From an optimization exercise on the open Yosys and OpenROAD flow, aimed at small area; shortcuts taken in it are not production practice. At most, simulation tests tie the RTL to the original design; equivalence was not proved. Not every run is shown, and edits may drop behaviour that the tests do not exercise. Function not checked in runs 2, 4 and 5: the RTL went through the layout flow alone.

===== flow/design.v =====
module decimation_filter (
	input mclk1,    
	input reset,    
	input mdata1,   
	output reg [15:0] DATA,   
	output reg data_en, 
	input [15:0] dec_rate );
reg [36:0] ip_data1;
reg [36:0] acc1;
reg [36:0] acc2;
reg [36:0] acc3;
reg [36:0] acc3_d2;
reg [36:0] diff1;
reg [36:0] diff2;
reg [36:0] diff3;
reg [36:0] diff1_d;
reg [36:0] diff2_d;
reg [15:0] word_count;
reg word_clk;
reg enable;
wire word_clk_rise = !reset && (word_count == dec_rate/2 - 1) && !word_clk;
always @(*) begin
	if(mdata1 == 0)
		ip_data1 = 37'd0;   
	else
		ip_data1 = 37'd1;
end
always @(posedge mclk1) begin
	if (reset)
	begin
		acc1 <= 37'd0;
		acc2 <= 37'd0;
		acc3 <= 37'd0;
	end
	else begin
		acc1 <= acc1 + ip_data1;
		acc2 <= acc2 + acc1;
		acc3 <= acc3 + acc2;
	end
end
always @(posedge mclk1) begin
	if (reset) begin
		word_count <= 16'd0;
	end
	else if (word_count == dec_rate - 1) begin
		word_count <= 16'd0;
	end else begin
		word_count <= word_count + 16'b1;
	end
end
always @(posedge mclk1) begin
	if (reset) begin
		word_clk <= 1'b0;
	end
	else if (word_count == dec_rate/2 - 1) begin
		word_clk <= 1'b1;
	end else if (word_count == dec_rate - 1) begin
		word_clk <= 1'b0;
	end
end
always @(posedge mclk1) begin
	if (reset)
	begin
		acc3_d2 <= 37'd0;
		diff1_d <= 37'd0;
		diff2_d <= 37'd0;
		diff1 <= 37'd0;
		diff2 <= 37'd0;
		diff3 <= 37'd0;
	end
	else if (word_clk_rise) begin
		diff1 <= acc3 - acc3_d2;
		diff2 <= diff1 - diff1_d;
		diff3 <= diff2 - diff2_d;
		acc3_d2 <= acc3;
		diff1_d <= diff1;
		diff2_d <= diff2;
	end
end
always @ ( posedge mclk1 ) begin 
	if (word_clk_rise) begin
	case ( dec_rate ) 
		16'd32:
			begin 
				DATA <= (diff3[15:0] == 16'h8000) ? 16'hFFFF : {diff3[14:0], 1'b0}; 
			end 
		16'd64:
			begin 
				DATA <= (diff3[18:2] == 17'h10000) ? 16'hFFFF : diff3[17:2]; 
			end 
		16'd128:
			begin 
				DATA <= (diff3[21:5] == 17'h10000) ? 16'hFFFF : diff3[20:5]; 
			end 
		16'd256:
			begin 
				DATA <= (diff3[24:8] == 17'h10000) ? 16'hFFFF : diff3[23:8]; 
			end 
		16'd512:
			begin 
				DATA <= (diff3[27:11] == 17'h10000) ? 16'hFFFF : diff3[26:11]; 
			end 
		16'd1024:
			begin 
				DATA <= (diff3[30:14] == 17'h10000) ? 16'hFFFF : diff3[29:14]; 
			end 
		16'd2048:
			begin 
				DATA <= (diff3[33:17] == 17'h10000) ? 16'hFFFF : diff3[32:17]; 
			end 
		16'd4096:
			begin 
				DATA <= (diff3[36:20] == 17'h10000) ? 16'hFFFF : diff3[35:20]; 
			end 
		default:
			begin 
				DATA <= (diff3[24:8] == 17'h10000) ? 16'hFFFF : diff3[23:8]; 
			end 
	endcase 
	end
end 
always @( posedge mclk1 )  begin   
	if ( reset ) begin 
		data_en <= 1'b0; 
		enable <= 1'b1; 
	end 
	else  
		if ( (word_count == dec_rate/2 - 1) && enable ) begin 
			data_en <= 1'b1; 
			enable <= 1'b0; 
		end 
		else if ( (word_count == dec_rate - 1)  && ~enable )  begin 
			data_en <= 1'b0; 
			enable <= 1'b1; 
		end 
		else 
			data_en <= 1'b0; 
end
endmodule

===== flow/constraint.sdc =====
create_clock -name core_clock -period 10.0 [get_ports {mclk1}]
set_input_delay 2.0000 -clock core_clock [delete_from_list [all_inputs] [get_ports {mclk1}]]
set_output_delay 2.0000 -clock core_clock [all_outputs]
set_load 0.01 [all_outputs]

===== flow/config.mk =====
export PLATFORM = sky130hd
export DESIGN_NAME = decimation_filter
export DESIGN_NICKNAME = decimation_filter
export VERILOG_FILES = /design/flow/design.v
export SDC_FILE = /design/flow/constraint.sdc
export NUM_CORES = 4
export LEC_CHECK = 0
export CAP_MARGIN = 20
export CORE_MARGIN = 2
export CORE_UTILIZATION = 40
export SLEW_MARGIN = 20

===== flow/run.sh =====
#!/bin/bash
# synth_recipe.tcl (not shown) runs the flow's synth.tcl, then flattens the netlist and writes it again
# the make line also repeats each setting of config.mk as NAME=value (left out here)
make -C /OpenROAD-flow-scripts/flow DESIGN_CONFIG=/design/flow/config.mk WORK_HOME=/design/flow/orfs CLKGATE_MAP_FILE= SYNTH_SCRIPT=/design/flow/synth_recipe.tcl finish

==> run summary, run 1 <==
Ranked by instance count, the synthesized netlist is headed by 517 x sky130_fd_sc_hd__nand2_1, 381 x sky130_fd_sc_hd__a21oi_1, 352 x sky130_fd_sc_hd__dfxtp_1. The post-synthesis instance area came out at 0.0238 mm^2. The initial core utilization is 0.404. In this run the critical register-to-register path is captured at diff3[34].

The pin count of the biggest net entering global routing is 151. The async set-reset flop share out of synthesis came out at 0. Among all cell types in the netlist, the one instantiated most often is sky130_fd_sc_hd__nand2_1. By area, the combinational part of the netlist is dominated by compound AO/OA/AOI/OAI gates. The warning count from the yosys run is 1. Pin placement for this block handled 36 I/O pins. The top fanout value on the critical path came out at 150.

In the synthesized netlist, the number of instances is 3150. After layout, the minimum clock period comes to 5.16 ns. The initial antenna violation count is 1. sky130_fd_sc_hd__dfxtp_1 takes more of the synthesized area than any other cell. The dominant register cell in the synthesized netlist is sky130_fd_sc_hd__dfxtp_1. The nature of the critical path startpoint is an input port.

The first-iteration detailed-routing DRC count is 1294. The global-route wire length before repair came out at 97700 um. The kind of path behind the tightest hold check is reg2reg.

The post-cts resize count came out at 0. Timing would allow up to 0.194 GHz. Of the total synthesized cell area, the portion taken by XOR and XNOR cells is 0.0891. The via count of the first global-routing pass was 20300. The synthesis-stage register bit count is 368. In this run the most critical hold path is launched from acc3_d2[15].

The remaining design rule violation count is 0. The count of endpoints failing hold in the final timing report is 0. The buffer depth of the longest clock path came out at 3.

The share of the synthesized area in the top cell type is 0.296. The synthesized-area fraction occupied by and/or/nand/nor cells is 0.213. In the layout the commonest cells are 517 x sky130_fd_sc_hd__nand2_1, 381 x sky130_fd_sc_hd__a21oi_1, 352 x sky130_fd_sc_hd__dfxtp_1, 258 x sky130_fd_sc_hd__nor2_1, 200 x sky130_fd_sc_hd__o21ai_0. The reported max-cap violation count came out at 0. The fraction of layout cells with a size suffix above 1 came out at 0.0387. The vias per cell is 5.36.

The area of the multi-input gates came out at 0.0151 mm^2. The area added between synthesis and finish came out at 10.6%. The multiplexer share of the synthesized area is 0.00137. Once detail routing completed, the nets flagged for antenna violations numbered 0. The placeable core region came out at 0.0589 mm^2. For hold timing, the worst endpoint is acc3_d2[15]. The run finished with no timing, DRC or antenna violations.
-- run 1: through the flow --
stage          hold WS (ns)  setup slack [ns]  cell area, um^2
2_1_floorplan         0.432              5.33            23800
3_3_place_gp          0.438              4.08            24700
3_5_place_dp          0.443              4.20            24700
4_1_cts               0.451              4.80            26300
5_1_grt               0.466              4.47            26300
6_report              0.447              4.84            26300
-- run 1: area by class of cell --
| cell class | instances | area share |
|---|---|---|
| Clock buffer | 59 | 0.0490 |
| Clock inverter | 22 | 0.0126 |
| Inverter | 162 | 0.0231 |
| Multi-Input combinational cell | 2470 | 0.574 |
| Sequential cell | 368 | 0.286 |
| Tap cell | 773 | 0.0368 |
| Timing Repair Buffer | 49 | 0.0185 |
-- run 1: state kept, by name, summed over array words and instances, names as in the netlist, 16 cells and up --
register    count
acc2           37
diff3          37
diff2_d        37
DATA           16
diff2          37
word_count     16
diff1_d        37
acc3_d2        37
acc1           37
acc3           37
diff1          37
-- run 1: worst max-delay path by stage --
| stage | slack (ns) | startpoint | cells after the start | to |
|---|---|---|---|---|
| 2_1_floorplan | 5.33 | dec_rate[1] | 10 | DATA[0] |
| 3_3_place_gp | 4.08 | dec_rate[7] | 9 | diff3[34] |
| 3_5_place_dp | 4.20 | dec_rate[7] | 9 | diff3[34] |
| 4_1_cts | 4.80 | dec_rate[7] | 9 | diff3[34] |
| 5_1_grt | 4.47 | dec_rate[10] | 10 | diff3[31] |
| 6_report | 4.84 | dec_rate[7] | 9 | diff3[34] |
-- run 1: layer usage --
layer / vias up / part of all wire / global-route usage
met4: 0 / 0.033 / 0.0673
met2: 419 / 0.47 / 0.335
met5: - / 0 / 0
met1: 9525 / 0.46 / 0.234
met3: 133 / 0.036 / 0.0285
li1: 10900 / - / -
-- run 1: worst max-delay path, stage by stage --
cell                              delay [ns]
sky130_fd_sc_hd__clkdlybuf4s50_1        0.62
sky130_fd_sc_hd__nor3_1                 0.54
sky130_fd_sc_hd__nand3_1                0.24
sky130_fd_sc_hd__xnor2_1                0.36
sky130_fd_sc_hd__nand4_1                0.14
sky130_fd_sc_hd__or4_4                  0.83
sky130_fd_sc_hd__buf_12                 0.41
sky130_fd_sc_hd__nor4b_1                0.36
sky130_fd_sc_hd__a221o_1                0.14
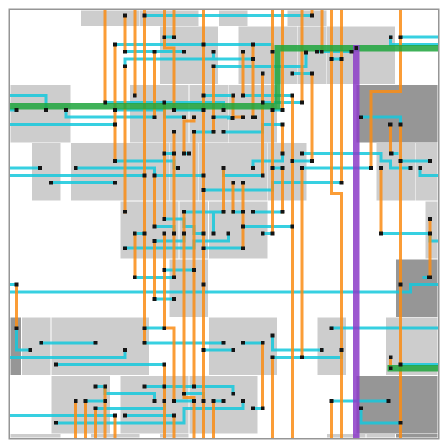
(run_1/detail.png)
Window x 114 to 134, y 163 to 183 um. Cells in gray, sequential cells in the stronger gray; small squares are vias.
| layer | color |
|---|---|
| metal 4 | purple |
| metal 3 | green |
| metal 2 | orange |
| metal 1 | cyan |
cells with their middle in the window: 28
sequential cells in the window: 2
most frequent: inv_1 (4), a21o_1 (4)
netlist names of flops here include: diff2 (2)

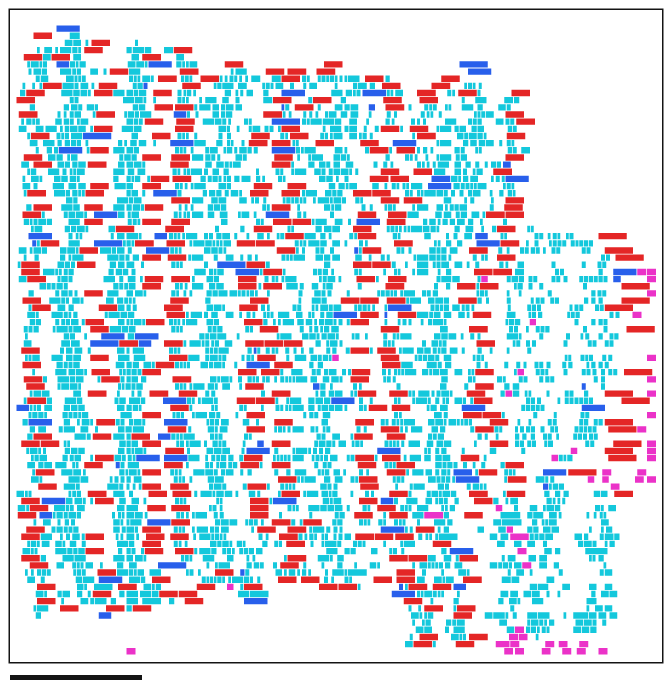
(run_1/placement_by_type.png)
Scale bar: 50 um.
| class | color | cells |
|---|---|---|
| other buffers and delay cells | magenta | 49 |
| combinational and other logic | cyan | 2632 |
| clock drivers and dummy loads | blue | 81 |
| flops | red | 368 |
post-layout utilization of the core: 0.446
area of all placed cells without fillers: 0.0263 mm^2
Cell Rows: 89

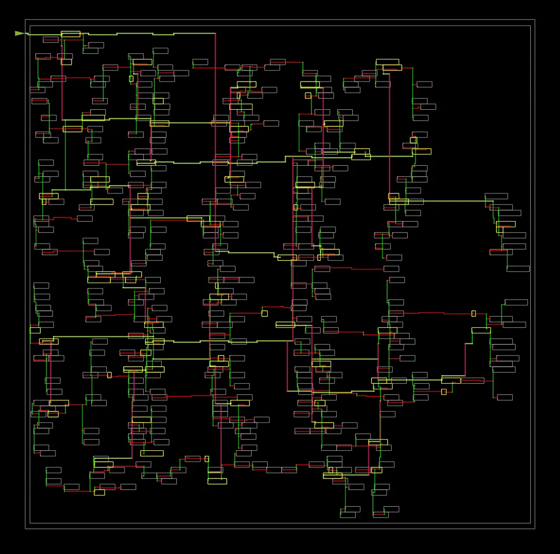
(run_1/clocks.png)
total clock sinks: 368
TritonCTS buffer count: 44
worst setup skew after layout: 0.0234 ns
number of clock-tree buffers in the layout: 59

==> run_1/metal_density.png <==
The die is cut into 25 by 25 equal tiles; white is low, dark blue is high, scaled to the fullest tile. Values are wire area over tile area, all layers added.
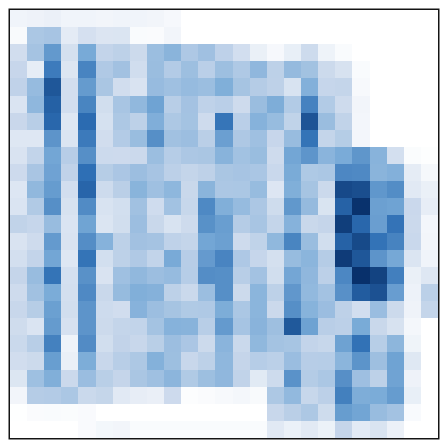

--- run 2 (diff from run 1) ---
==> flow/design.v (replaced) <==
module decimation_filter (
	input mclk1,
	input reset,
	input mdata1,
	output reg [15:0] DATA,
	output reg data_en,
	input [15:0] dec_rate );
wire [7:0] rs = dec_rate[12:5];
wire [11:0] mask = {|dec_rate[12:12], |dec_rate[12:11], |dec_rate[12:10], |dec_rate[12:9],
                    |dec_rate[12:8], |dec_rate[12:7], |dec_rate[12:6], 5'h1F};
function [36:0] radd;
	input [36:0] a, b;
	input cin;
	integer i;
	reg c;
	begin
		c = cin;
		for (i = 0; i < 37; i = i + 1) begin
			radd[i] = a[i] ^ b[i] ^ c;
			c = (a[i] & b[i]) | (c & (a[i] ^ b[i]));
		end
	end
endfunction
function [23:0] kmux;
	input [7:0] s;
	input [23:0] k0, k1, k2, k3, k4, k5, k6, k7;
	kmux = ({24{s[0]}} & k0) | ({24{s[1]}} & k1) | ({24{s[2]}} & k2) | ({24{s[3]}} & k3)
	     | ({24{s[4]}} & k4) | ({24{s[5]}} & k5) | ({24{s[6]}} & k6) | ({24{s[7]}} & k7);
endfunction
wire [23:0] wa_rst = kmux(rs, 24'd136, 24'd528, 24'd2080, 24'd8256, 24'd32896, 24'd131328, 24'd524800, 24'd2098176);
wire [23:0] wb_rst = kmux(rs, 24'd768, 24'd3072, 24'd12288, 24'd49152, 24'd196608, 24'd786432, 24'd3145728, 24'd12582912);
wire [23:0] wc_rst = kmux(rs, 24'd120, 24'd496, 24'd2016, 24'd8128, 24'd32640, 24'd130816, 24'd523776, 24'd2096128);
wire [23:0] wa_0   = kmux(rs, 24'd528, 24'd2080, 24'd8256, 24'd32896, 24'd131328, 24'd524800, 24'd2098176, 24'd8390656);
wire [23:0] wb_0   = kmux(rs, 24'd496, 24'd2016, 24'd8128, 24'd32640, 24'd130816, 24'd523776, 24'd2096128, 24'd8386560);
reg [11:0] n;           
reg [23:0] wa, wb;      
reg [22:0] wc;
reg [2:0] xd;           
reg [36:0] y0;          
reg [35:0] y1;          
reg [33:0] y2;          
reg [15:0] f1, f2;      
wire last = &(n | ~mask);
wire x = xd[2];
wire [12:0] r13 = dec_rate[12:0];
wire [23:0] da = {{12{1'b1}}, n} & {{12{1'b1}}, mask} | ~{12'h000, mask};    
wire [36:0] db37 = radd({24'h0, r13}, ~{24'h0, n, 1'b0}, 1'b1);
wire [13:0] db = db37[13:0];                          
always @(posedge mclk1) begin
	if (reset) begin
		n <= dec_rate[12:1];
		data_en <= 1'b0;
		xd <= 3'b000;
		wa <= wa_rst;
		wb <= wb_rst;
		wc <= wc_rst[22:0];
	end else begin
		n <= radd({25'h0, n}, 37'd0, 1'b1) & mask;
		data_en <= last;
		xd <= {xd[1:0], mdata1};
		if (last) begin
			wa <= wa_0;
			wb <= wb_0;
			wc <= 23'd0;
		end else begin
			wa <= radd({13'h0, wa}, {13'h0, da}, 1'b0);
			wb <= radd({13'h0, wb}, {23'h0, {10{db[13]}}, db}, 1'b0);
			wc <= radd({14'h0, wc}, {25'h0, n}, 1'b0);
		end
	end
end
wire [23:0] xa = {24{x}} & wa;
wire [23:0] xb = {24{x}} & wb;
wire [22:0] xc = {23{x}} & wc;
always @(posedge mclk1) begin
	if (reset) begin
		y0 <= 37'd0;
		y1 <= 36'd0;
		y2 <= 34'd0;
	end else if (data_en) begin
		y0 <= radd({1'b0, y1}, {13'h0, xa}, 1'b0);
		y1 <= radd({3'b000, y2}, {13'h0, xb}, 1'b0);
		y2 <= xc;
	end else begin
		y0 <= radd(y0, {13'h0, xa}, 1'b0);
		y1 <= radd({1'b0, y1}, {13'h0, xb}, 1'b0);
		y2 <= radd({3'b000, y2}, {14'h0, xc}, 1'b0);
	end
end
wire [15:0] word =
	  ({16{rs[0]}} & {y0[14:0], 1'b0}) | ({16{rs[1]}} & y0[17:2])  | ({16{rs[2]}} & y0[20:5])
	| ({16{rs[3]}} & y0[23:8])         | ({16{rs[4]}} & y0[26:11]) | ({16{rs[5]}} & y0[29:14])
	| ({16{rs[6]}} & y0[32:17])        | ({16{rs[7]}} & y0[35:20])
	| {16{|(rs & {y0[36], y0[33], y0[30], y0[27], y0[24], y0[21], y0[18], y0[15]})}};
always @(posedge mclk1) begin
	if (reset) begin
		f1 <= 16'd0;
		f2 <= 16'd0;
		DATA <= 16'd0;
	end else if (data_en) begin
		f1 <= word;
		f2 <= f1;
		DATA <= f2;
	end
end
endmodule
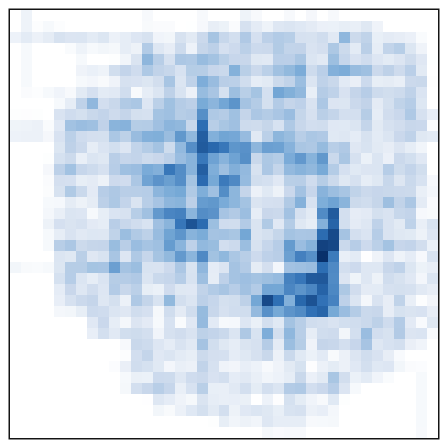
(run_2/metal_density.png)
The die is cut into 39 by 39 equal tiles; white is low, dark blue is high, scaled to the fullest tile. Values are wire area over tile area, all layers added.
tiles over half the peak: 6.2%
fullest tile: 0.70
emptiest ninth of the die: south-west
mean over tiles: 0.14
densest ninth of the die: center
nearly empty tiles: 22%

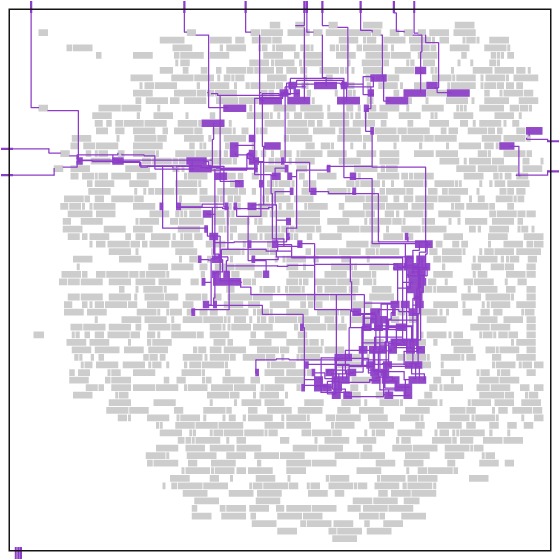
(run_2/io_fan.png)
| port | color | bits | direction | edge | end cells | buffers | wire |
|---|---|---|---|---|---|---|---|
| dec_rate | purple | 16 | input | 9 north, 3 south, 2 east, 2 west | 141 | 21 | 3410 um |
number of I/O port buffers: 32
number of I/O pins: 36

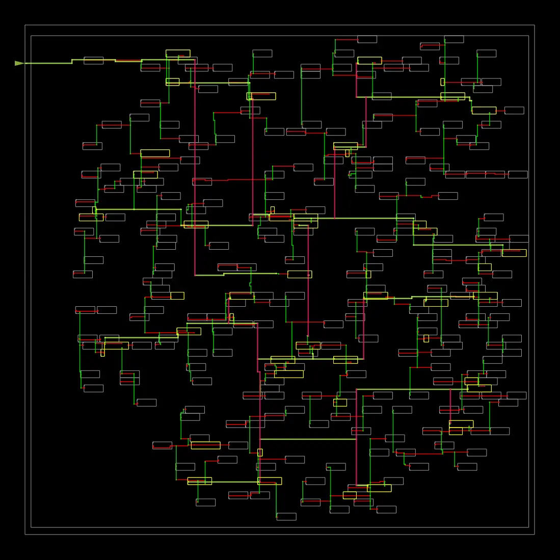
(run_2/clocks.png)
number of flip-flops and latches: 242
total clock sinks: 242
clock latency at the later pin of the worst-skew pair: 0.54 ns

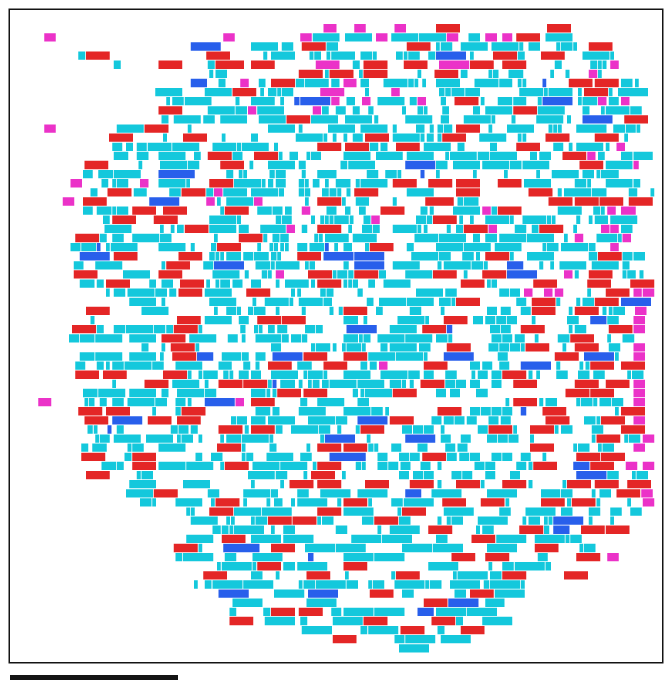
(run_2/placement_by_type.png)
Scale bar: 50 um.
proportion of cell area occupied by registers: 0.277
core box area: 0.0357 mm^2
post-layout utilization of the core: 0.492
Cell Rows: 69
area of all placed cells without fillers: 0.0175 mm^2

==> run 2 against run 1 <==
The layout now fails its checks (negative setup slack). Count of clock-buffer cells in the layout decreased by 16. Utilization increased by 4.6 points. Clock skew decreased by 0.014 ns. Sequential share of layout area shrank 0.97 points. Via count down 54%. Largest cell class unchanged. Register-to-register slack worse by 6.7 ns. Synthesized area shrank 39%. Highest routed layer unchanged. Design area is 33% lower.
==> run summary, run 2 <==
The run finished, with violations left. The layout checks failed on negative setup slack. The final-layout worst hold slack is 0.441 ns. The warning count from the yosys run came out at 1. The met3 layer usage reported by global route is 0.0234. The most prevalent standard cell on the critical path is sky130_fd_sc_hd__fa_2.

Among cell families on the critical path, the largest total delay comes from adder cells. The cell with the most instances after synthesis is sky130_fd_sc_hd__dfxtp_1. y0 holds more flip-flops than any other register. Setup violations remaining at the end of the flow were counted as 17.

The commonest cells after synthesis are 242 x sky130_fd_sc_hd__dfxtp_1, 182 x sky130_fd_sc_hd__nor2_1, 169 x sky130_fd_sc_hd__fa_1. The synthesis-stage register bit count came out at 242. The share of the synthesized area in the top cell type came out at 0.334. The initial core utilization came out at 0.407. The number of flip-flops in the largest register is 37.

The first-iteration detailed-routing DRC count is 623. Clock tree synthesis selected as its root buffer the cell sky130_fd_sc_hd__clkbuf_16. The remaining design rule violation count came out at 0.

The most critical setup path has its startpoint at xd[2]. STA classifies the critical path startpoint as a flop. In the layout the commonest cells are 240 x sky130_fd_sc_hd__dfxtp_1, 182 x sky130_fd_sc_hd__nor2_1, 146 x sky130_fd_sc_hd__fa_2, 122 x sky130_fd_sc_hd__mux2i_1, 99 x sky130_fd_sc_hd__inv_1. The delay of the slowest cell on the worst path is 0.37 ns. The number of buffer and inverter stages on the critical path came out at 5. The vias per cell came out at 5.24.

Once routing completed, OpenROAD measured the worst setup slack at -0.654 ns. The via count of the first global-routing pass is 10000. Subtracting the final worst setup slack from the clock period gives 10.65 ns. For this run, the leading register cell type out of synthesis is sky130_fd_sc_hd__dfxtp_1.

The critical path data arrival time is 11.06 ns. Entering global routing, the biggest net connects 84 pins. On the final layout, the worst clock skew is 0.00977 ns. The count of endpoints failing hold in the final timing report came out at 0. The biggest area contributor in the post-synthesis netlist is sky130_fd_sc_hd__dfxtp_1. The endpoint of the lowest-slack register-to-register path is y1[34]. The post-synthesis instance area came out at 0.0145 mm^2. The multi-input combinational cells in the finished layout cover a total of 0.0100 mm^2. Synthesis produced a netlist whose cell count is 1349. The top fanout value on the critical path is 7. After global routing, the most crowded layer is met2. The reported max-cap violation count came out at 0. In the global route stage, met1 resource usage came out at 0.251. The clock passes through at most 3 buffers.

The slowest stage of the critical path belongs to the cell sky130_fd_sc_hd__fa_2. Static timing analysis puts the maximum clock frequency at 0.0939 GHz. The startpoint identified for the worst hold timing path is xd[1].

The global-route wire length before repair is 54100 um. The worst hold path belongs to the class reg2reg.
-- run 2: final cells by class --
| type | instances | area share |
|---|---|---|
| Clock buffer | 43 | 0.0489 |
| Clock inverter | 7 | 0.00628 |
| Inverter | 116 | 0.0255 |
| Multi-Input combinational cell | 906 | 0.571 |
| Sequential cell | 242 | 0.277 |
| Tap cell | 461 | 0.0329 |
| Timing Repair Buffer | 73 | 0.0385 |
-- run 2: worst max-delay path by stage --
stage	to	slack, ns	cells after the start
finish	y1[34]	-0.65	42
CTS	y0[36]	-0.70	44
detailed placement	wb[23]	-1.29	30
floorplan	y0[36]	-0.47	45
global placement	wb[23]	-1.24	30
global route	y0[36]	-0.90	44
-- run 2: metrics by stage --
step	TNS (ns)	std cells	utilization	cell area, um^2	setup WS [ns]
after floorplan	-2.64	1349	-	15600	-0.474
after global placement	-8.93	1794	0.459	16400	-1.24
after detailed placement	-9.95	1794	0.459	16400	-1.29
after CTS	-6.88	1844	0.486	17300	-0.705
after global routing	-10.52	1848	0.492	17500	-0.903
final	-5.73	1848	0.492	17500	-0.654
-- run 2: what timing repair did --
item	CTS	global route
setup endpoints to repair	18	22
resized for setup	7	34
pin swaps	3	7
setup buffers	0	4
gates cloned	0	1
-- run 2: kinds of logic (layout without fill, tap and decap cells) --
kind of cell    after synthesis  count (layout)  share of synthesized area
simple gates                341             341                      0.111
fa+ha+maj                   261             261                      0.312
flops                       242             242                      0.334
buf+inv                     201             239                     0.0559
compound gates              169             169                     0.0943
mux                         125             125                     0.0865
xor+xnor                     10              10                    0.00603
-- run 2: metal layers --
metal  wire length, um  up-vias  share of wire
li1                  -     4620              -
met1             15600     4789           0.48
met2             14900      220           0.45
met3              1620       51          0.049
met4               726        0          0.022
met5                 0        -              0
==> run_2/detail.png <==
Window x 87 to 107, y 126 to 146 um. Cells in gray, sequential cells in the stronger gray; small squares are vias.
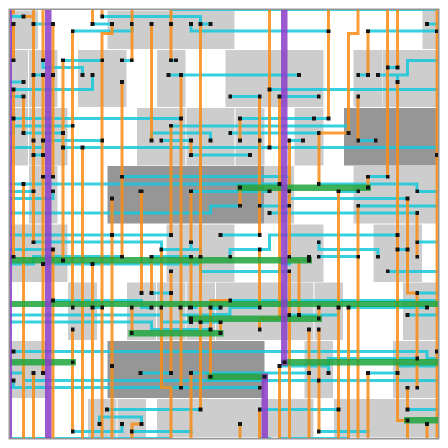

## Run 3: files that changed since run 2, shown whole
==> flow/design.v <==
module decimation_filter (
	input mclk1,
	input reset,
	input mdata1,
	output reg [15:0] DATA,
	output reg data_en,
	input [15:0] dec_rate );
function [36:0] radd;
	input [36:0] a, b;
	input cin;
	integer i;
	reg c;
	begin
		c = cin;
		for (i = 0; i < 37; i = i + 1) begin
			radd[i] = a[i] ^ b[i] ^ c;
			c = (a[i] & b[i]) | (c & (a[i] ^ b[i]));
		end
	end
endfunction
function rcarry;
	input [36:0] a, b;
	input cin;
	input integer k;
	integer i;
	reg c;
	begin
		c = cin;
		for (i = 0; i < 37; i = i + 1)
			if (i < k) c = (a[i] & b[i]) | (c & (a[i] ^ b[i]));
		rcarry = c;
	end
endfunction
wire [7:0] rs = dec_rate[12:5];
wire [11:0] mask = {|dec_rate[12:12], |dec_rate[12:11], |dec_rate[12:10], |dec_rate[12:9],
                    |dec_rate[12:8], |dec_rate[12:7], |dec_rate[12:6], 5'h1F};
function [23:0] kmux;
	input [7:0] s;
	input [23:0] k0, k1, k2, k3, k4, k5, k6, k7;
	kmux = ({24{s[0]}} & k0) | ({24{s[1]}} & k1) | ({24{s[2]}} & k2) | ({24{s[3]}} & k3)
	     | ({24{s[4]}} & k4) | ({24{s[5]}} & k5) | ({24{s[6]}} & k6) | ({24{s[7]}} & k7);
endfunction
wire [23:0] wa_rst = kmux(rs, 24'd120, 24'd496, 24'd2016, 24'd8128, 24'd32640, 24'd130816, 24'd523776, 24'd2096128);
wire [23:0] wb_rst = kmux(rs, 24'd768, 24'd3072, 24'd12288, 24'd49152, 24'd196608, 24'd786432, 24'd3145728, 24'd12582912);
wire [23:0] wc_rst = kmux(rs, 24'd136, 24'd528, 24'd2080, 24'd8256, 24'd32896, 24'd131328, 24'd524800, 24'd2098176);
wire [23:0] wa_0 = kmux(rs, 24'd528, 24'd2080, 24'd8256, 24'd32896, 24'd131328, 24'd524800, 24'd2098176, 24'd8390656);
wire [23:0] wb_0 = kmux(rs, 24'd496, 24'd2016, 24'd8128, 24'd32640, 24'd130816, 24'd523776, 24'd2096128, 24'd8386560);
localparam K = 12;      
reg [11:0] p;           
reg [23:0] wa, wb;      
reg [22:0] wc;          
reg [1:0] xd;           
reg [36:0] y0;
reg [35:0] y1;
reg [33:0] y2;
reg c0, c1, c2;         
reg [15:0] f1, f2;      
wire x = xd[1];
wire z = (p == 12'd0);            
wire last = &(p | ~mask);         
wire [11:0] mhi = mask & ~{1'b0, mask[11:1]};     
wire p_top = |(p & mhi);                          
wire [23:0] da = {12'hFFF, p | ~mask};
wire [23:0] db;
genvar gi;
generate
	for (gi = 0; gi < 24; gi = gi + 1) begin : g_db
		if (gi == 0) assign db[gi] = 1'b1;
		else if (gi <= 11) assign db[gi] = mask[gi] ? ~p[gi-1] : p_top;
		else assign db[gi] = p_top;
	end
endgenerate
always @(posedge mclk1) begin
	if (reset) begin
		p <= {dec_rate[12:2], 1'b1};
		data_en <= 1'b0;
		xd <= 2'b00;
		wa <= wa_rst;
		wb <= wb_rst;
		wc <= wc_rst[22:0];
	end else begin
		p <= radd({25'h0, p}, 37'd0, 1'b1) & mask;
		data_en <= z;
		xd <= {xd[0], mdata1};
		if (last) begin
			wa <= wa_0;
			wb <= wb_0;
			wc <= 23'd0;
		end else begin
			wa <= radd({13'h0, wa}, {13'h0, da}, 1'b0);
			wb <= radd({13'h0, wb}, {13'h0, db}, 1'b1);
			wc <= radd({14'h0, wc}, {25'h0, p}, 1'b0);
		end
	end
end
wire xz = x & z;
wire xn = x & ~z;
wire [23:0] a0 = {24{xn}} & wa;
wire [23:0] a1 = ({24{xz}} & wa) | ({24{xn}} & wb);
wire [23:0] a2 = ({24{xz}} & wb) | ({24{xn}} & {1'b0, wc});
wire [36:0] b0 = data_en ? {1'b0, y1} : y0;
wire bc0 = data_en ? c1 : c0;
wire [35:0] b1 = data_en ? {2'b00, y2} : y1;
wire bc1 = data_en ? c2 : c1;
wire [33:0] b2 = data_en ? 34'd0 : y2;
wire bc2 = data_en ? 1'b0 : c2;
always @(posedge mclk1) begin
	if (reset) begin
		y0 <= 37'd0;  c0 <= 1'b0;
		y1 <= 36'd0;  c1 <= 1'b0;
		y2 <= 34'd0;  c2 <= 1'b0;
	end else begin
		y0[K-1:0] <= radd(b0, {13'h0, a0}, 1'b0);
		c0        <= rcarry(b0, {13'h0, a0}, 1'b0, K);
		y0[36:K]  <= radd(b0 >> K, {13'h0, a0} >> K, bc0);
		y1[K-1:0] <= radd({1'b0, b1}, {13'h0, a1}, 1'b0);
		c1        <= rcarry({1'b0, b1}, {13'h0, a1}, 1'b0, K);
		y1[35:K]  <= radd({1'b0, b1} >> K, {13'h0, a1} >> K, bc1);
		y2[K-1:0] <= radd({3'h0, b2}, {13'h0, a2}, 1'b0);
		c2        <= rcarry({3'h0, b2}, {13'h0, a2}, 1'b0, K);
		y2[33:K]  <= radd({3'h0, b2} >> K, {13'h0, a2} >> K, bc2);
	end
end
wire [15:0] word =
	  ({16{rs[0]}} & {y0[14:0], 1'b0}) | ({16{rs[1]}} & y0[17:2])  | ({16{rs[2]}} & y0[20:5])
	| ({16{rs[3]}} & y0[23:8])         | ({16{rs[4]}} & y0[26:11]) | ({16{rs[5]}} & y0[29:14])
	| ({16{rs[6]}} & y0[32:17])        | ({16{rs[7]}} & y0[35:20])
	| {16{|(rs & {y0[36], y0[33], y0[30], y0[27], y0[24], y0[21], y0[18], y0[15]})}};
always @(posedge mclk1) begin
	if (reset) begin
		f1 <= 16'd0;
		f2 <= 16'd0;
		DATA <= 16'd0;
	end else if (data_en) begin
		f1 <= word;
		f2 <= f1;
		DATA <= f2;
	end
end
endmodule
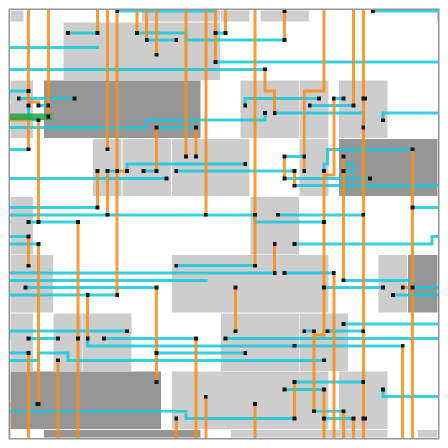
(run_3/detail.png)
Window x 84 to 104, y 122 to 142 um. Cells in gray, sequential cells in the stronger gray; small squares are vias.
| layer | color |
|---|---|
| metal 2 | orange |
| metal 1 | cyan |
| metal 3 | green |
sequential cells in the window: 3
netlist names of flops here include: y2 (2), y1 (1)
cells with their middle in the window: 23
most frequent: nor2_1 (5), and3_1 (4)

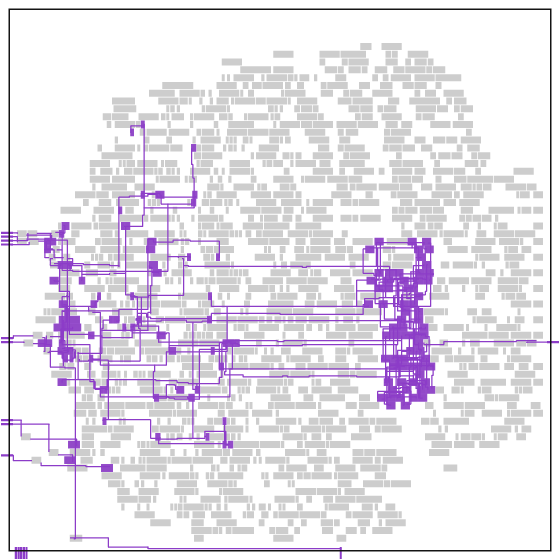
(run_3/io_fan.png)
number of I/O port buffers: 30

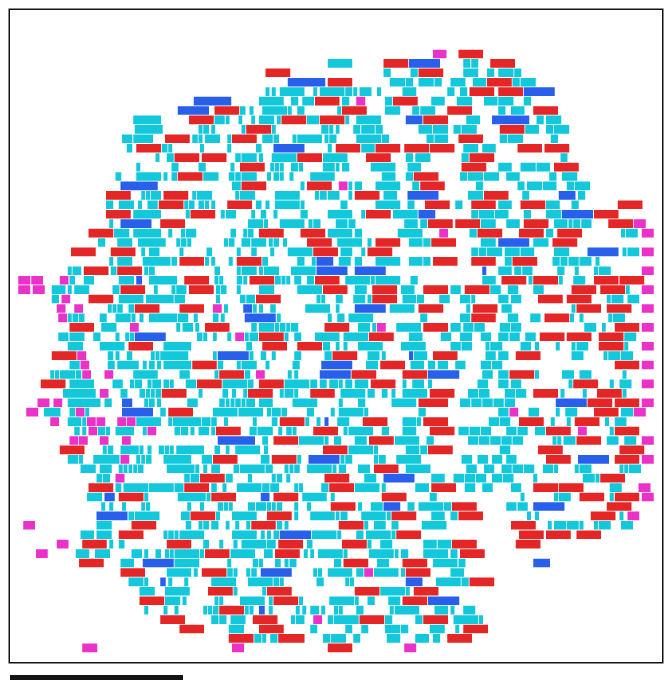
(run_3/placement_by_type.png)
Scale bar: 50 um.
| class | color | cells |
|---|---|---|
| other buffers and delay cells | magenta | 67 |
| flops | red | 243 |
| combinational and other logic | cyan | 1040 |
| clock drivers and dummy loads | blue | 51 |
core box area: 0.0334 mm^2
proportion of cell area occupied by registers: 0.315

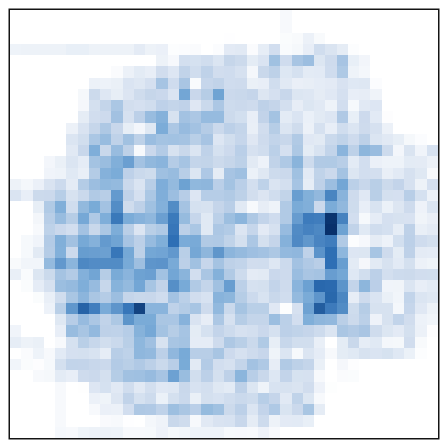
(run_3/metal_density.png)
The die is cut into 38 by 38 equal tiles; white is low, dark blue is high, scaled to the fullest tile. Values are wire area over tile area, all layers added.
mean over tiles: 0.14
densest ninth of the die: center
fullest tile: 0.74
global router's overall resource usage: 0.183
wire per inst: 17.1 um

==> run 3 against run 2 <==
The run now finishes clean. Cell count about the same. Routed wire length shrank 4.0%. Setup slack gained 0.87 ns. Count of clock-buffer cells in the layout fell by 4. Critical path type is now in2reg. Largest cell class unchanged.
==> run summary, run 3 <==
Counting instances in the post-synthesis netlist gives the leading cell types as 243 x sky130_fd_sc_hd__dfxtp_1, 134 x sky130_fd_sc_hd__nor2_1, 129 x sky130_fd_sc_hd__nand2_1. The largest registers in the layout are y0: 37 flops, y1: 36 flops, y2: 34 flops. The buffer depth of the longest clock path came out at 3. The worst clock skew is 0.00941 ns.

The vias per cell is 5.19. The final-layout worst hold slack is 0.441 ns. The number of flip-flops in the largest register came out at 37. Leaving out fill and tap cells, the most frequent cells in the layout are 241 x sky130_fd_sc_hd__dfxtp_1, 134 x sky130_fd_sc_hd__nor2_1, 129 x sky130_fd_sc_hd__nand2_1, 95 x sky130_fd_sc_hd__fa_1, 89 x sky130_fd_sc_hd__inv_1. The top fanout value on the critical path came out at 2. The via count of the first global-routing pass came out at 9603. The end of the worst hold path is xd[1]. STA classifies the critical path startpoint as an input port. Ranked by flip-flop count, first place goes to y0. The flow ran to the end and the layout has no timing, DRC or antenna violations. The first global-routing pass estimated 52400 um of wire. The area of the multi-input gates is 0.00809 mm^2. The share of the synthesized area in the top cell type is 0.359. The number of setup buffers added after CTS is 0. In this run the remaining antenna-violating nets after routing total 0.

The initial antenna violation count came out at 1.
## run 3: routing by layer
| metal | part of all wire | wire length [um] | GRT usage | vias to the layer above |
|---|---|---|---|---|
| li1 | - | - | - | 4670 |
| met1 | 0.48 | 15300 | 0.263 | 4609 |
| met2 | 0.43 | 13700 | 0.282 | 257 |
| met3 | 0.050 | 1580 | 0.0251 | 67 |
| met4 | 0.034 | 1080 | 0.0654 | 0 |
| met5 | 0 | 0 | 0 | - |
## run 3: area by class of cell
class | count | share of cell area
multi-input cells | 949 | 0.523
flip-flops and latches | 243 | 0.315
clock buffers | 39 | 0.0539
repair buffers | 67 | 0.0376
well taps | 448 | 0.0362
inverters | 91 | 0.0221
clock inverters | 12 | 0.0128
## run 3: worst max-delay path: stages
cell and delay (ns):
sky130_fd_sc_hd__clkdlybuf4s50_1 0.42, sky130_fd_sc_hd__or4b_4 0.55, sky130_fd_sc_hd__a221oi_4 0.27, sky130_fd_sc_hd__a221oi_4 0.06, sky130_fd_sc_hd__mux2_4 0.29, sky130_fd_sc_hd__fa_2 0.36, sky130_fd_sc_hd__fa_2 0.35, sky130_fd_sc_hd__fa_2 0.36
sky130_fd_sc_hd__fa_2 0.35, sky130_fd_sc_hd__fa_2 0.36, sky130_fd_sc_hd__fa_2 0.35, sky130_fd_sc_hd__fa_2 0.35, sky130_fd_sc_hd__fa_2 0.35, sky130_fd_sc_hd__fa_2 0.35, sky130_fd_sc_hd__fa_2 0.35, sky130_fd_sc_hd__fa_2 0.35
sky130_fd_sc_hd__fa_2 0.35, sky130_fd_sc_hd__fa_2 0.35, sky130_fd_sc_hd__fa_2 0.35, sky130_fd_sc_hd__fa_2 0.35, sky130_fd_sc_hd__inv_2 0.06, sky130_fd_sc_hd__fa_1 0.15, sky130_fd_sc_hd__inv_1 0.05, sky130_fd_sc_hd__fa_2 0.33
sky130_fd_sc_hd__fa_2 0.36, sky130_fd_sc_hd__xor2_2 0.18, sky130_fd_sc_hd__xnor2_1 0.14, sky130_fd_sc_hd__o21ai_1 0.07
## run 3: cell families after synthesis
family | count (synthesis) | share of synthesized area
AND/OR/NAND/NOR | 431 | 0.152
buffers and inverters | 189 | 0.0533
AO/OA/AOI/OAI | 219 | 0.115
multiplexers | 109 | 0.0853
flip-flops | 243 | 0.359
adder cells (fa/ha/maj) | 182 | 0.230
XOR/XNOR | 8 | 0.00517
==> run_3/clocks.png <==
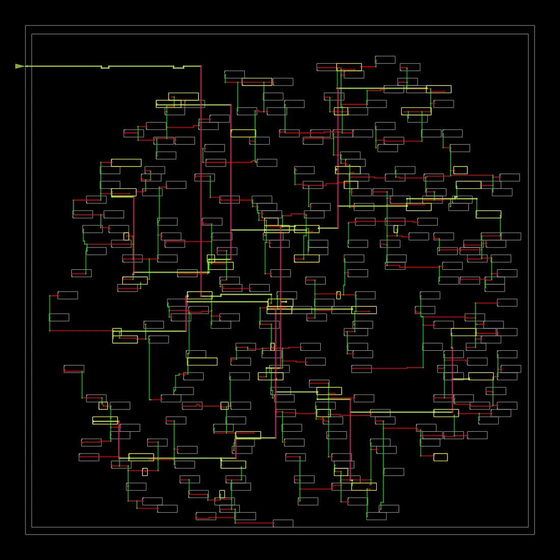

--- run 4 (diff from run 3) ---
--- a/flow/design.v
+++ b/flow/design.v
@@ -56,3 +56,3 @@
 reg c0, c1, c2;         
-reg [15:0] f1, f2;      
+reg [15:0] f1, f2, fd;  
 wire x = xd[1];
@@ -128,13 +128,19 @@
 	| {16{|(rs & {y0[36], y0[33], y0[30], y0[27], y0[24], y0[21], y0[18], y0[15]})}};
+wire mv = (p[11:4] == 8'd1);
+reg [1:0] nw;           
 always @(posedge mclk1) begin
-	if (reset) begin
-		f1 <= 16'd0;
-		f2 <= 16'd0;
-		DATA <= 16'd0;
-	end else if (data_en) begin
-		f1 <= word;
-		f2 <= f1;
-		DATA <= f2;
-	end
+	f1 <= {(mv ? fd[0] : f1[0]), f1[15:1]};
+	f2 <= {(mv ? f1[0] : f2[0]), f2[15:1]};
+	if (data_en)
+		fd <= {word[0], word[15:1]};
+	else
+		fd <= {(mv ? f2[0] : fd[0]), fd[15:1]};
 end
+always @(posedge mclk1) begin
+	if (reset)
+		nw <= 2'd0;
+	else if (data_en && !(&nw))
+		nw <= nw + 2'd1;
+end
+always @(*) DATA = fd & {16{&nw}};
 endmodule
--- a/flow/config.mk
+++ b/flow/config.mk
@@ -9,3 +9,4 @@
 export CORE_MARGIN = 2
-export CORE_UTILIZATION = 40
+export CORE_UTILIZATION = 60
+export CTS_BUF_LIST = sky130_fd_sc_hd__clkbuf_4 sky130_fd_sc_hd__clkbuf_8
 export SLEW_MARGIN = 20
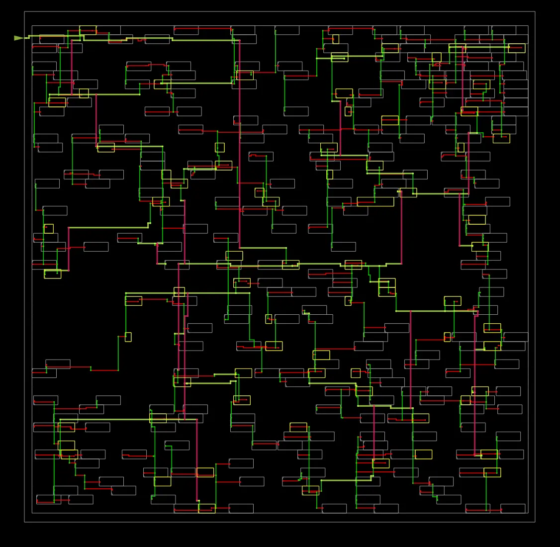
(run_4/clocks.png)
total clock sinks: 245
clock latency at the later pin of the worst-skew pair: 0.57 ns

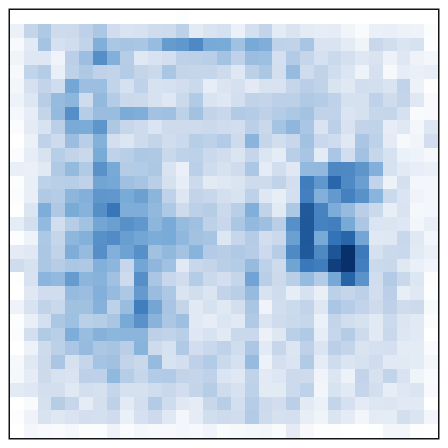
(run_4/metal_density.png)
The die is cut into 31 by 31 equal tiles; white is low, dark blue is high, scaled to the fullest tile. Values are wire area over tile area, all layers added.
mean over tiles: 0.23
nearly empty tiles: 6.1%
fullest tile: 0.89
tiles over half the peak: 7.5%

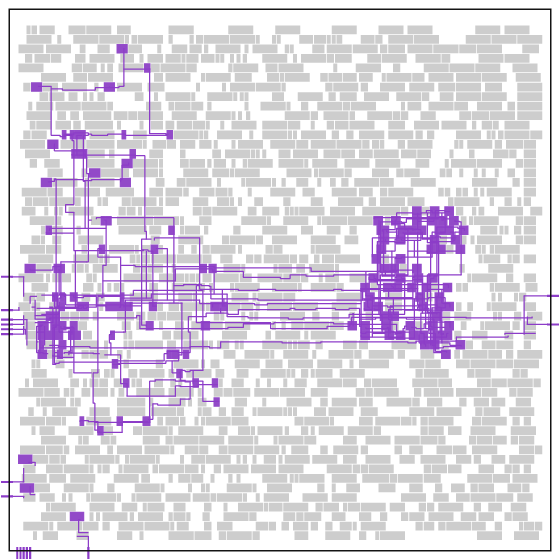
(run_4/io_fan.png)
| port | color | bits | direction | edge | end cells | buffers | wire |
|---|---|---|---|---|---|---|---|
| dec_rate | purple | 16 | input | 8 west, 6 south, 2 east | 133 | 27 | 3350 um |

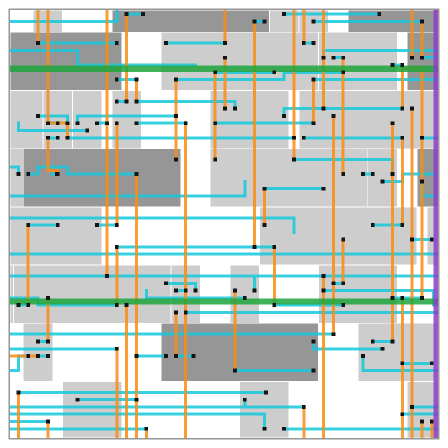
(run_4/detail.png)
Window x 67 to 87, y 98 to 118 um. Cells in gray, sequential cells in the stronger gray; small squares are vias.
| layer | color |
|---|---|
| metal 1 | cyan |
| metal 4 | purple |
| metal 2 | orange |
| metal 3 | green |
most frequent: fa_1 (6), mux2i_1 (4), nor2_1 (4)
netlist names of flops here include: y2 (3)
cells with their middle in the window: 22
sequential cells in the window: 3

==> run 4 against run 3 <==
Count of clock-buffer cells in the layout increased by 25. Still clean on timing, DRC and antenna. Synthesized area is 0.62% lower. Hold slack worse by 0.12 ns. Die area down 33%. Routed wire length rose by 2.3%. Setup slack better by 0.088 ns. Synthesized cell count is 3.6% lower. Critical path depth up 1. Cell count decreased by 9.7%.
==> run summary, run 4 <==
In this run, synthesis produced a sequential element count of 245. The flow ran to the end and the layout has no timing, DRC or antenna violations. The initial core utilization is 0.614. The reported max-cap violation count came out at 0.

The top fanout value on the critical path came out at 2. In the global route stage, met3 resource usage came out at 0.0493. y0 holds more flip-flops than any other register. After detailed routing, the average wire length per cell comes to 19.4 um. The all-layer global routing usage is 0.282. The critical path data arrival time is 10.11 ns. The startpoint identified for the worst hold timing path is f1[13]. The number of nets with antenna violations after routing is 0. Across all setup checks in the final design, the least slack found is 0.307 ns. The met2 demand-to-capacity share in global routing came out at 0.418. In the global route stage, met1 resource usage came out at 0.402. The buffer depth of the longest clock path came out at 3. The clock root buffer is sky130_fd_sc_hd__clkbuf_8. The async set-reset flop share out of synthesis came out at 0. Of all cell types, the one taking the most synthesized area is sky130_fd_sc_hd__dfxtp_1.

STA classifies the critical path startpoint as an input port. In this run, the number of DRC markers left after iteration 0 of detailed routing was 622. met2 is the most crowded layer. The count of endpoints failing hold in the final timing report came out at 0. The via count of the first global-routing pass came out at 9648. The number of flip-flops in the largest register is 37.

The delay of the slowest cell on the worst path came out at 0.56 ns. Ranked by instance count, the synthesized netlist is headed by 245 x sky130_fd_sc_hd__dfxtp_1, 112 x sky130_fd_sc_hd__fa_1, 103 x sky130_fd_sc_hd__nor2_1. The global-route wire length before repair is 52400 um.

The initial antenna violation count was 0. In the final timing run, aggregate negative setup slack is 0 ns. The vias per cell is 5.78. For this run, the number of Yosys warnings is 1. The number of non-filler instances in the completed layout is 1669. After synthesis, the largest family of logic cells by area is adder cells. The clock arrives with 0.0195 ns of skew. In this run the critical register-to-register path is captured at y0[35]. The area added between synthesis and finish came out at 11.8%. sky130_fd_sc_hd__dfxtp_1 is the most common cell in the netlist. The top-level port count came out at 36. The end of the worst hold path is f1[12]. The number of rows created at floorplan is 54. The maximum clock rate came out at 0.103 GHz. The most used flip-flop cell after synthesis is sky130_fd_sc_hd__dfxtp_1. The pin count of the biggest net entering global routing came out at 91.

The number of buffers added by the clock tree synthesis step came out at 43. Of the cells placed in the final design, the portion with a size suffix greater than 1 is 0.155. The kind of path behind the tightest hold check is reg2reg.
==> run 4: final cells by class <==
cell class / instances / area (um^2)
clock buffers: 64 / 837
clock inverters: 11 / 86.3
fillers: 1771 / 6890
inverters: 93 / 349
multi-input cells: 903 / 7910
flip-flops and latches: 245 / 4910
well taps: 280 / 350
repair buffers: 73 / 627
==> run 4: what timing repair did <==
action / 4_1_cts / 5_1_grt
endpoints found under the setup margin: 0 / 1
endpoints found under the hold margin: 0 / 0
gates resized for setup: 0 / 3
==> run 4: logic make-up after synthesis <==
logic type,count (synthesis)
xor+xnor,9
simple gates,408
buf+inv,183
flops,245
compound gates,178
mux,125
fa+ha+maj,183
==> run 4: routing by layer <==
layer,up-vias,wire length (um),part of all wire
met1,4633,15100,0.47
met4,0,1650,0.051
met3,98,1950,0.060
met2,356,13600,0.42
li1,4559,-,-
met5,-,0,0
==> run 4: critical path, delay by kind of cell <==
family | cells | cell delay (ns)
adder cells (fa/ha/maj) | 18 | 6.19
AND/OR/NAND/NOR | 1 | 0.56
buffers and inverters | 4 | 0.61
AO/OA/AOI/OAI | 4 | 0.42
XOR/XNOR | 2 | 0.32
==> run 4: worst max path at each step <==
stage                   to  slack (ns)  cells past startpoint          from
finish              wb[23]        0.31                     29  dec_rate[12]
detailed placement  wb[23]       -0.51                     29  dec_rate[10]
CTS                 wb[23]        0.08                     29  dec_rate[10]
global placement    wb[23]       -0.48                     29  dec_rate[10]
floorplan           wb[23]        0.03                     29  dec_rate[12]
global route        wb[23]        0.05                     29  dec_rate[12]
==> run 4: through the flow <==
stage          hold slack, ns  instance area, um^2  utilization
4_1_cts                 0.326                15100        0.686
5_1_grt                 0.330                15100        0.686
2_1_floorplan           0.310                13500            -
3_3_place_gp            0.312                14100        0.644
6_report                0.326                15100        0.686
3_5_place_dp            0.312                14100        0.644
==> run_4/placement_by_type.png <==
Scale bar: 50 um.
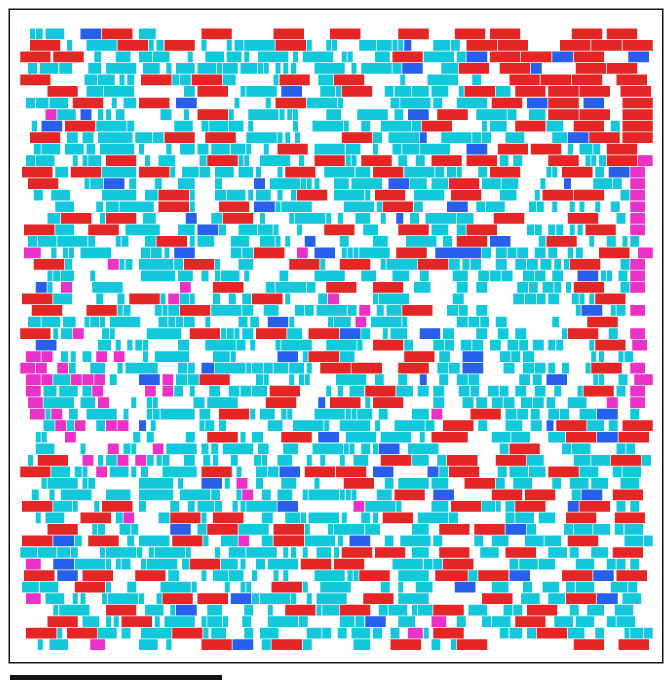

--- run 5 (diff from run 4) ---
--- a/flow/design.v
+++ b/flow/design.v
@@ -52,2 +52,3 @@
 reg [1:0] xd;           
+reg [1:0] rd;           
 reg [36:0] y0;
@@ -57,3 +58,3 @@
 reg [15:0] f1, f2, fd;  
-wire x = xd[1];
+wire x = xd[1] & ~reset;
 wire z = (p == 12'd0);            
@@ -100,14 +101,12 @@
 wire [23:0] a2 = ({24{xz}} & wb) | ({24{xn}} & {1'b0, wc});
-wire [36:0] b0 = data_en ? {1'b0, y1} : y0;
-wire bc0 = data_en ? c1 : c0;
-wire [35:0] b1 = data_en ? {2'b00, y2} : y1;
-wire bc1 = data_en ? c2 : c1;
-wire [33:0] b2 = data_en ? 34'd0 : y2;
-wire bc2 = data_en ? 1'b0 : c2;
+wire sh = data_en | reset | rd[0] | rd[1];
+wire [36:0] b0 = sh ? {1'b0, y1} : y0;
+wire bc0 = sh ? c1 : c0;
+wire [35:0] b1 = sh ? {2'b00, y2} : y1;
+wire bc1 = sh ? c2 : c1;
+wire [33:0] b2 = sh ? 34'd0 : y2;
+wire bc2 = sh ? 1'b0 : c2;
+always @(posedge mclk1) rd <= {rd[0], reset};
 always @(posedge mclk1) begin
-	if (reset) begin
-		y0 <= 37'd0;  c0 <= 1'b0;
-		y1 <= 36'd0;  c1 <= 1'b0;
-		y2 <= 34'd0;  c2 <= 1'b0;
-	end else begin
+	begin
 		y0[K-1:0] <= radd(b0, {13'h0, a0}, 1'b0);
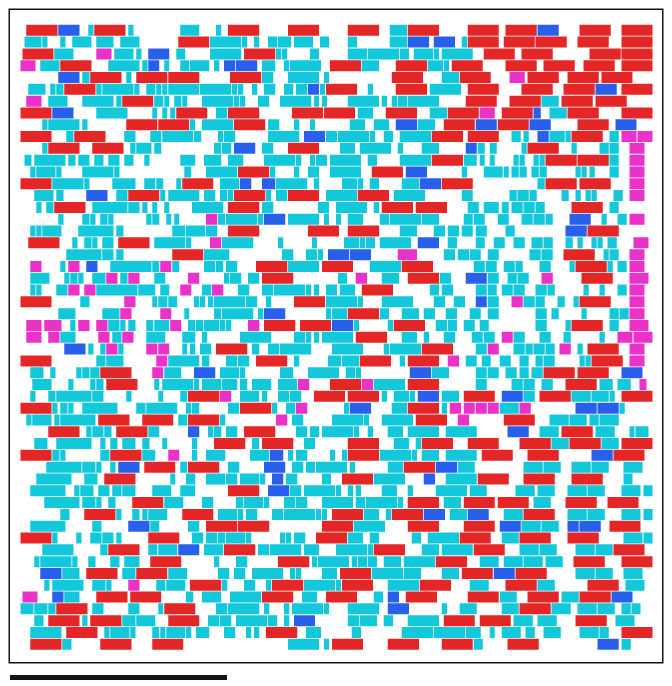
(run_5/placement_by_type.png)
Scale bar: 50 um.
| class | color | cells |
|---|---|---|
| flops | red | 247 |
| combinational and other logic | cyan | 891 |
| other buffers and delay cells | magenta | 78 |
| clock drivers and dummy loads | blue | 71 |

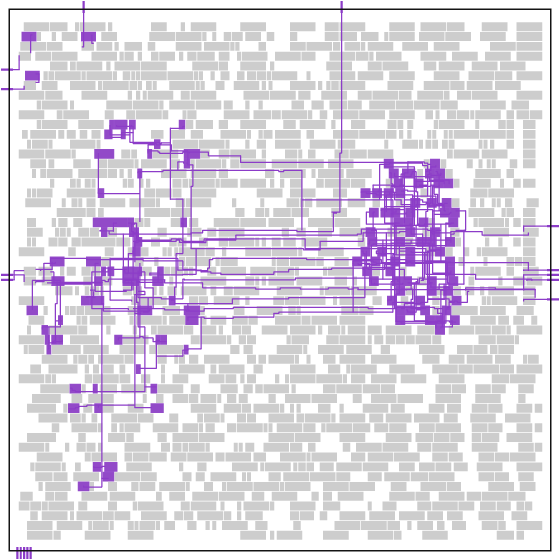
(run_5/io_fan.png)
| port | color | bits | direction | edge | end cells | buffers | wire |
|---|---|---|---|---|---|---|---|
| dec_rate | purple | 16 | input | 5 south, 5 east, 4 west, 2 north | 129 | 28 | 3260 um |

==> run 5 against run 4 <==
Critical endpoint unchanged. Highest routed layer unchanged. Count of clock-buffer cells in the layout grew 3. Maximum frequency decreased by 0.48%. Routed wire length shrank 8.6%.
==> run summary, run 5 <==
The final worst slack is 0.261 ns. The global-route wire length before repair is 47600 um. The pin count of the biggest net entering global routing is 66.

The area added between synthesis and finish came out at 12.9%. Of the total synthesized cell area, the portion taken by XOR and XNOR cells is 0.00615. CTS placed an instance of sky130_fd_sc_hd__clkbuf_8 at the clock tree root. The remaining design rule violation count came out at 0. The count of endpoints failing hold in the final timing report came out at 0. For this run, the leading register cell type out of synthesis is sky130_fd_sc_hd__dfxtp_1.

In the final layout, the registers with the most flip-flops are y0: 37 flops, y1: 36 flops, y2: 34 flops. Counting flops per register, the top entry is y0. The reported max-cap violation count came out at 0.

The fraction of the mapped netlist area in compound gates is 0.123. The via count of the first global-routing pass is 8717. The initial core utilization came out at 0.610.

The master of the slowest instance on the critical path is sky130_fd_sc_hd__or3_4. The synthesis-stage register bit count came out at 247. The number of input and output port buffers inserted came out at 30. The run finished with no timing, DRC or antenna violations. The top-level port count came out at 36. The cell count after synthesis is 1213. The share of the synthesized area in the top cell type is 0.386. The register with the most flip-flops in the layout has 37 of them. Of all nets on the critical path, the largest fanout is 4. By instance count, the leading cell after synthesis is sky130_fd_sc_hd__dfxtp_1. The post-synthesis instance area came out at 0.0128 mm^2.
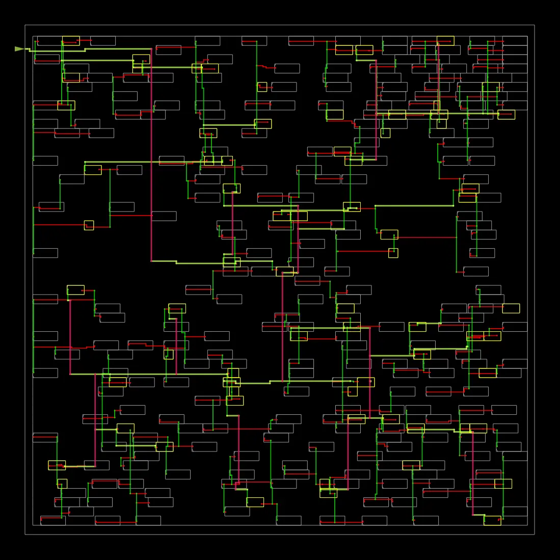
(run_5/clocks.png)
TritonCTS buffer count: 42
number of flip-flops and latches: 247
number of clock-tree buffers in the layout: 67

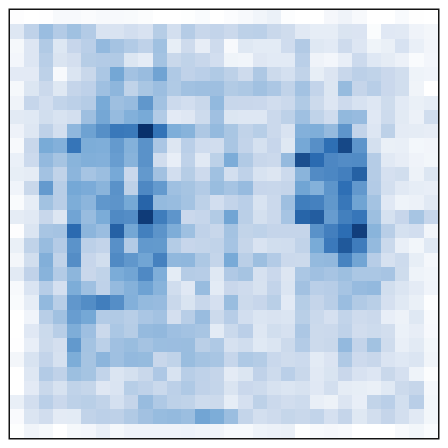
(run_5/metal_density.png)
The die is cut into 30 by 30 equal tiles; white is low, dark blue is high, scaled to the fullest tile. Values are wire area over tile area, all layers added.
fullest tile: 0.76
nearly empty tiles: 3.3%
mean over tiles: 0.21
tiles over half the peak: 11%
overall via count from detail_route: 8778
wire per inst: 18.9 um
total wire length: 29600 um
global router's overall resource usage: 0.274

run 5: worst max-delay path: cells and delay by family:
family	cells	cell delay, ns
adder cells (fa/ha/maj)	18	6.30
buffers and inverters	4	0.60
AO/OA/AOI/OAI	4	0.47
AND/OR/NAND/NOR	1	0.44
XOR/XNOR	2	0.32
run 5: final timing paths:
path                start     end  slack (ns)  cells after the start
max          dec_rate[11]  wb[23]        0.26                     29
min                f1[13]  f1[12]        0.32                      0
max reg2reg         p[11]  y0[36]        0.77                     31
min reg2reg        f1[13]  f1[12]        0.32                      0
run 5: through the flow:
stage / instances / utilization / TNS [ns]
after global placement: 1490 / 0.646 / -1.05
after global routing: 1562 / 0.689 / 0
final: 1562 / 0.689 / 0
after CTS: 1561 / 0.687 / 0
after floorplan: 1213 / - / 0
after detailed placement: 1490 / 0.646 / -1.22
run 5: timing repair:
item                                    CTS  global route
buffers inserted                          0             0
gates resized for setup                   0             8
endpoints found under the setup margin    0             2
run 5: kinds of logic (layout without fill, tap and decap cells):
family                     Yosys count  in the layout
and+or+nand+nor                    260            260
DFF                                247            247
AOI/OAI and AO/OA                  221            221
buffers and inverters              212            286
adders and majority gates          183            183
muxes                               81             81
xor gates and xnor gates             9              9
run 5: cell type report:
class / instances / area (um^2)
timing repair buffer: 78 / 669
inverter: 137 / 514
fill: 1653 / 6550
sequential: 247 / 4940
clock buffer: 67 / 841
tap: 275 / 344
clock inverter: 4 / 30.0
multi-input combinational: 754 / 7130
run 5: layer usage:
layer	global-route usage	wire, um	part of all wire	vias up
li1	-	-	-	4238
met4	0.0825	765	0.026	0
met1	0.411	14400	0.49	4148
met2	0.407	12700	0.43	320
met3	0.0455	1800	0.061	72
met5	0	0	0	-
==> run_5/detail.png <==
Window x 65 to 85, y 95 to 115 um. Cells in gray, sequential cells in the stronger gray; small squares are vias.
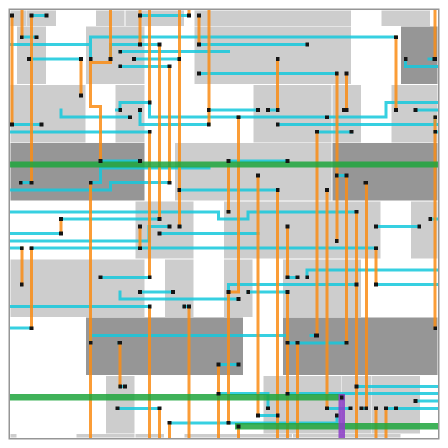

--- run 6 (diff from run 5) ---
--- a/flow/design.v
+++ b/flow/design.v
@@ -34,4 +34,7 @@
 wire [7:0] rs = dec_rate[12:5];
-wire [11:0] mask = {|dec_rate[12:12], |dec_rate[12:11], |dec_rate[12:10], |dec_rate[12:9],
-                    |dec_rate[12:8], |dec_rate[12:7], |dec_rate[12:6], 5'h1F};
+reg [6:0] mr;
+always @(posedge mclk1)
+	mr <= {|dec_rate[12:12], |dec_rate[12:11], |dec_rate[12:10], |dec_rate[12:9],
+	       |dec_rate[12:8], |dec_rate[12:7], |dec_rate[12:6]};
+wire [11:0] mask = {mr, 5'h1F};
 function [23:0] kmux;
@@ -47,3 +50,3 @@
 wire [23:0] wb_0 = kmux(rs, 24'd496, 24'd2016, 24'd8128, 24'd32640, 24'd130816, 24'd523776, 24'd2096128, 24'd8386560);
-localparam K = 12;      
+localparam K = 13;      
 reg [11:0] p;           
@@ -52,3 +55,3 @@
 reg [1:0] xd;           
-reg [1:0] rd;           
+reg [2:0] rd;           
 reg [36:0] y0;
@@ -58,3 +61,3 @@
 reg [15:0] f1, f2, fd;  
-wire x = xd[1] & ~reset;
+wire x = xd[1];
 wire z = (p == 12'd0);            
@@ -101,3 +104,3 @@
 wire [23:0] a2 = ({24{xz}} & wb) | ({24{xn}} & {1'b0, wc});
-wire sh = data_en | reset | rd[0] | rd[1];
+wire sh = data_en | rd[0] | rd[1] | rd[2];
 wire [36:0] b0 = sh ? {1'b0, y1} : y0;
@@ -108,3 +111,3 @@
 wire bc2 = sh ? 1'b0 : c2;
-always @(posedge mclk1) rd <= {rd[0], reset};
+always @(posedge mclk1) rd <= {rd[1:0], reset};
 always @(posedge mclk1) begin
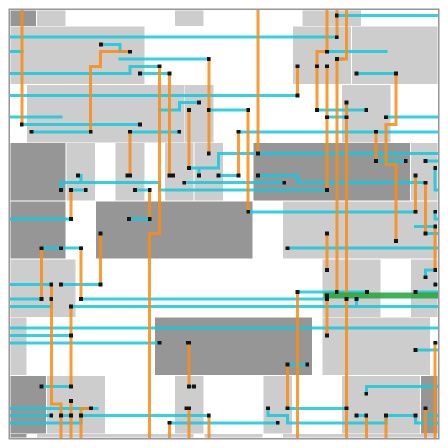
(run_6/detail.png)
Window x 65 to 85, y 95 to 115 um. Cells in gray, sequential cells in the stronger gray; small squares are vias.
| layer | color |
|---|---|
| metal 2 | orange |
| metal 3 | green |
| metal 1 | cyan |
sequential cells in the window: 3
most frequent: inv_1 (4), fa_1 (4)
cells with their middle in the window: 21
netlist names of flops here include: y2 (3)

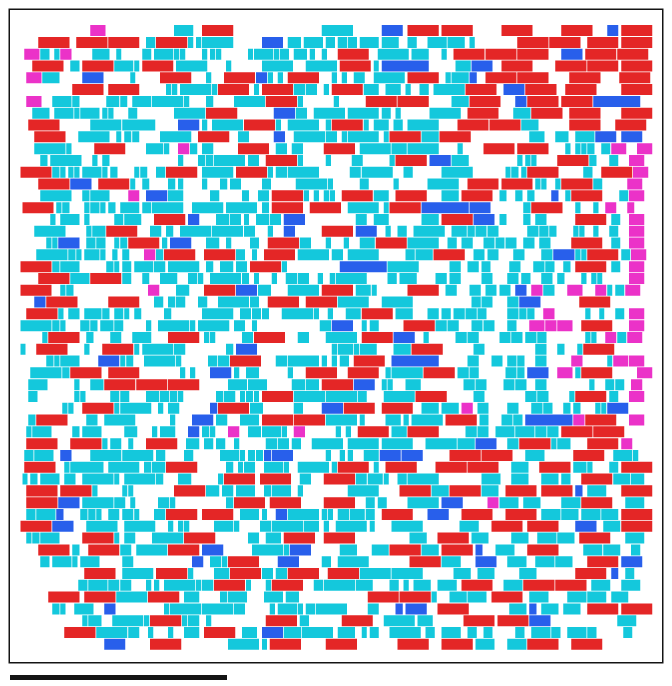
(run_6/placement_by_type.png)
Scale bar: 50 um.
| class | color | cells |
|---|---|---|
| flops | red | 255 |
| other buffers and delay cells | magenta | 49 |
| combinational and other logic | cyan | 878 |
| clock drivers and dummy loads | blue | 79 |
post-layout utilization of the core: 0.684
core box area: 0.0210 mm^2
area of all placed cells without fillers: 0.0144 mm^2

==> run 6 against run 5 <==
Critical path depth shrank 1. Maximum frequency grew 3.4%. Count of clock-buffer cells in the layout shrank 7. Utilization fell by 0.46 points. Routed wire length down 2.2%. First-iteration DRC count increased by 17%. Via count grew 0.34%. Hold slack improved by 0.0012 ns. Clock skew rose by 0.0043 ns. Cell count decreased by 1.7%. Critical path type is now reg2reg. Highest routed layer unchanged.
==> run summary, run 6 <==
The run finished with no timing, DRC or antenna violations. The cell type with the largest total area after synthesis is sky130_fd_sc_hd__dfxtp_1. The register with the most flip-flops in the layout has 37 of them.

The global-route wire length before repair is 47300 um. The number of rows created at floorplan came out at 53. Synthesis produced a netlist whose cell count is 1200. Counting flops with an async set or reset pin after synthesis yields a share of 0. The number of buffers added by the clock tree synthesis step came out at 44. STA classifies the critical path startpoint as a flop. The most common cell in the synthesized netlist is sky130_fd_sc_hd__dfxtp_1. The warning count from the yosys run is 1. The critical path data arrival time came out at 9.89 ns. Among all flip-flop cells after synthesis, the most frequent one is sky130_fd_sc_hd__dfxtp_1. The mean routed wirelength per cell is 18.8 um. The initial antenna violation count came out at 0. The count of endpoints failing hold in the final timing report is 0. The number of input and output port buffers inserted came out at 30. The worst setup path startpoint is wb[1]. In this run the most critical hold path is launched from f1[14]. The initial utilization of the core area, before any placement, comes to 0.611.

The placed instances occupy a cell area of 0.0134 mm^2. The worst clock skew is 0.0188 ns. The top cell types in the final layout, fill and taps aside, are 255 x sky130_fd_sc_hd__dfxtp_1, 140 x sky130_fd_sc_hd__inv_1, 112 x sky130_fd_sc_hd__fa_1, 109 x sky130_fd_sc_hd__a22oi_1, 71 x sky130_fd_sc_hd__ha_1. Of all nets on the critical path, the largest fanout is 3. 36 I/O pins were placed. The maximum clock rate is 0.106 GHz. The share of synthesized area in the top cell type comes to 0.398.

After the first detailed-routing iteration, the DRC count stood at 684. The count of vias placed by the detailed router came out at 8808. The count of endpoints failing setup in the final report is 0. For this run, design rule violations remaining after detail routing come to 0.

The number of setup buffers added after CTS is 0. In the routed layout, each cell is associated on average with a via count of 5.73. The number of nets with antenna violations after routing came out at 0.

The delay of the slowest cell on the worst path came out at 0.41 ns. The all-layer global routing usage is 0.269.
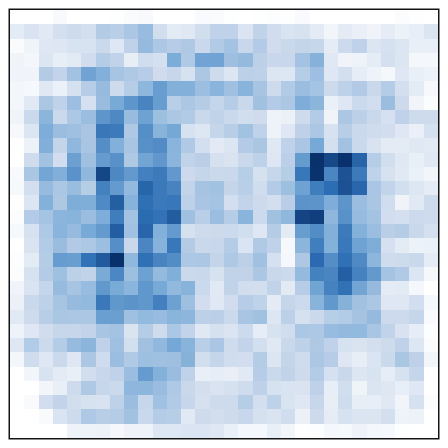
(run_6/metal_density.png)
The die is cut into 30 by 30 equal tiles; white is low, dark blue is high, scaled to the fullest tile. Values are wire area over tile area, all layers added.
tiles over half the peak: 13%
nearly empty tiles: 5.7%
mean over tiles: 0.21
fullest tile: 0.73

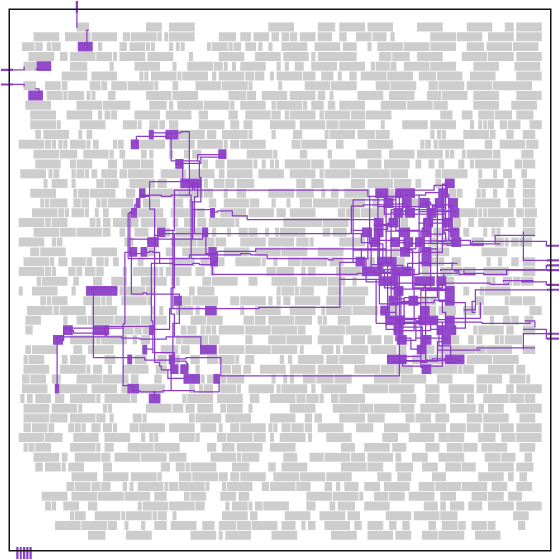
(run_6/io_fan.png)
| port | color | bits | direction | edge | end cells | buffers | wire |
|---|---|---|---|---|---|---|---|
| dec_rate | purple | 16 | input | 8 east, 5 south, 2 west, 1 north | 111 | 19 | 2800 um |

run 6: worst paths after layout:
path                            endpoint  slack, ns  depth (start not counted)
worst max-delay path              wb[23]       0.58                         28
worst min-delay path              f1[13]       0.33                          0
worst max register to register    wb[23]       0.58                         28
worst min register to register    f1[13]       0.33                          0
run 6: cells by family after synthesis:
family	synth area share
flip-flops	0.398
AND/OR/NAND/NOR	0.101
AO/OA/AOI/OAI	0.121
buffers and inverters	0.0646
adder cells (fa/ha/maj)	0.244
multiplexers	0.0668
XOR/XNOR	0.00546
run 6: metal layers:
metal | track usage | vias to the layer above | routed length (um)
met4 | 0.100 | 0 | 856
met3 | 0.0576 | 79 | 1910
met2 | 0.390 | 302 | 12400
met1 | 0.396 | 4263 | 13700
met5 | 0 | - | 0
li1 | - | 4164 | -
run 6: area by class of cell:
cell class,count,area (um^2)
Timing Repair Buffer,49,438
Multi-Input combinational cell,737,6950
Tap cell,275,344
Clock inverter,19,253
Fill cell,1653,6640
Inverter,141,529
Clock buffer,60,763
Sequential cell,255,5100
run 6: worst max-delay path: cells and delay by family (launching register included):
family / cells / cell delay, ns
xor gates and xnor gates: 1 / 0.18
DFF: 1 / 0.36
AOI/OAI and AO/OA: 1 / 0.19
and+or+nand+nor: 1 / 0.22
buffers and inverters: 3 / 0.19
adders and majority gates: 22 / 8.22
run 6: metrics by stage:
step / instances / hold WS (ns) / utilization
finish: 1536 / 0.326 / 0.684
global route: 1536 / 0.334 / 0.684
CTS: 1536 / 0.324 / 0.684
detailed placement: 1457 / 0.312 / 0.636
global placement: 1457 / 0.312 / 0.636
floorplan: 1200 / 0.310 / -
==> run_6/clocks.png <==
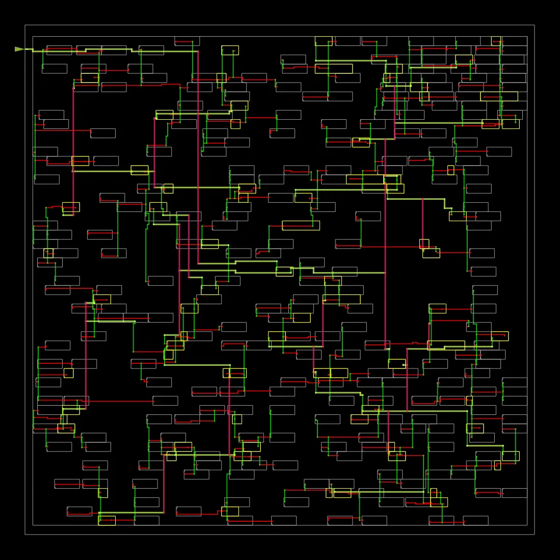

--- run 7 (diff from run 6) ---
==> flow/flow/run.sh (new file) <==
#!/bin/bash
# Standard ORFS layout (standard.sh) with two changes:
#  - clock tree synthesis without dummy loads, with small leaf buffers;
#  - port buffers of the smallest buffer cell.
# The make output goes to flow.log in the work folder; ORFS keeps each
# step's own log under orfs/logs.
set -euo pipefail
export CTS_ARGS="-sink_clustering_enable -repair_clock_nets -dont_use_dummy_load -buf_list {sky130_fd_sc_hd__clkbuf_4 sky130_fd_sc_hd__clkbuf_8} -sink_clustering_size 16 -sink_clustering_max_diameter 50"
export BUFFER_PORTS_ARGS="-buffer_cell sky130_fd_sc_hd__buf_1"
bash standard.sh > flow.log 2>&1
==> flow/standard.sh (new file) <==
#!/bin/bash
# synth_recipe.tcl (not shown) runs the flow's synth.tcl, then flattens the netlist and writes it again
# the make line also repeats each setting of config.mk as NAME=value (left out here)
make -C /OpenROAD-flow-scripts/flow DESIGN_CONFIG=/design/flow/config.mk WORK_HOME=/design/flow/orfs CLKGATE_MAP_FILE= SYNTH_SCRIPT=/design/flow/synth_recipe.tcl "${@:-finish}"
--- a/flow/config.mk
+++ b/flow/config.mk
@@ -9,4 +9,4 @@
 export CORE_MARGIN = 2
-export CORE_UTILIZATION = 60
-export CTS_BUF_LIST = sky130_fd_sc_hd__clkbuf_4 sky130_fd_sc_hd__clkbuf_8
+export CORE_UTILIZATION = 75
+export GPL_TIMING_DRIVEN = 0
 export SLEW_MARGIN = 20
removed: flow/run.sh
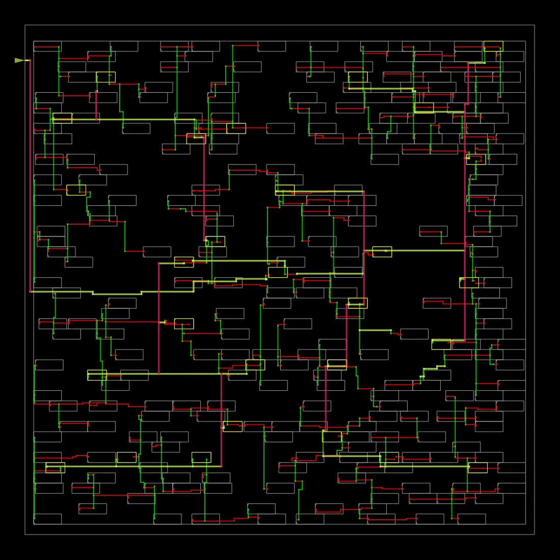
(run_7/clocks.png)
worst setup skew after layout: 0.0433 ns
TritonCTS buffer count: 28

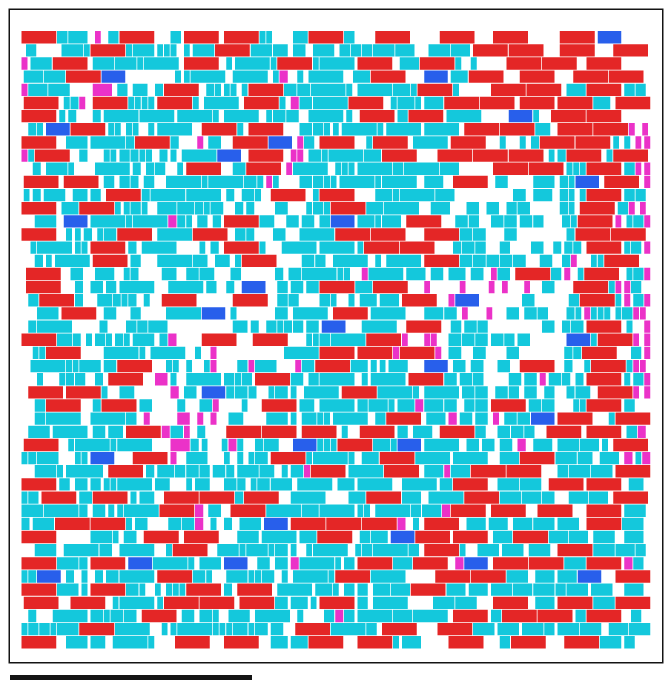
(run_7/placement_by_type.png)
Scale bar: 50 um.
| class | color | cells |
|---|---|---|
| other buffers and delay cells | magenta | 96 |
| flops | red | 255 |
| clock drivers | blue | 28 |
| combinational and other logic | cyan | 878 |

==> run 7 against run 6 <==
Hold slack got worse by 0.0089 ns. Count of clock-buffer cells in the layout decreased by 32. Setup slack got worse by 0.32 ns. First-iteration DRC count increased by 85%. Die area decreased by 19%. Clock skew increased by 0.024 ns. Critical path depth unchanged. Maximum frequency decreased by 3.3%. Critical endpoint unchanged.
==> run summary, run 7 <==
The flow ran to the end and the layout has no timing, DRC or antenna violations. The synthesis-stage register bit count came out at 255. The share of the synthesized area in the top cell type came out at 0.398. The detail route stage leaves a number of antenna-violating nets equal to 0. Counting stages on the worst path, the most repeated cell is sky130_fd_sc_hd__fa_1. The first-iteration detailed-routing DRC count is 1264. The worst setup path is launched from a flop. For this run, the number of standard cells in the final layout without fillers is 1477. The count of vias placed by the detailed router is 9466.

The fraction of the mapped netlist area in compound gates is 0.121. In the synthesized netlist, the cells that appear most often are 255 x sky130_fd_sc_hd__dfxtp_1, 140 x sky130_fd_sc_hd__inv_1, 112 x sky130_fd_sc_hd__fa_1. For this run, the leading register cell type out of synthesis is sky130_fd_sc_hd__dfxtp_1.

The post-route standard cell area excluding fillers came out at 0.0136 mm^2. The number of cells traversed by the worst hold path came out at 0. The area added between synthesis and finish is 5.99%. The cell with the most instances after synthesis is sky130_fd_sc_hd__dfxtp_1. The post-cts resize count is 0. The mean routed wirelength per cell is 23.1 um. The top-level port count came out at 36. The clock passes through at most 3 buffers. The cell area that synthesis handed to floorplanning was 0.0128 mm^2.

The remaining design rule violation count is 0. The worst hold path belongs to the class reg2reg. The initial core utilization is 0.771. The vias per cell came out at 6.41.

The placeable core region is 0.0166 mm^2. The count of endpoints failing setup in the final report is 0. Of the total synthesized cell area, the portion taken by full adders, half adders and majority gates is 0.244.

The synthesized-area fraction occupied by and/or/nand/nor cells is 0.101. In this run the worst setup path terminates at wb[23]. The critical path data arrival time is 10.20 ns. The final worst slack came out at 0.264 ns. The via count of the first global-routing pass came out at 10100. The register with the highest flop count is y0. Timing would allow up to 0.103 GHz. The number of setup buffers added after CTS is 0. Of all flip-flops after synthesis, the portion carrying an async set or reset was 0. The pin count of the biggest net entering global routing came out at 17.

For the worst-skew pair, the clock arrives at the later sink with an insertion delay of 0.57 ns. The count of endpoints failing hold in the final timing report is 0. Counting every instance in the synthesized netlist gives 1200.
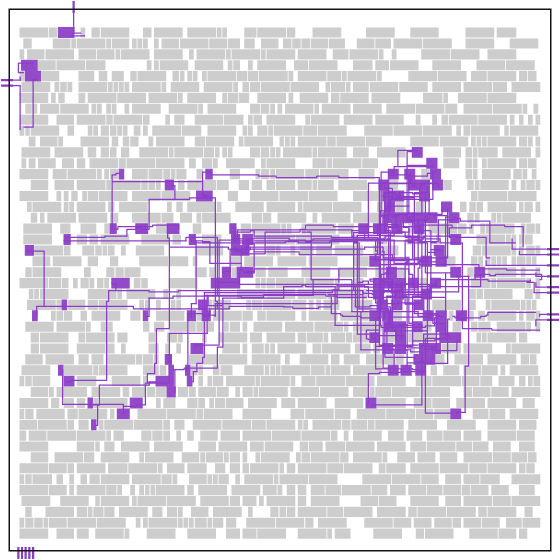
(run_7/io_fan.png)
| port | color | bits | direction | edge | end cells | buffers | wire |
|---|---|---|---|---|---|---|---|
| dec_rate | purple | 16 | input | 8 east, 5 south, 2 west, 1 north | 111 | 28 | 3460 um |

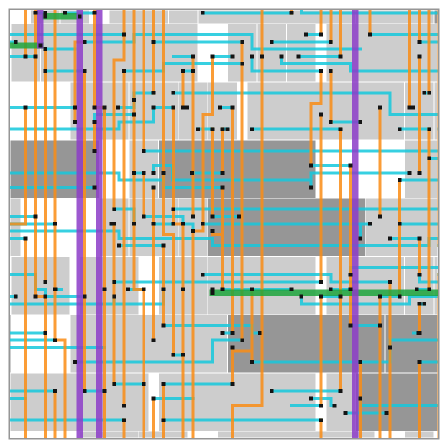
(run_7/detail.png)
Window x 57 to 77, y 84 to 104 um. Cells in gray, sequential cells in the stronger gray; small squares are vias.

==> run 7: cell counts after synthesis <==
No cell type changed its count.
==> run 7: final cells by class <==
cell class / instances / area, um^2 / share of cell area
multi-input combinational: 737 / 6900 / 0.507
sequential: 255 / 5100 / 0.375
inverter: 141 / 529 / 0.0389
clock buffer: 28 / 385 / 0.0283
buffer: 67 / 300 / 0.0221
tap: 220 / 275 / 0.0202
timing repair buffer: 29 / 109 / 0.00800
==> run 7: cells by family after synthesis <==
| group | count (synthesis) |
|---|---|
| xor gates and xnor gates | 8 |
| muxes | 79 |
| adders and majority gates | 183 |
| buffers and inverters | 208 |
| DFF | 255 |
| AOI/OAI and AO/OA | 215 |
| and+or+nand+nor | 252 |
==> run 7: worst max-delay path: cells and delay by family (launching register included) <==
family / cells / cell delay (ns)
AOI/OAI and AO/OA: 1 / 0.28
adders and majority gates: 22 / 8.40
and+or+nand+nor: 1 / 0.22
xor gates and xnor gates: 1 / 0.18
buffers and inverters: 3 / 0.21
DFF: 1 / 0.36
==> run 7: layer usage <==
layer / GRT usage / share of wire / vias up
li1: - / - / 4189
met1: 0.498 / 0.38 / 4563
met2: 0.644 / 0.47 / 563
met3: 0.0755 / 0.097 / 151
met4: 0.201 / 0.056 / 0
met5: 0 / 0 / -
==> run 7: worst min path at each step <==
stage	start	end	slack, ns
after global routing	f2[11]	f2[10]	0.33
after floorplan	f1[1]	f1[0]	0.31
after global placement	f1[6]	f1[5]	0.31
final	f2[11]	f2[10]	0.32
after CTS	f2[11]	f2[10]	0.32
after detailed placement	f2[2]	f2[1]	0.31
==> run 7: stage by stage <==
step | util | hold WS (ns)
after floorplan | - | 0.310
after global placement | 0.794 | 0.312
after detailed placement | 0.794 | 0.313
after CTS | 0.818 | 0.319
after global routing | 0.818 | 0.326
final | 0.818 | 0.317
==> run_7/metal_density.png <==
The die is cut into 27 by 27 equal tiles; white is low, dark blue is high, scaled to the fullest tile. Values are wire area over tile area, all layers added.
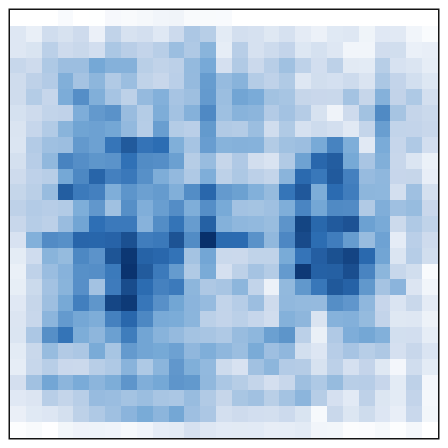

--- run 8 (diff from run 7) ---
--- a/flow/flow/run.sh
+++ b/flow/flow/run.sh
@@ -7,3 +7,3 @@
 set -euo pipefail
-export CTS_ARGS="-sink_clustering_enable -repair_clock_nets -dont_use_dummy_load -buf_list {sky130_fd_sc_hd__clkbuf_4 sky130_fd_sc_hd__clkbuf_8} -sink_clustering_size 16 -sink_clustering_max_diameter 50"
+export CTS_ARGS="-sink_clustering_enable -repair_clock_nets -dont_use_dummy_load -buf_list {sky130_fd_sc_hd__clkbuf_4 sky130_fd_sc_hd__clkbuf_8} -sink_clustering_size 20 -sink_clustering_max_diameter 60"
 export BUFFER_PORTS_ARGS="-buffer_cell sky130_fd_sc_hd__buf_1"
--- a/flow/config.mk
+++ b/flow/config.mk
@@ -9,4 +9,3 @@
 export CORE_MARGIN = 2
-export CORE_UTILIZATION = 75
-export GPL_TIMING_DRIVEN = 0
+export CORE_UTILIZATION = 50
 export SLEW_MARGIN = 20
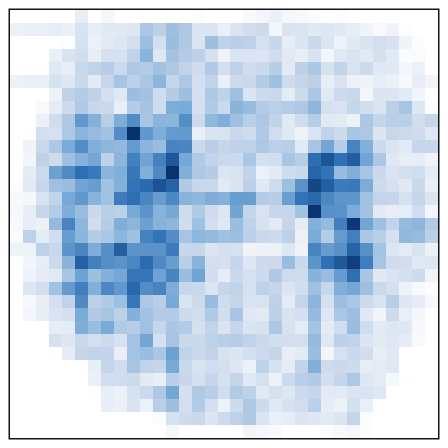
(run_8/metal_density.png)
The die is cut into 33 by 33 equal tiles; white is low, dark blue is high, scaled to the fullest tile. Values are wire area over tile area, all layers added.
tiles over half the peak: 12%
fullest tile: 0.66
nearly empty tiles: 15%
mean over tiles: 0.16
wire per inst: 18.0 um
overall via count from detail_route: 8441
global router's overall resource usage: 0.213
total wire length: 27700 um

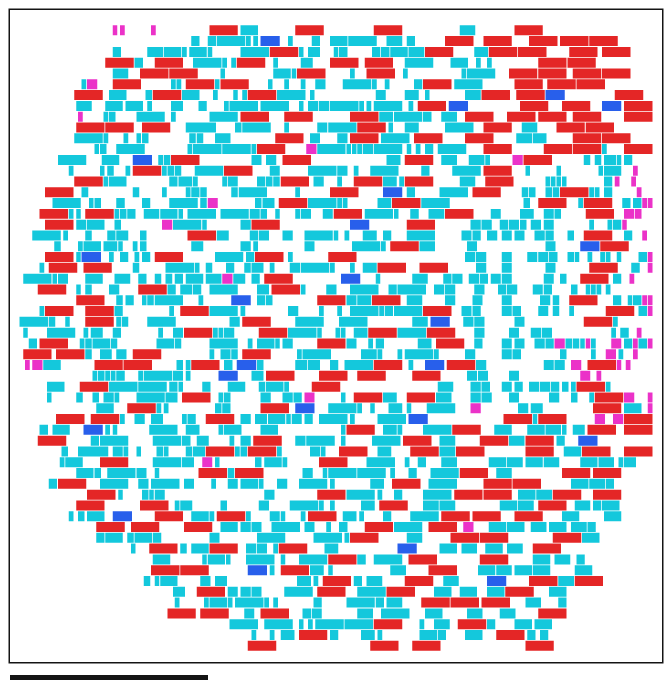
(run_8/placement_by_type.png)
Scale bar: 50 um.
| class | color | cells |
|---|---|---|
| clock drivers | blue | 23 |
| other buffers and delay cells | magenta | 50 |
| combinational and other logic | cyan | 878 |
| flops | red | 255 |

==> run 8 against run 7 <==
Synthesized cell count is the same. Critical endpoint unchanged. Critical path type unchanged. Routed wire length down 19%. First-iteration DRC count shrank 53%. Largest cell class unchanged. Global-route usage shrank 18 points. Still clean.
==> run summary, run 8 <==
The insertion delay of the later-clocked pin in the worst-skew pair came out at 0.56 ns. The number of flip-flops in the largest register came out at 37. The vias per cell is 5.50. The tightest min-delay check is of the reg2reg type. No sink is reached through more buffers than the 3 on the longest clock path. Counting both buffers and inverters, the worst setup path holds a total of 3. The cell type group with the largest total delay on the critical path is adder cells. The number of setup buffers added after CTS came out at 0. The count of endpoints failing hold in the final timing report is 0. For the final routed database, the setup TNS stands at 0 ns. Counting I/O delays and the setup requirement, the final critical path takes 9.41 ns. The count of endpoints failing setup in the final report is 0.

In this run the remaining antenna-violating nets after routing total 0. The top fanout value on the critical path is 3. The share of the synthesized area in the top cell type is 0.398. The synthesis-stage register bit count came out at 255. The utilization of the core after routing came out at 0.539.

After synthesis, the largest family of logic cells by area is adder cells. Of the cells placed in the final design, the portion with a size suffix greater than 1 is 0.0945. The via count of the first global-routing pass came out at 8270.

The area growth from synthesis to layout is 5.75%. The number of non-filler instances in the completed layout is 1536. Among all stages on the critical path, the largest delay is contributed by sky130_fd_sc_hd__fa_1. In the synthesized netlist the dominant register cell turns out to be sky130_fd_sc_hd__dfxtp_1. The number of input and output port buffers inserted came out at 30. Ranked by instance count, the synthesized netlist is headed by 255 x sky130_fd_sc_hd__dfxtp_1, 140 x sky130_fd_sc_hd__inv_1, 112 x sky130_fd_sc_hd__fa_1.

The largest registers in the layout are y0: 37 flops, y1: 36 flops, y2: 34 flops. The number of rows created at floorplan is 58. The portion of synthesized area spent on multiplexers is 0.0668. The fraction of the mapped netlist area in compound gates came to 0.121. The final-layout worst hold slack came out at 0.296 ns. The post-synthesis instance area came out at 0.0128 mm^2.

y0 holds more flip-flops than any other register. The cell with the most instances after synthesis is sky130_fd_sc_hd__dfxtp_1. The global-route wire length before repair came out at 45000 um. The remaining design rule violation count is 0.

The top-level port count is 36. The run finished with no timing, DRC or antenna violations. Among the stages of the critical path, the cell type that occurs most often is sky130_fd_sc_hd__fa_1.

The delay of the slowest cell on the worst path came out at 0.41 ns. The tool flagged a number of max-cap violations equal to 0. The largest total area in the synthesized netlist belongs to sky130_fd_sc_hd__dfxtp_1. The pre-CTS setup slack came out at 0.686 ns. Static timing analysis puts the maximum clock frequency at 0.106 GHz. The first-iteration detailed-routing DRC count came out at 599. Counting the fill cells in the layout gives 2220. In the layout the commonest cells are 255 x sky130_fd_sc_hd__dfxtp_1, 140 x sky130_fd_sc_hd__inv_1, 112 x sky130_fd_sc_hd__fa_1, 109 x sky130_fd_sc_hd__a22oi_1, 71 x sky130_fd_sc_hd__ha_1.

The xor and xnor area share after synthesis is 0.00546. The tree is rooted in a sky130_fd_sc_hd__clkbuf_8. The final worst slack came out at 0.592 ns. The instance count after placement with tap cells included is 1513.

The critical path data arrival time is 9.85 ns. For this run, the number of Yosys warnings is 1.
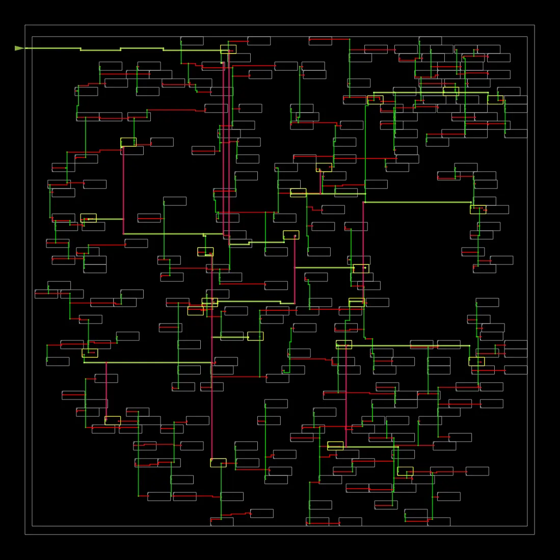
(run_8/clocks.png)
TritonCTS buffer count: 23
worst setup skew after layout: 0.0448 ns
number of clock-tree buffers in the layout: 23
total clock sinks: 255

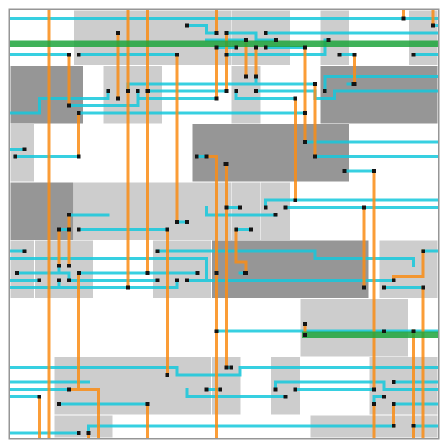
(run_8/detail.png)
Window x 72 to 92, y 105 to 125 um. Cells in gray, sequential cells in the stronger gray; small squares are vias.
| layer | color |
|---|---|
| metal 2 | orange |
| metal 1 | cyan |
| metal 3 | green |
sequential cells in the window: 3
cells with their middle in the window: 20
most frequent: inv_1 (5), a22oi_1 (4)
netlist names of flops here include: y2 (3)

[run 8: cell counts after synthesis]
No cell type changed its count.
[run 8: metrics by stage]
stage / cell area (um^2)
floorplan: 12800
global placement: 13300
detailed placement: 13300
CTS: 13600
global route: 13600
finish: 13600
[run 8: area by class of cell]
cell class                      instances  area (um^2)  area share
Multi-Input combinational cell        737         6950       0.512
Sequential cell                       255         5100       0.376
Timing Repair Buffer                   50          264      0.0194
Inverter                              141          529      0.0390
Clock buffer                           23          317      0.0233
Tap cell                              330          413      0.0304
[run 8: per-layer routing]
| metal | wire length (um) | part of all wire | vias to the layer above | global-route usage |
|---|---|---|---|---|
| li1 | - | - | 4085 | - |
| met1 | 13800 | 0.50 | 4046 | 0.319 |
| met2 | 11700 | 0.42 | 261 | 0.316 |
| met3 | 1570 | 0.057 | 49 | 0.0338 |
| met4 | 634 | 0.023 | 0 | 0.0658 |
| met5 | 0 | 0 | - | 0 |
[run 8: worst paths after layout]
check / slack, ns / cells past startpoint / start / endpoint
worst min register to register: 0.30 / 0 / f1[10] / f1[9]
worst min-delay path: 0.30 / 0 / f1[10] / f1[9]
worst max-delay path: 0.59 / 28 / wb[1] / wb[23]
worst max register to register: 0.59 / 28 / wb[1] / wb[23]
[run 8: kinds of logic (layout without fill, tap and decap cells)]
logic type | after synthesis | count (layout)
adder cells (fa/ha/maj) | 183 | 183
flip-flops | 255 | 255
multiplexers | 79 | 79
AND/OR/NAND/NOR | 252 | 252
AO/OA/AOI/OAI | 215 | 215
buffers and inverters | 208 | 214
XOR/XNOR | 8 | 8
==> run_8/io_fan.png <==
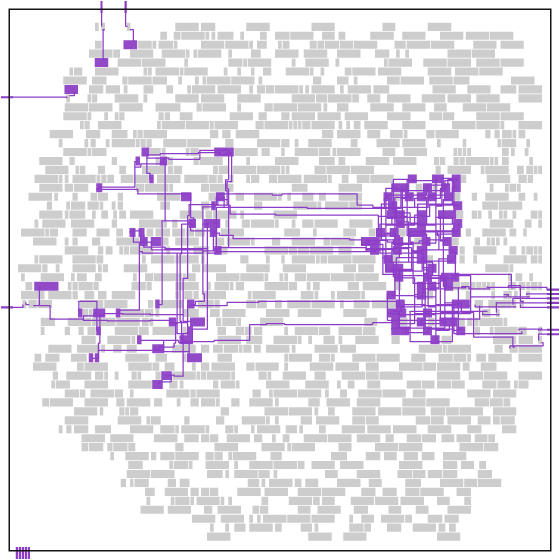

--- run 9 (diff from run 8) ---
--- a/flow/config.mk
+++ b/flow/config.mk
@@ -9,3 +9,3 @@
 export CORE_MARGIN = 2
-export CORE_UTILIZATION = 50
+export CORE_UTILIZATION = 60
 export SLEW_MARGIN = 20
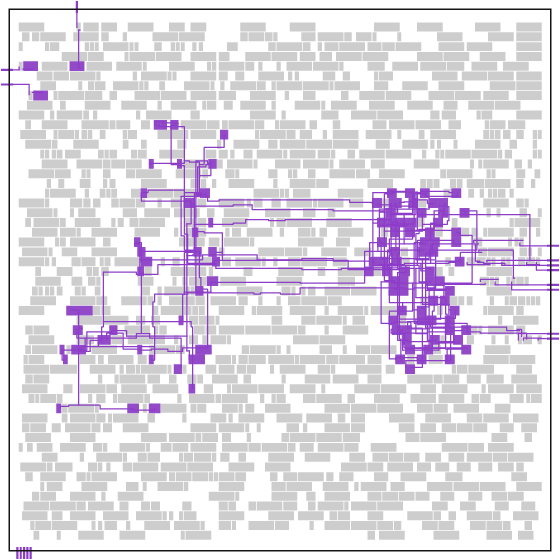
(run_9/io_fan.png)

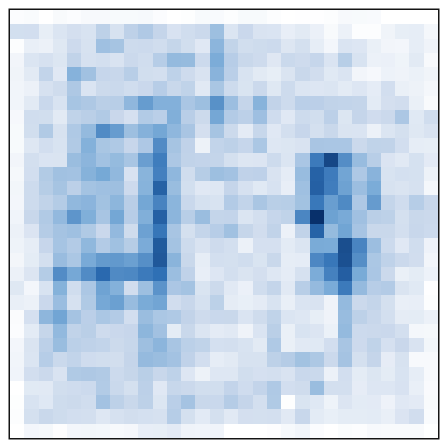
(run_9/metal_density.png)
The die is cut into 30 by 30 equal tiles; white is low, dark blue is high, scaled to the fullest tile. Values are wire area over tile area, all layers added.
densest ninth of the die: east
tiles over half the peak: 7.3%
fullest tile: 0.82
mean over tiles: 0.20
nearly empty tiles: 4.0%

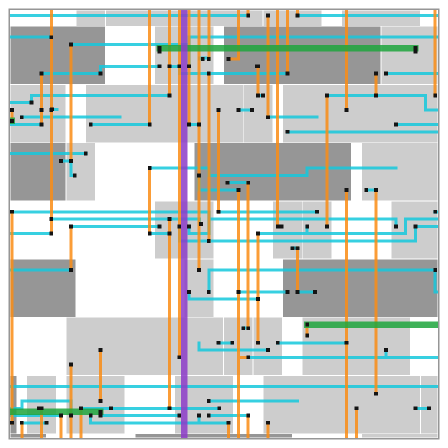
(run_9/detail.png)
Window x 65 to 85, y 95 to 115 um. Cells in gray, sequential cells in the stronger gray; small squares are vias.
| layer | color |
|---|---|
| metal 4 | purple |
| metal 2 | orange |
| metal 1 | cyan |
| metal 3 | green |
sequential cells in the window: 4
cells with their middle in the window: 24
netlist names of flops here include: y2 (3), wb (1)
most frequent: inv_1 (6), a22oi_1 (5)

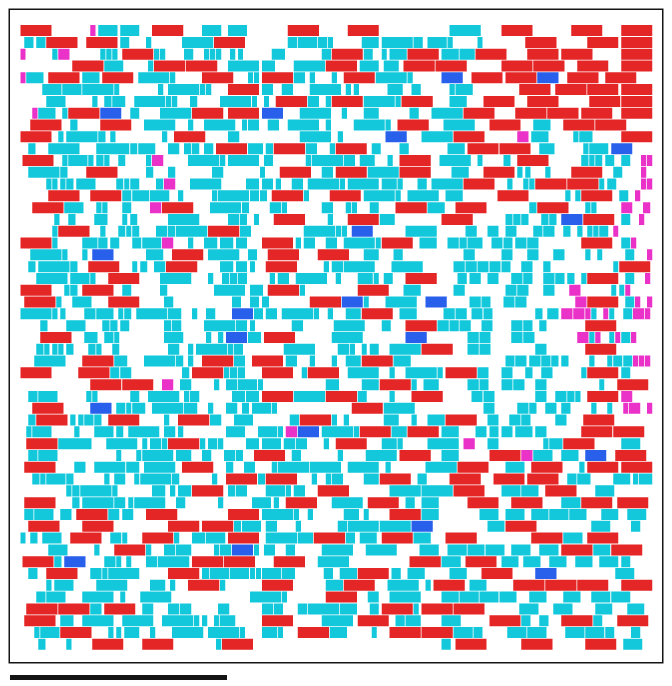
(run_9/placement_by_type.png)
Scale bar: 50 um.
| class | color | cells |
|---|---|---|
| flops | red | 255 |
| clock drivers | blue | 21 |
| other buffers and delay cells | magenta | 49 |
| combinational and other logic | cyan | 878 |
post-layout utilization of the core: 0.641
proportion of cell area occupied by registers: 0.379

==> run 9 against run 8 <==
Still clean. Clock skew grew 0.019 ns. Utilization grew 10 points. Sequential share of layout area is 0.29 points higher. Setup slack improved by 0.0046 ns. Cell count shrank 3.8%. Via count barely moved. Synthesized cell count is the same. Hold slack is essentially flat. Register-to-register slack is essentially flat. Critical endpoint unchanged. Highest routed layer unchanged.
==> run summary, run 9 <==
Entering global routing, the biggest net connects 69 pins. The total wire length is 28000 um. The pre-CTS setup slack is 0.659 ns. The number of rows created at floorplan came out at 53. The maximum clock rate came out at 0.106 GHz.

Summing all flip-flop and latch instances after layout gives 0.00510 mm^2. In the layout the commonest cells are 255 x sky130_fd_sc_hd__dfxtp_1, 140 x sky130_fd_sc_hd__inv_1, 112 x sky130_fd_sc_hd__fa_1, 109 x sky130_fd_sc_hd__a22oi_1, 71 x sky130_fd_sc_hd__ha_1. The run finished with no timing, DRC or antenna violations.

The global-route wire length before repair came out at 45400 um. The fraction of the mapped netlist area in compound gates is 0.121. The post-route standard cell area excluding fillers is 0.0135 mm^2.

The tightest min-delay check is of the reg2reg type. The top-level port count is 36. The area added between synthesis and finish came out at 4.94%. By area, the combinational part of the netlist is dominated by adder cells. The multi-input combinational cells in the finished layout cover a total of 0.00695 mm^2. The detailed router placed 8449 vias in this run. The dominant register cell in the synthesized netlist is sky130_fd_sc_hd__dfxtp_1.

The top fanout value on the critical path is 3. The mapped netlist covers 0.0128 mm^2. The initial antenna violation count was 0.

The synthesis-stage register bit count came out at 255. The register with the most flip-flops in the layout has 37 of them. Of the post-synthesis cell area, the dominant cell type holds 0.398. The adder and majority cell fraction of the synthesized area is 0.244. The number of setup buffers added after CTS is 0. The post-cts resize count is 0. Of all cell types, the one taking the most synthesized area is sky130_fd_sc_hd__dfxtp_1. The fraction of layout cells with a size suffix above 1 is 0.0923. The largest individual stage delay along the critical path comes from the cell sky130_fd_sc_hd__fa_1. The number of input and output port buffers inserted came out at 30. The via count of the first global-routing pass came to 8439. The critical path data arrival time came out at 9.84 ns.

The xor and xnor area share after synthesis is 0.00546. The async set-reset flop share out of synthesis is 0.

The remaining design rule violation count came out at 0. Setup violations remaining at the end of the flow were counted as 0. The reported max-cap violation count is 0.

The tree built by TritonCTS fans out to 255 sinks. After filler insertion, the fill cell instance count of the layout stands at 1768.
## run 9: cell counts after synthesis
Identical to the previous run, type by type.
## run 9: cell families after synthesis
family | count (synthesis)
flops | 255
simple gates | 252
compound gates | 215
buf+inv | 208
fa+ha+maj | 183
mux | 79
xor+xnor | 8
## run 9: area by class of cell
cell class              count  area share
multi-input cells         737       0.516
flip-flops and latches    255       0.379
inverters                 141      0.0393
well taps                 275      0.0255
clock buffers              21      0.0215
repair buffers             49      0.0190
## run 9: final timing paths
| check | from | to | slack (ns) | cells after the start |
|---|---|---|---|---|
| setup / recovery | wb[1] | wb[23] | 0.60 | 28 |
| hold / removal | f1[15] | f1[14] | 0.30 | 0 |
| setup reg to reg | wb[1] | wb[23] | 0.60 | 28 |
| hold reg to reg | f1[15] | f1[14] | 0.30 | 0 |
## run 9: critical path, delay by kind of cell (launching register included)
kind                       cells  cell delay [ns]
AOI/OAI and AO/OA              1             0.17
xor gates and xnor gates       1             0.17
adders and majority gates     22             8.17
buffers and inverters          3             0.18
DFF                            1             0.37
and+or+nand+nor                1             0.21
## run 9: through the flow
step / hold slack [ns] / std cells
floorplan: 0.310 / 1200
global route: 0.307 / 1478
detailed placement: 0.312 / 1457
finish: 0.296 / 1478
CTS: 0.303 / 1478
global placement: 0.312 / 1457
## run 9: per-layer routing
layer / vias to the layer above / track usage / share of wire
li1: 4081 / - / -
met1: 4038 / 0.388 / 0.49
met2: 267 / 0.376 / 0.42
met3: 63 / 0.0445 / 0.061
met4: 0 / 0.0873 / 0.033
met5: - / 0 / 0
==> run_9/clocks.png <==
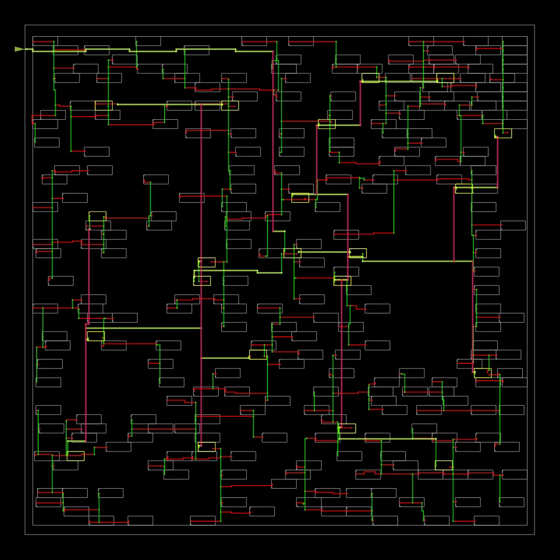

--- run 10 (diff from run 9) ---
--- a/flow/flow/run.sh
+++ b/flow/flow/run.sh
@@ -7,3 +7,3 @@
 set -euo pipefail
-export CTS_ARGS="-sink_clustering_enable -repair_clock_nets -dont_use_dummy_load -buf_list {sky130_fd_sc_hd__clkbuf_4 sky130_fd_sc_hd__clkbuf_8} -sink_clustering_size 20 -sink_clustering_max_diameter 60"
+export CTS_ARGS="-sink_clustering_enable -repair_clock_nets -dont_use_dummy_load -buf_list {sky130_fd_sc_hd__clkbuf_8 sky130_fd_sc_hd__clkbuf_16} -sink_clustering_size 24 -sink_clustering_max_diameter 45"
 export BUFFER_PORTS_ARGS="-buffer_cell sky130_fd_sc_hd__buf_1"
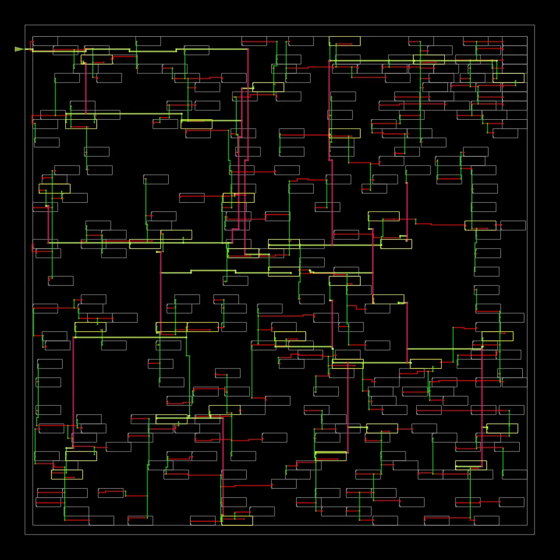
(run_10/clocks.png)
worst setup skew after layout: 0.0455 ns
clock latency at the later pin of the worst-skew pair: 0.50 ns
number of flip-flops and latches: 255
number of clock-tree buffers in the layout: 36

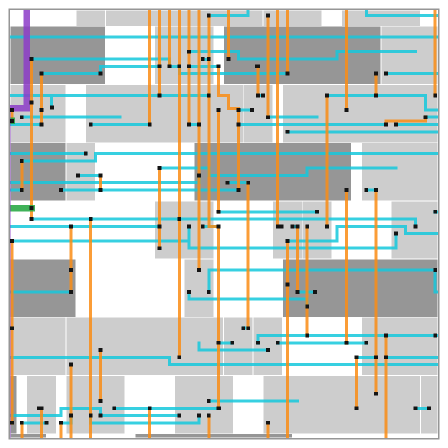
(run_10/detail.png)
Window x 65 to 85, y 95 to 115 um. Cells in gray, sequential cells in the stronger gray; small squares are vias.
| layer | color |
|---|---|
| metal 2 | orange |
| metal 1 | cyan |
| metal 4 | purple |
| metal 3 | green |
sequential cells in the window: 4
cells with their middle in the window: 24
netlist names of flops here include: y2 (3), wb (1)
most frequent: inv_1 (6), a22oi_1 (5)

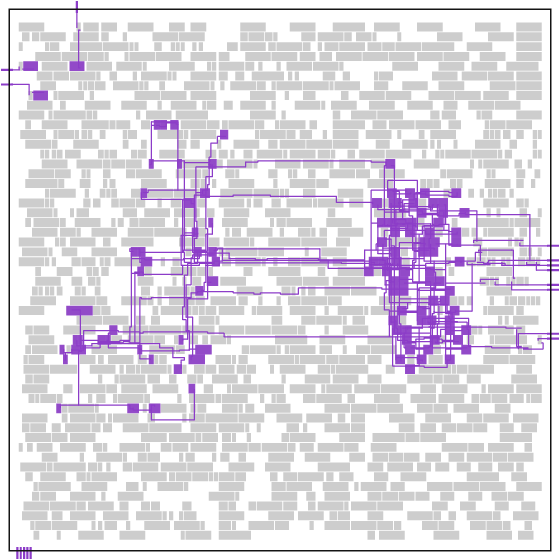
(run_10/io_fan.png)
| port | color | bits | direction | edge | end cells | buffers | wire |
|---|---|---|---|---|---|---|---|
| dec_rate | purple | 16 | input | 8 east, 5 south, 2 west, 1 north | 111 | 19 | 2700 um |

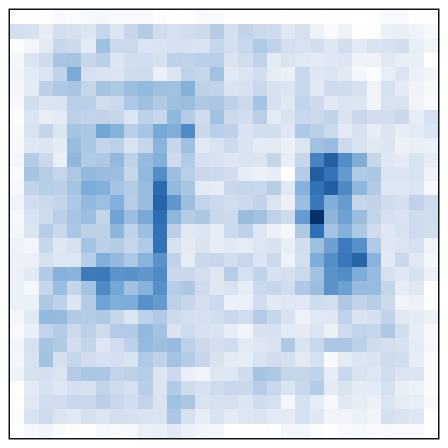
(run_10/metal_density.png)
The die is cut into 30 by 30 equal tiles; white is low, dark blue is high, scaled to the fullest tile. Values are wire area over tile area, all layers added.
wire per inst: 19.2 um
global router's overall resource usage: 0.266
total wire length: 28600 um
overall via count from detail_route: 8605

==> run 10 against run 9 <==
Clock skew decreased by 0.018 ns. Maximum frequency increased by 0.17%. First-iteration DRC count decreased by 7.5%. Utilization increased by 2.9 points. Design area increased by 4.5%. Synthesized area unchanged. Hold slack improved by 0.032 ns. Via count increased by 1.8%. Die area unchanged. Critical endpoint unchanged.
==> run summary, run 10 <==
The run finished with no timing, DRC or antenna violations. The initial antenna violation count came to 0. In this run the worst hold path is classified as reg2reg. In the synthesized netlist the dominant register cell turns out to be sky130_fd_sc_hd__dfxtp_1.

The count of endpoints failing setup in the final report is 0. STA classifies the critical path startpoint as a flop. The placeable core region is 0.0210 mm^2. The highest layer used for signal routing is met4. The pin count of the biggest net entering global routing is 69. y0 holds more flip-flops than any other register. The post-synthesis instance area came out at 0.0128 mm^2. The remaining design rule violation count is 0. The register with the most flip-flops in the layout has 37 of them. In this run the core area contains 53 standard-cell rows. The number of nets with antenna violations after routing is 0.

The largest total area in the synthesized netlist belongs to sky130_fd_sc_hd__dfxtp_1. The initial core utilization came out at 0.611. The worst path needs 9.39 ns of the cycle, external delays included.

The reported max-cap violation count is 0. The count of endpoints failing hold in the final timing report is 0. The master of the slowest instance on the critical path is sky130_fd_sc_hd__fa_1.

The most common cell in the synthesized netlist is sky130_fd_sc_hd__dfxtp_1. The number of buffers added by the clock tree synthesis step is 36. The area growth from synthesis to layout is 9.71%. Pin placement for this block handled 36 I/O pins. The critical path data arrival time is 9.78 ns. The library cells used most frequently in the layout, excluding fill and tap cells, are 255 x sky130_fd_sc_hd__dfxtp_1, 140 x sky130_fd_sc_hd__inv_1, 112 x sky130_fd_sc_hd__fa_1, 109 x sky130_fd_sc_hd__a22oi_1, 71 x sky130_fd_sc_hd__ha_1.

In the detailed route, the total length drawn on met3 is 1940 um. The first-iteration detailed-routing DRC count is 626. The post-cts resize count came out at 0. The cell sitting at the root of the clock tree is a sky130_fd_sc_hd__clkbuf_16.

Adding up every negative setup slack in the final design gives 0 ns. The total clock sinks is 255. No sink is reached through more buffers than the 3 on the longest clock path.

The top fanout value on the critical path is 3. By count the netlist is led by 255 x sky130_fd_sc_hd__dfxtp_1, 140 x sky130_fd_sc_hd__inv_1, 112 x sky130_fd_sc_hd__fa_1. Including well taps, the total number of placed cells is 1457.

The via count of the first global-routing pass came out at 8617. The share of the synthesized area in the top cell type came out at 0.398. The global-route wire length before repair came out at 46500 um. The tightest hold path in the finished design has a slack of 0.328 ns.

The number of setup buffers added after CTS came out at 0. The met2 routed wirelength is 11900 um. The utilization of the core after routing is 0.670. Dividing the detail-routed via count by the number of cells gives 5.76.

The synthesis-stage register bit count is 255.
-- run 10: cell count changes in the layout (fill, tap and decap cells not counted), sizes merged --
cell,previous run,this run
clkbuf,22,37
-- run 10: layout make-up --
class | instances | area (um^2) | share of cell area
clock buffer | 36 | 901 | 0.0640
multi-input combinational | 737 | 6950 | 0.493
timing repair buffer | 49 | 256 | 0.0182
tap | 275 | 344 | 0.0244
inverter | 141 | 529 | 0.0376
sequential | 255 | 5100 | 0.362
-- run 10: cell families after synthesis --
kind of cell,after synthesis,synth area share
XOR/XNOR,8,0.00546
AND/OR/NAND/NOR,252,0.101
buffers and inverters,208,0.0646
multiplexers,79,0.0668
flip-flops,255,0.398
adder cells (fa/ha/maj),183,0.244
AO/OA/AOI/OAI,215,0.121
-- run 10: worst max-delay path: cells and delay by family, from the launching register on --
kind / cells / cell delay, ns
xor gates and xnor gates: 1 / 0.18
adders and majority gates: 22 / 8.17
buffers and inverters: 3 / 0.18
DFF: 1 / 0.35
AOI/OAI and AO/OA: 1 / 0.17
and+or+nand+nor: 1 / 0.21
-- run 10: stage by stage --
| stage | cell area (um^2) | worst slack, ns |
|---|---|---|
| 5_1_grt | 14100 | 0.276 |
| 3_5_place_dp | 13200 | 0.659 |
| 4_1_cts | 14100 | 0.623 |
| 6_report | 14100 | 0.613 |
| 2_1_floorplan | 12800 | 1.06 |
| 3_3_place_gp | 13200 | 0.735 |
-- run 10: layer usage --
metal | global-route usage | vias up
met5 | 0 | -
met4 | 0.0958 | 0
met3 | 0.0545 | 87
met2 | 0.386 | 314
met1 | 0.394 | 4097
li1 | - | 4107
-- run 10: path summary, 6_finish.rpt --
| kind | endpoint | start | depth (start not counted) | slack [ns] |
|---|---|---|---|---|
| setup / recovery | wb[23] | wb[1] | 28 | 0.61 |
| hold / removal | f1[7] | f1[8] | 0 | 0.33 |
| setup reg to reg | wb[23] | wb[1] | 28 | 0.61 |
| hold reg to reg | f1[7] | f1[8] | 0 | 0.33 |

[re-timing with driven ports]
The results above use ideal ports. As a check the final layouts listed here were re-extracted and re-timed, cells and wires unchanged. Step 1 (the two cells are an assumption about what drives the block):
set clk [get_ports {mclk1}]
set_driving_cell -lib_cell sky130_fd_sc_hd__clkbuf_16 $clk
set_driving_cell -lib_cell sky130_fd_sc_hd__buf_2 [delete_from_list [all_inputs] $clk]
Step 2 adds t to the input delays and takes it off the output delays; t is the mean of the earliest and latest rising clock arrival at the registers after step 1. Input paths then give back, and output paths get back, about the clock's delay inside the block. Three values: no drivers, after step 1, after step 2; two values: the first two.
run | shift t [ns] | slack for setup (ns) | hold WS [ns]
run 1 | 0.643 | 4.839 / 4.875 / 4.232 | 0.447 / 0.447 / 0.447
run 2 | 0.592 | -0.654 / -0.654 / -0.783 | 0.441 / 0.441 / 0.441
run 3 | 0.587 | 0.219 / 0.250 / -0.337 | 0.441 / 0.441 / 0.441
run 4 | 0.600 | 0.307 / 0.330 / -0.270 | 0.326 / 0.326 / 0.326
run 5 | 0.575 | 0.261 / 0.284 / -0.292 | 0.325 / 0.325 / 0.325
run 6 | 0.598 | 0.584 / 0.584 / 0.584 | 0.326 / 0.326 / 0.326
run 7 | 0.593 | 0.264 / 0.264 / 0.264 | 0.317 / 0.317 / 0.317
run 8 | 0.578 | 0.592 / 0.592 / 0.592 | 0.296 / 0.296 / 0.296
run 9 | 0.575 | 0.597 / 0.597 / 0.597 | 0.296 / 0.296 / 0.296
run 10 | 0.528 | 0.613 / 0.613 / 0.613 | 0.328 / 0.328 / 0.328
With both steps, setup timing fails in run 3, run 4 and run 5, where it was met with ideal ports. The setup slack of run 1, which loses most, moves by +0.036 ns with the drivers and by -0.607 ns with both steps.
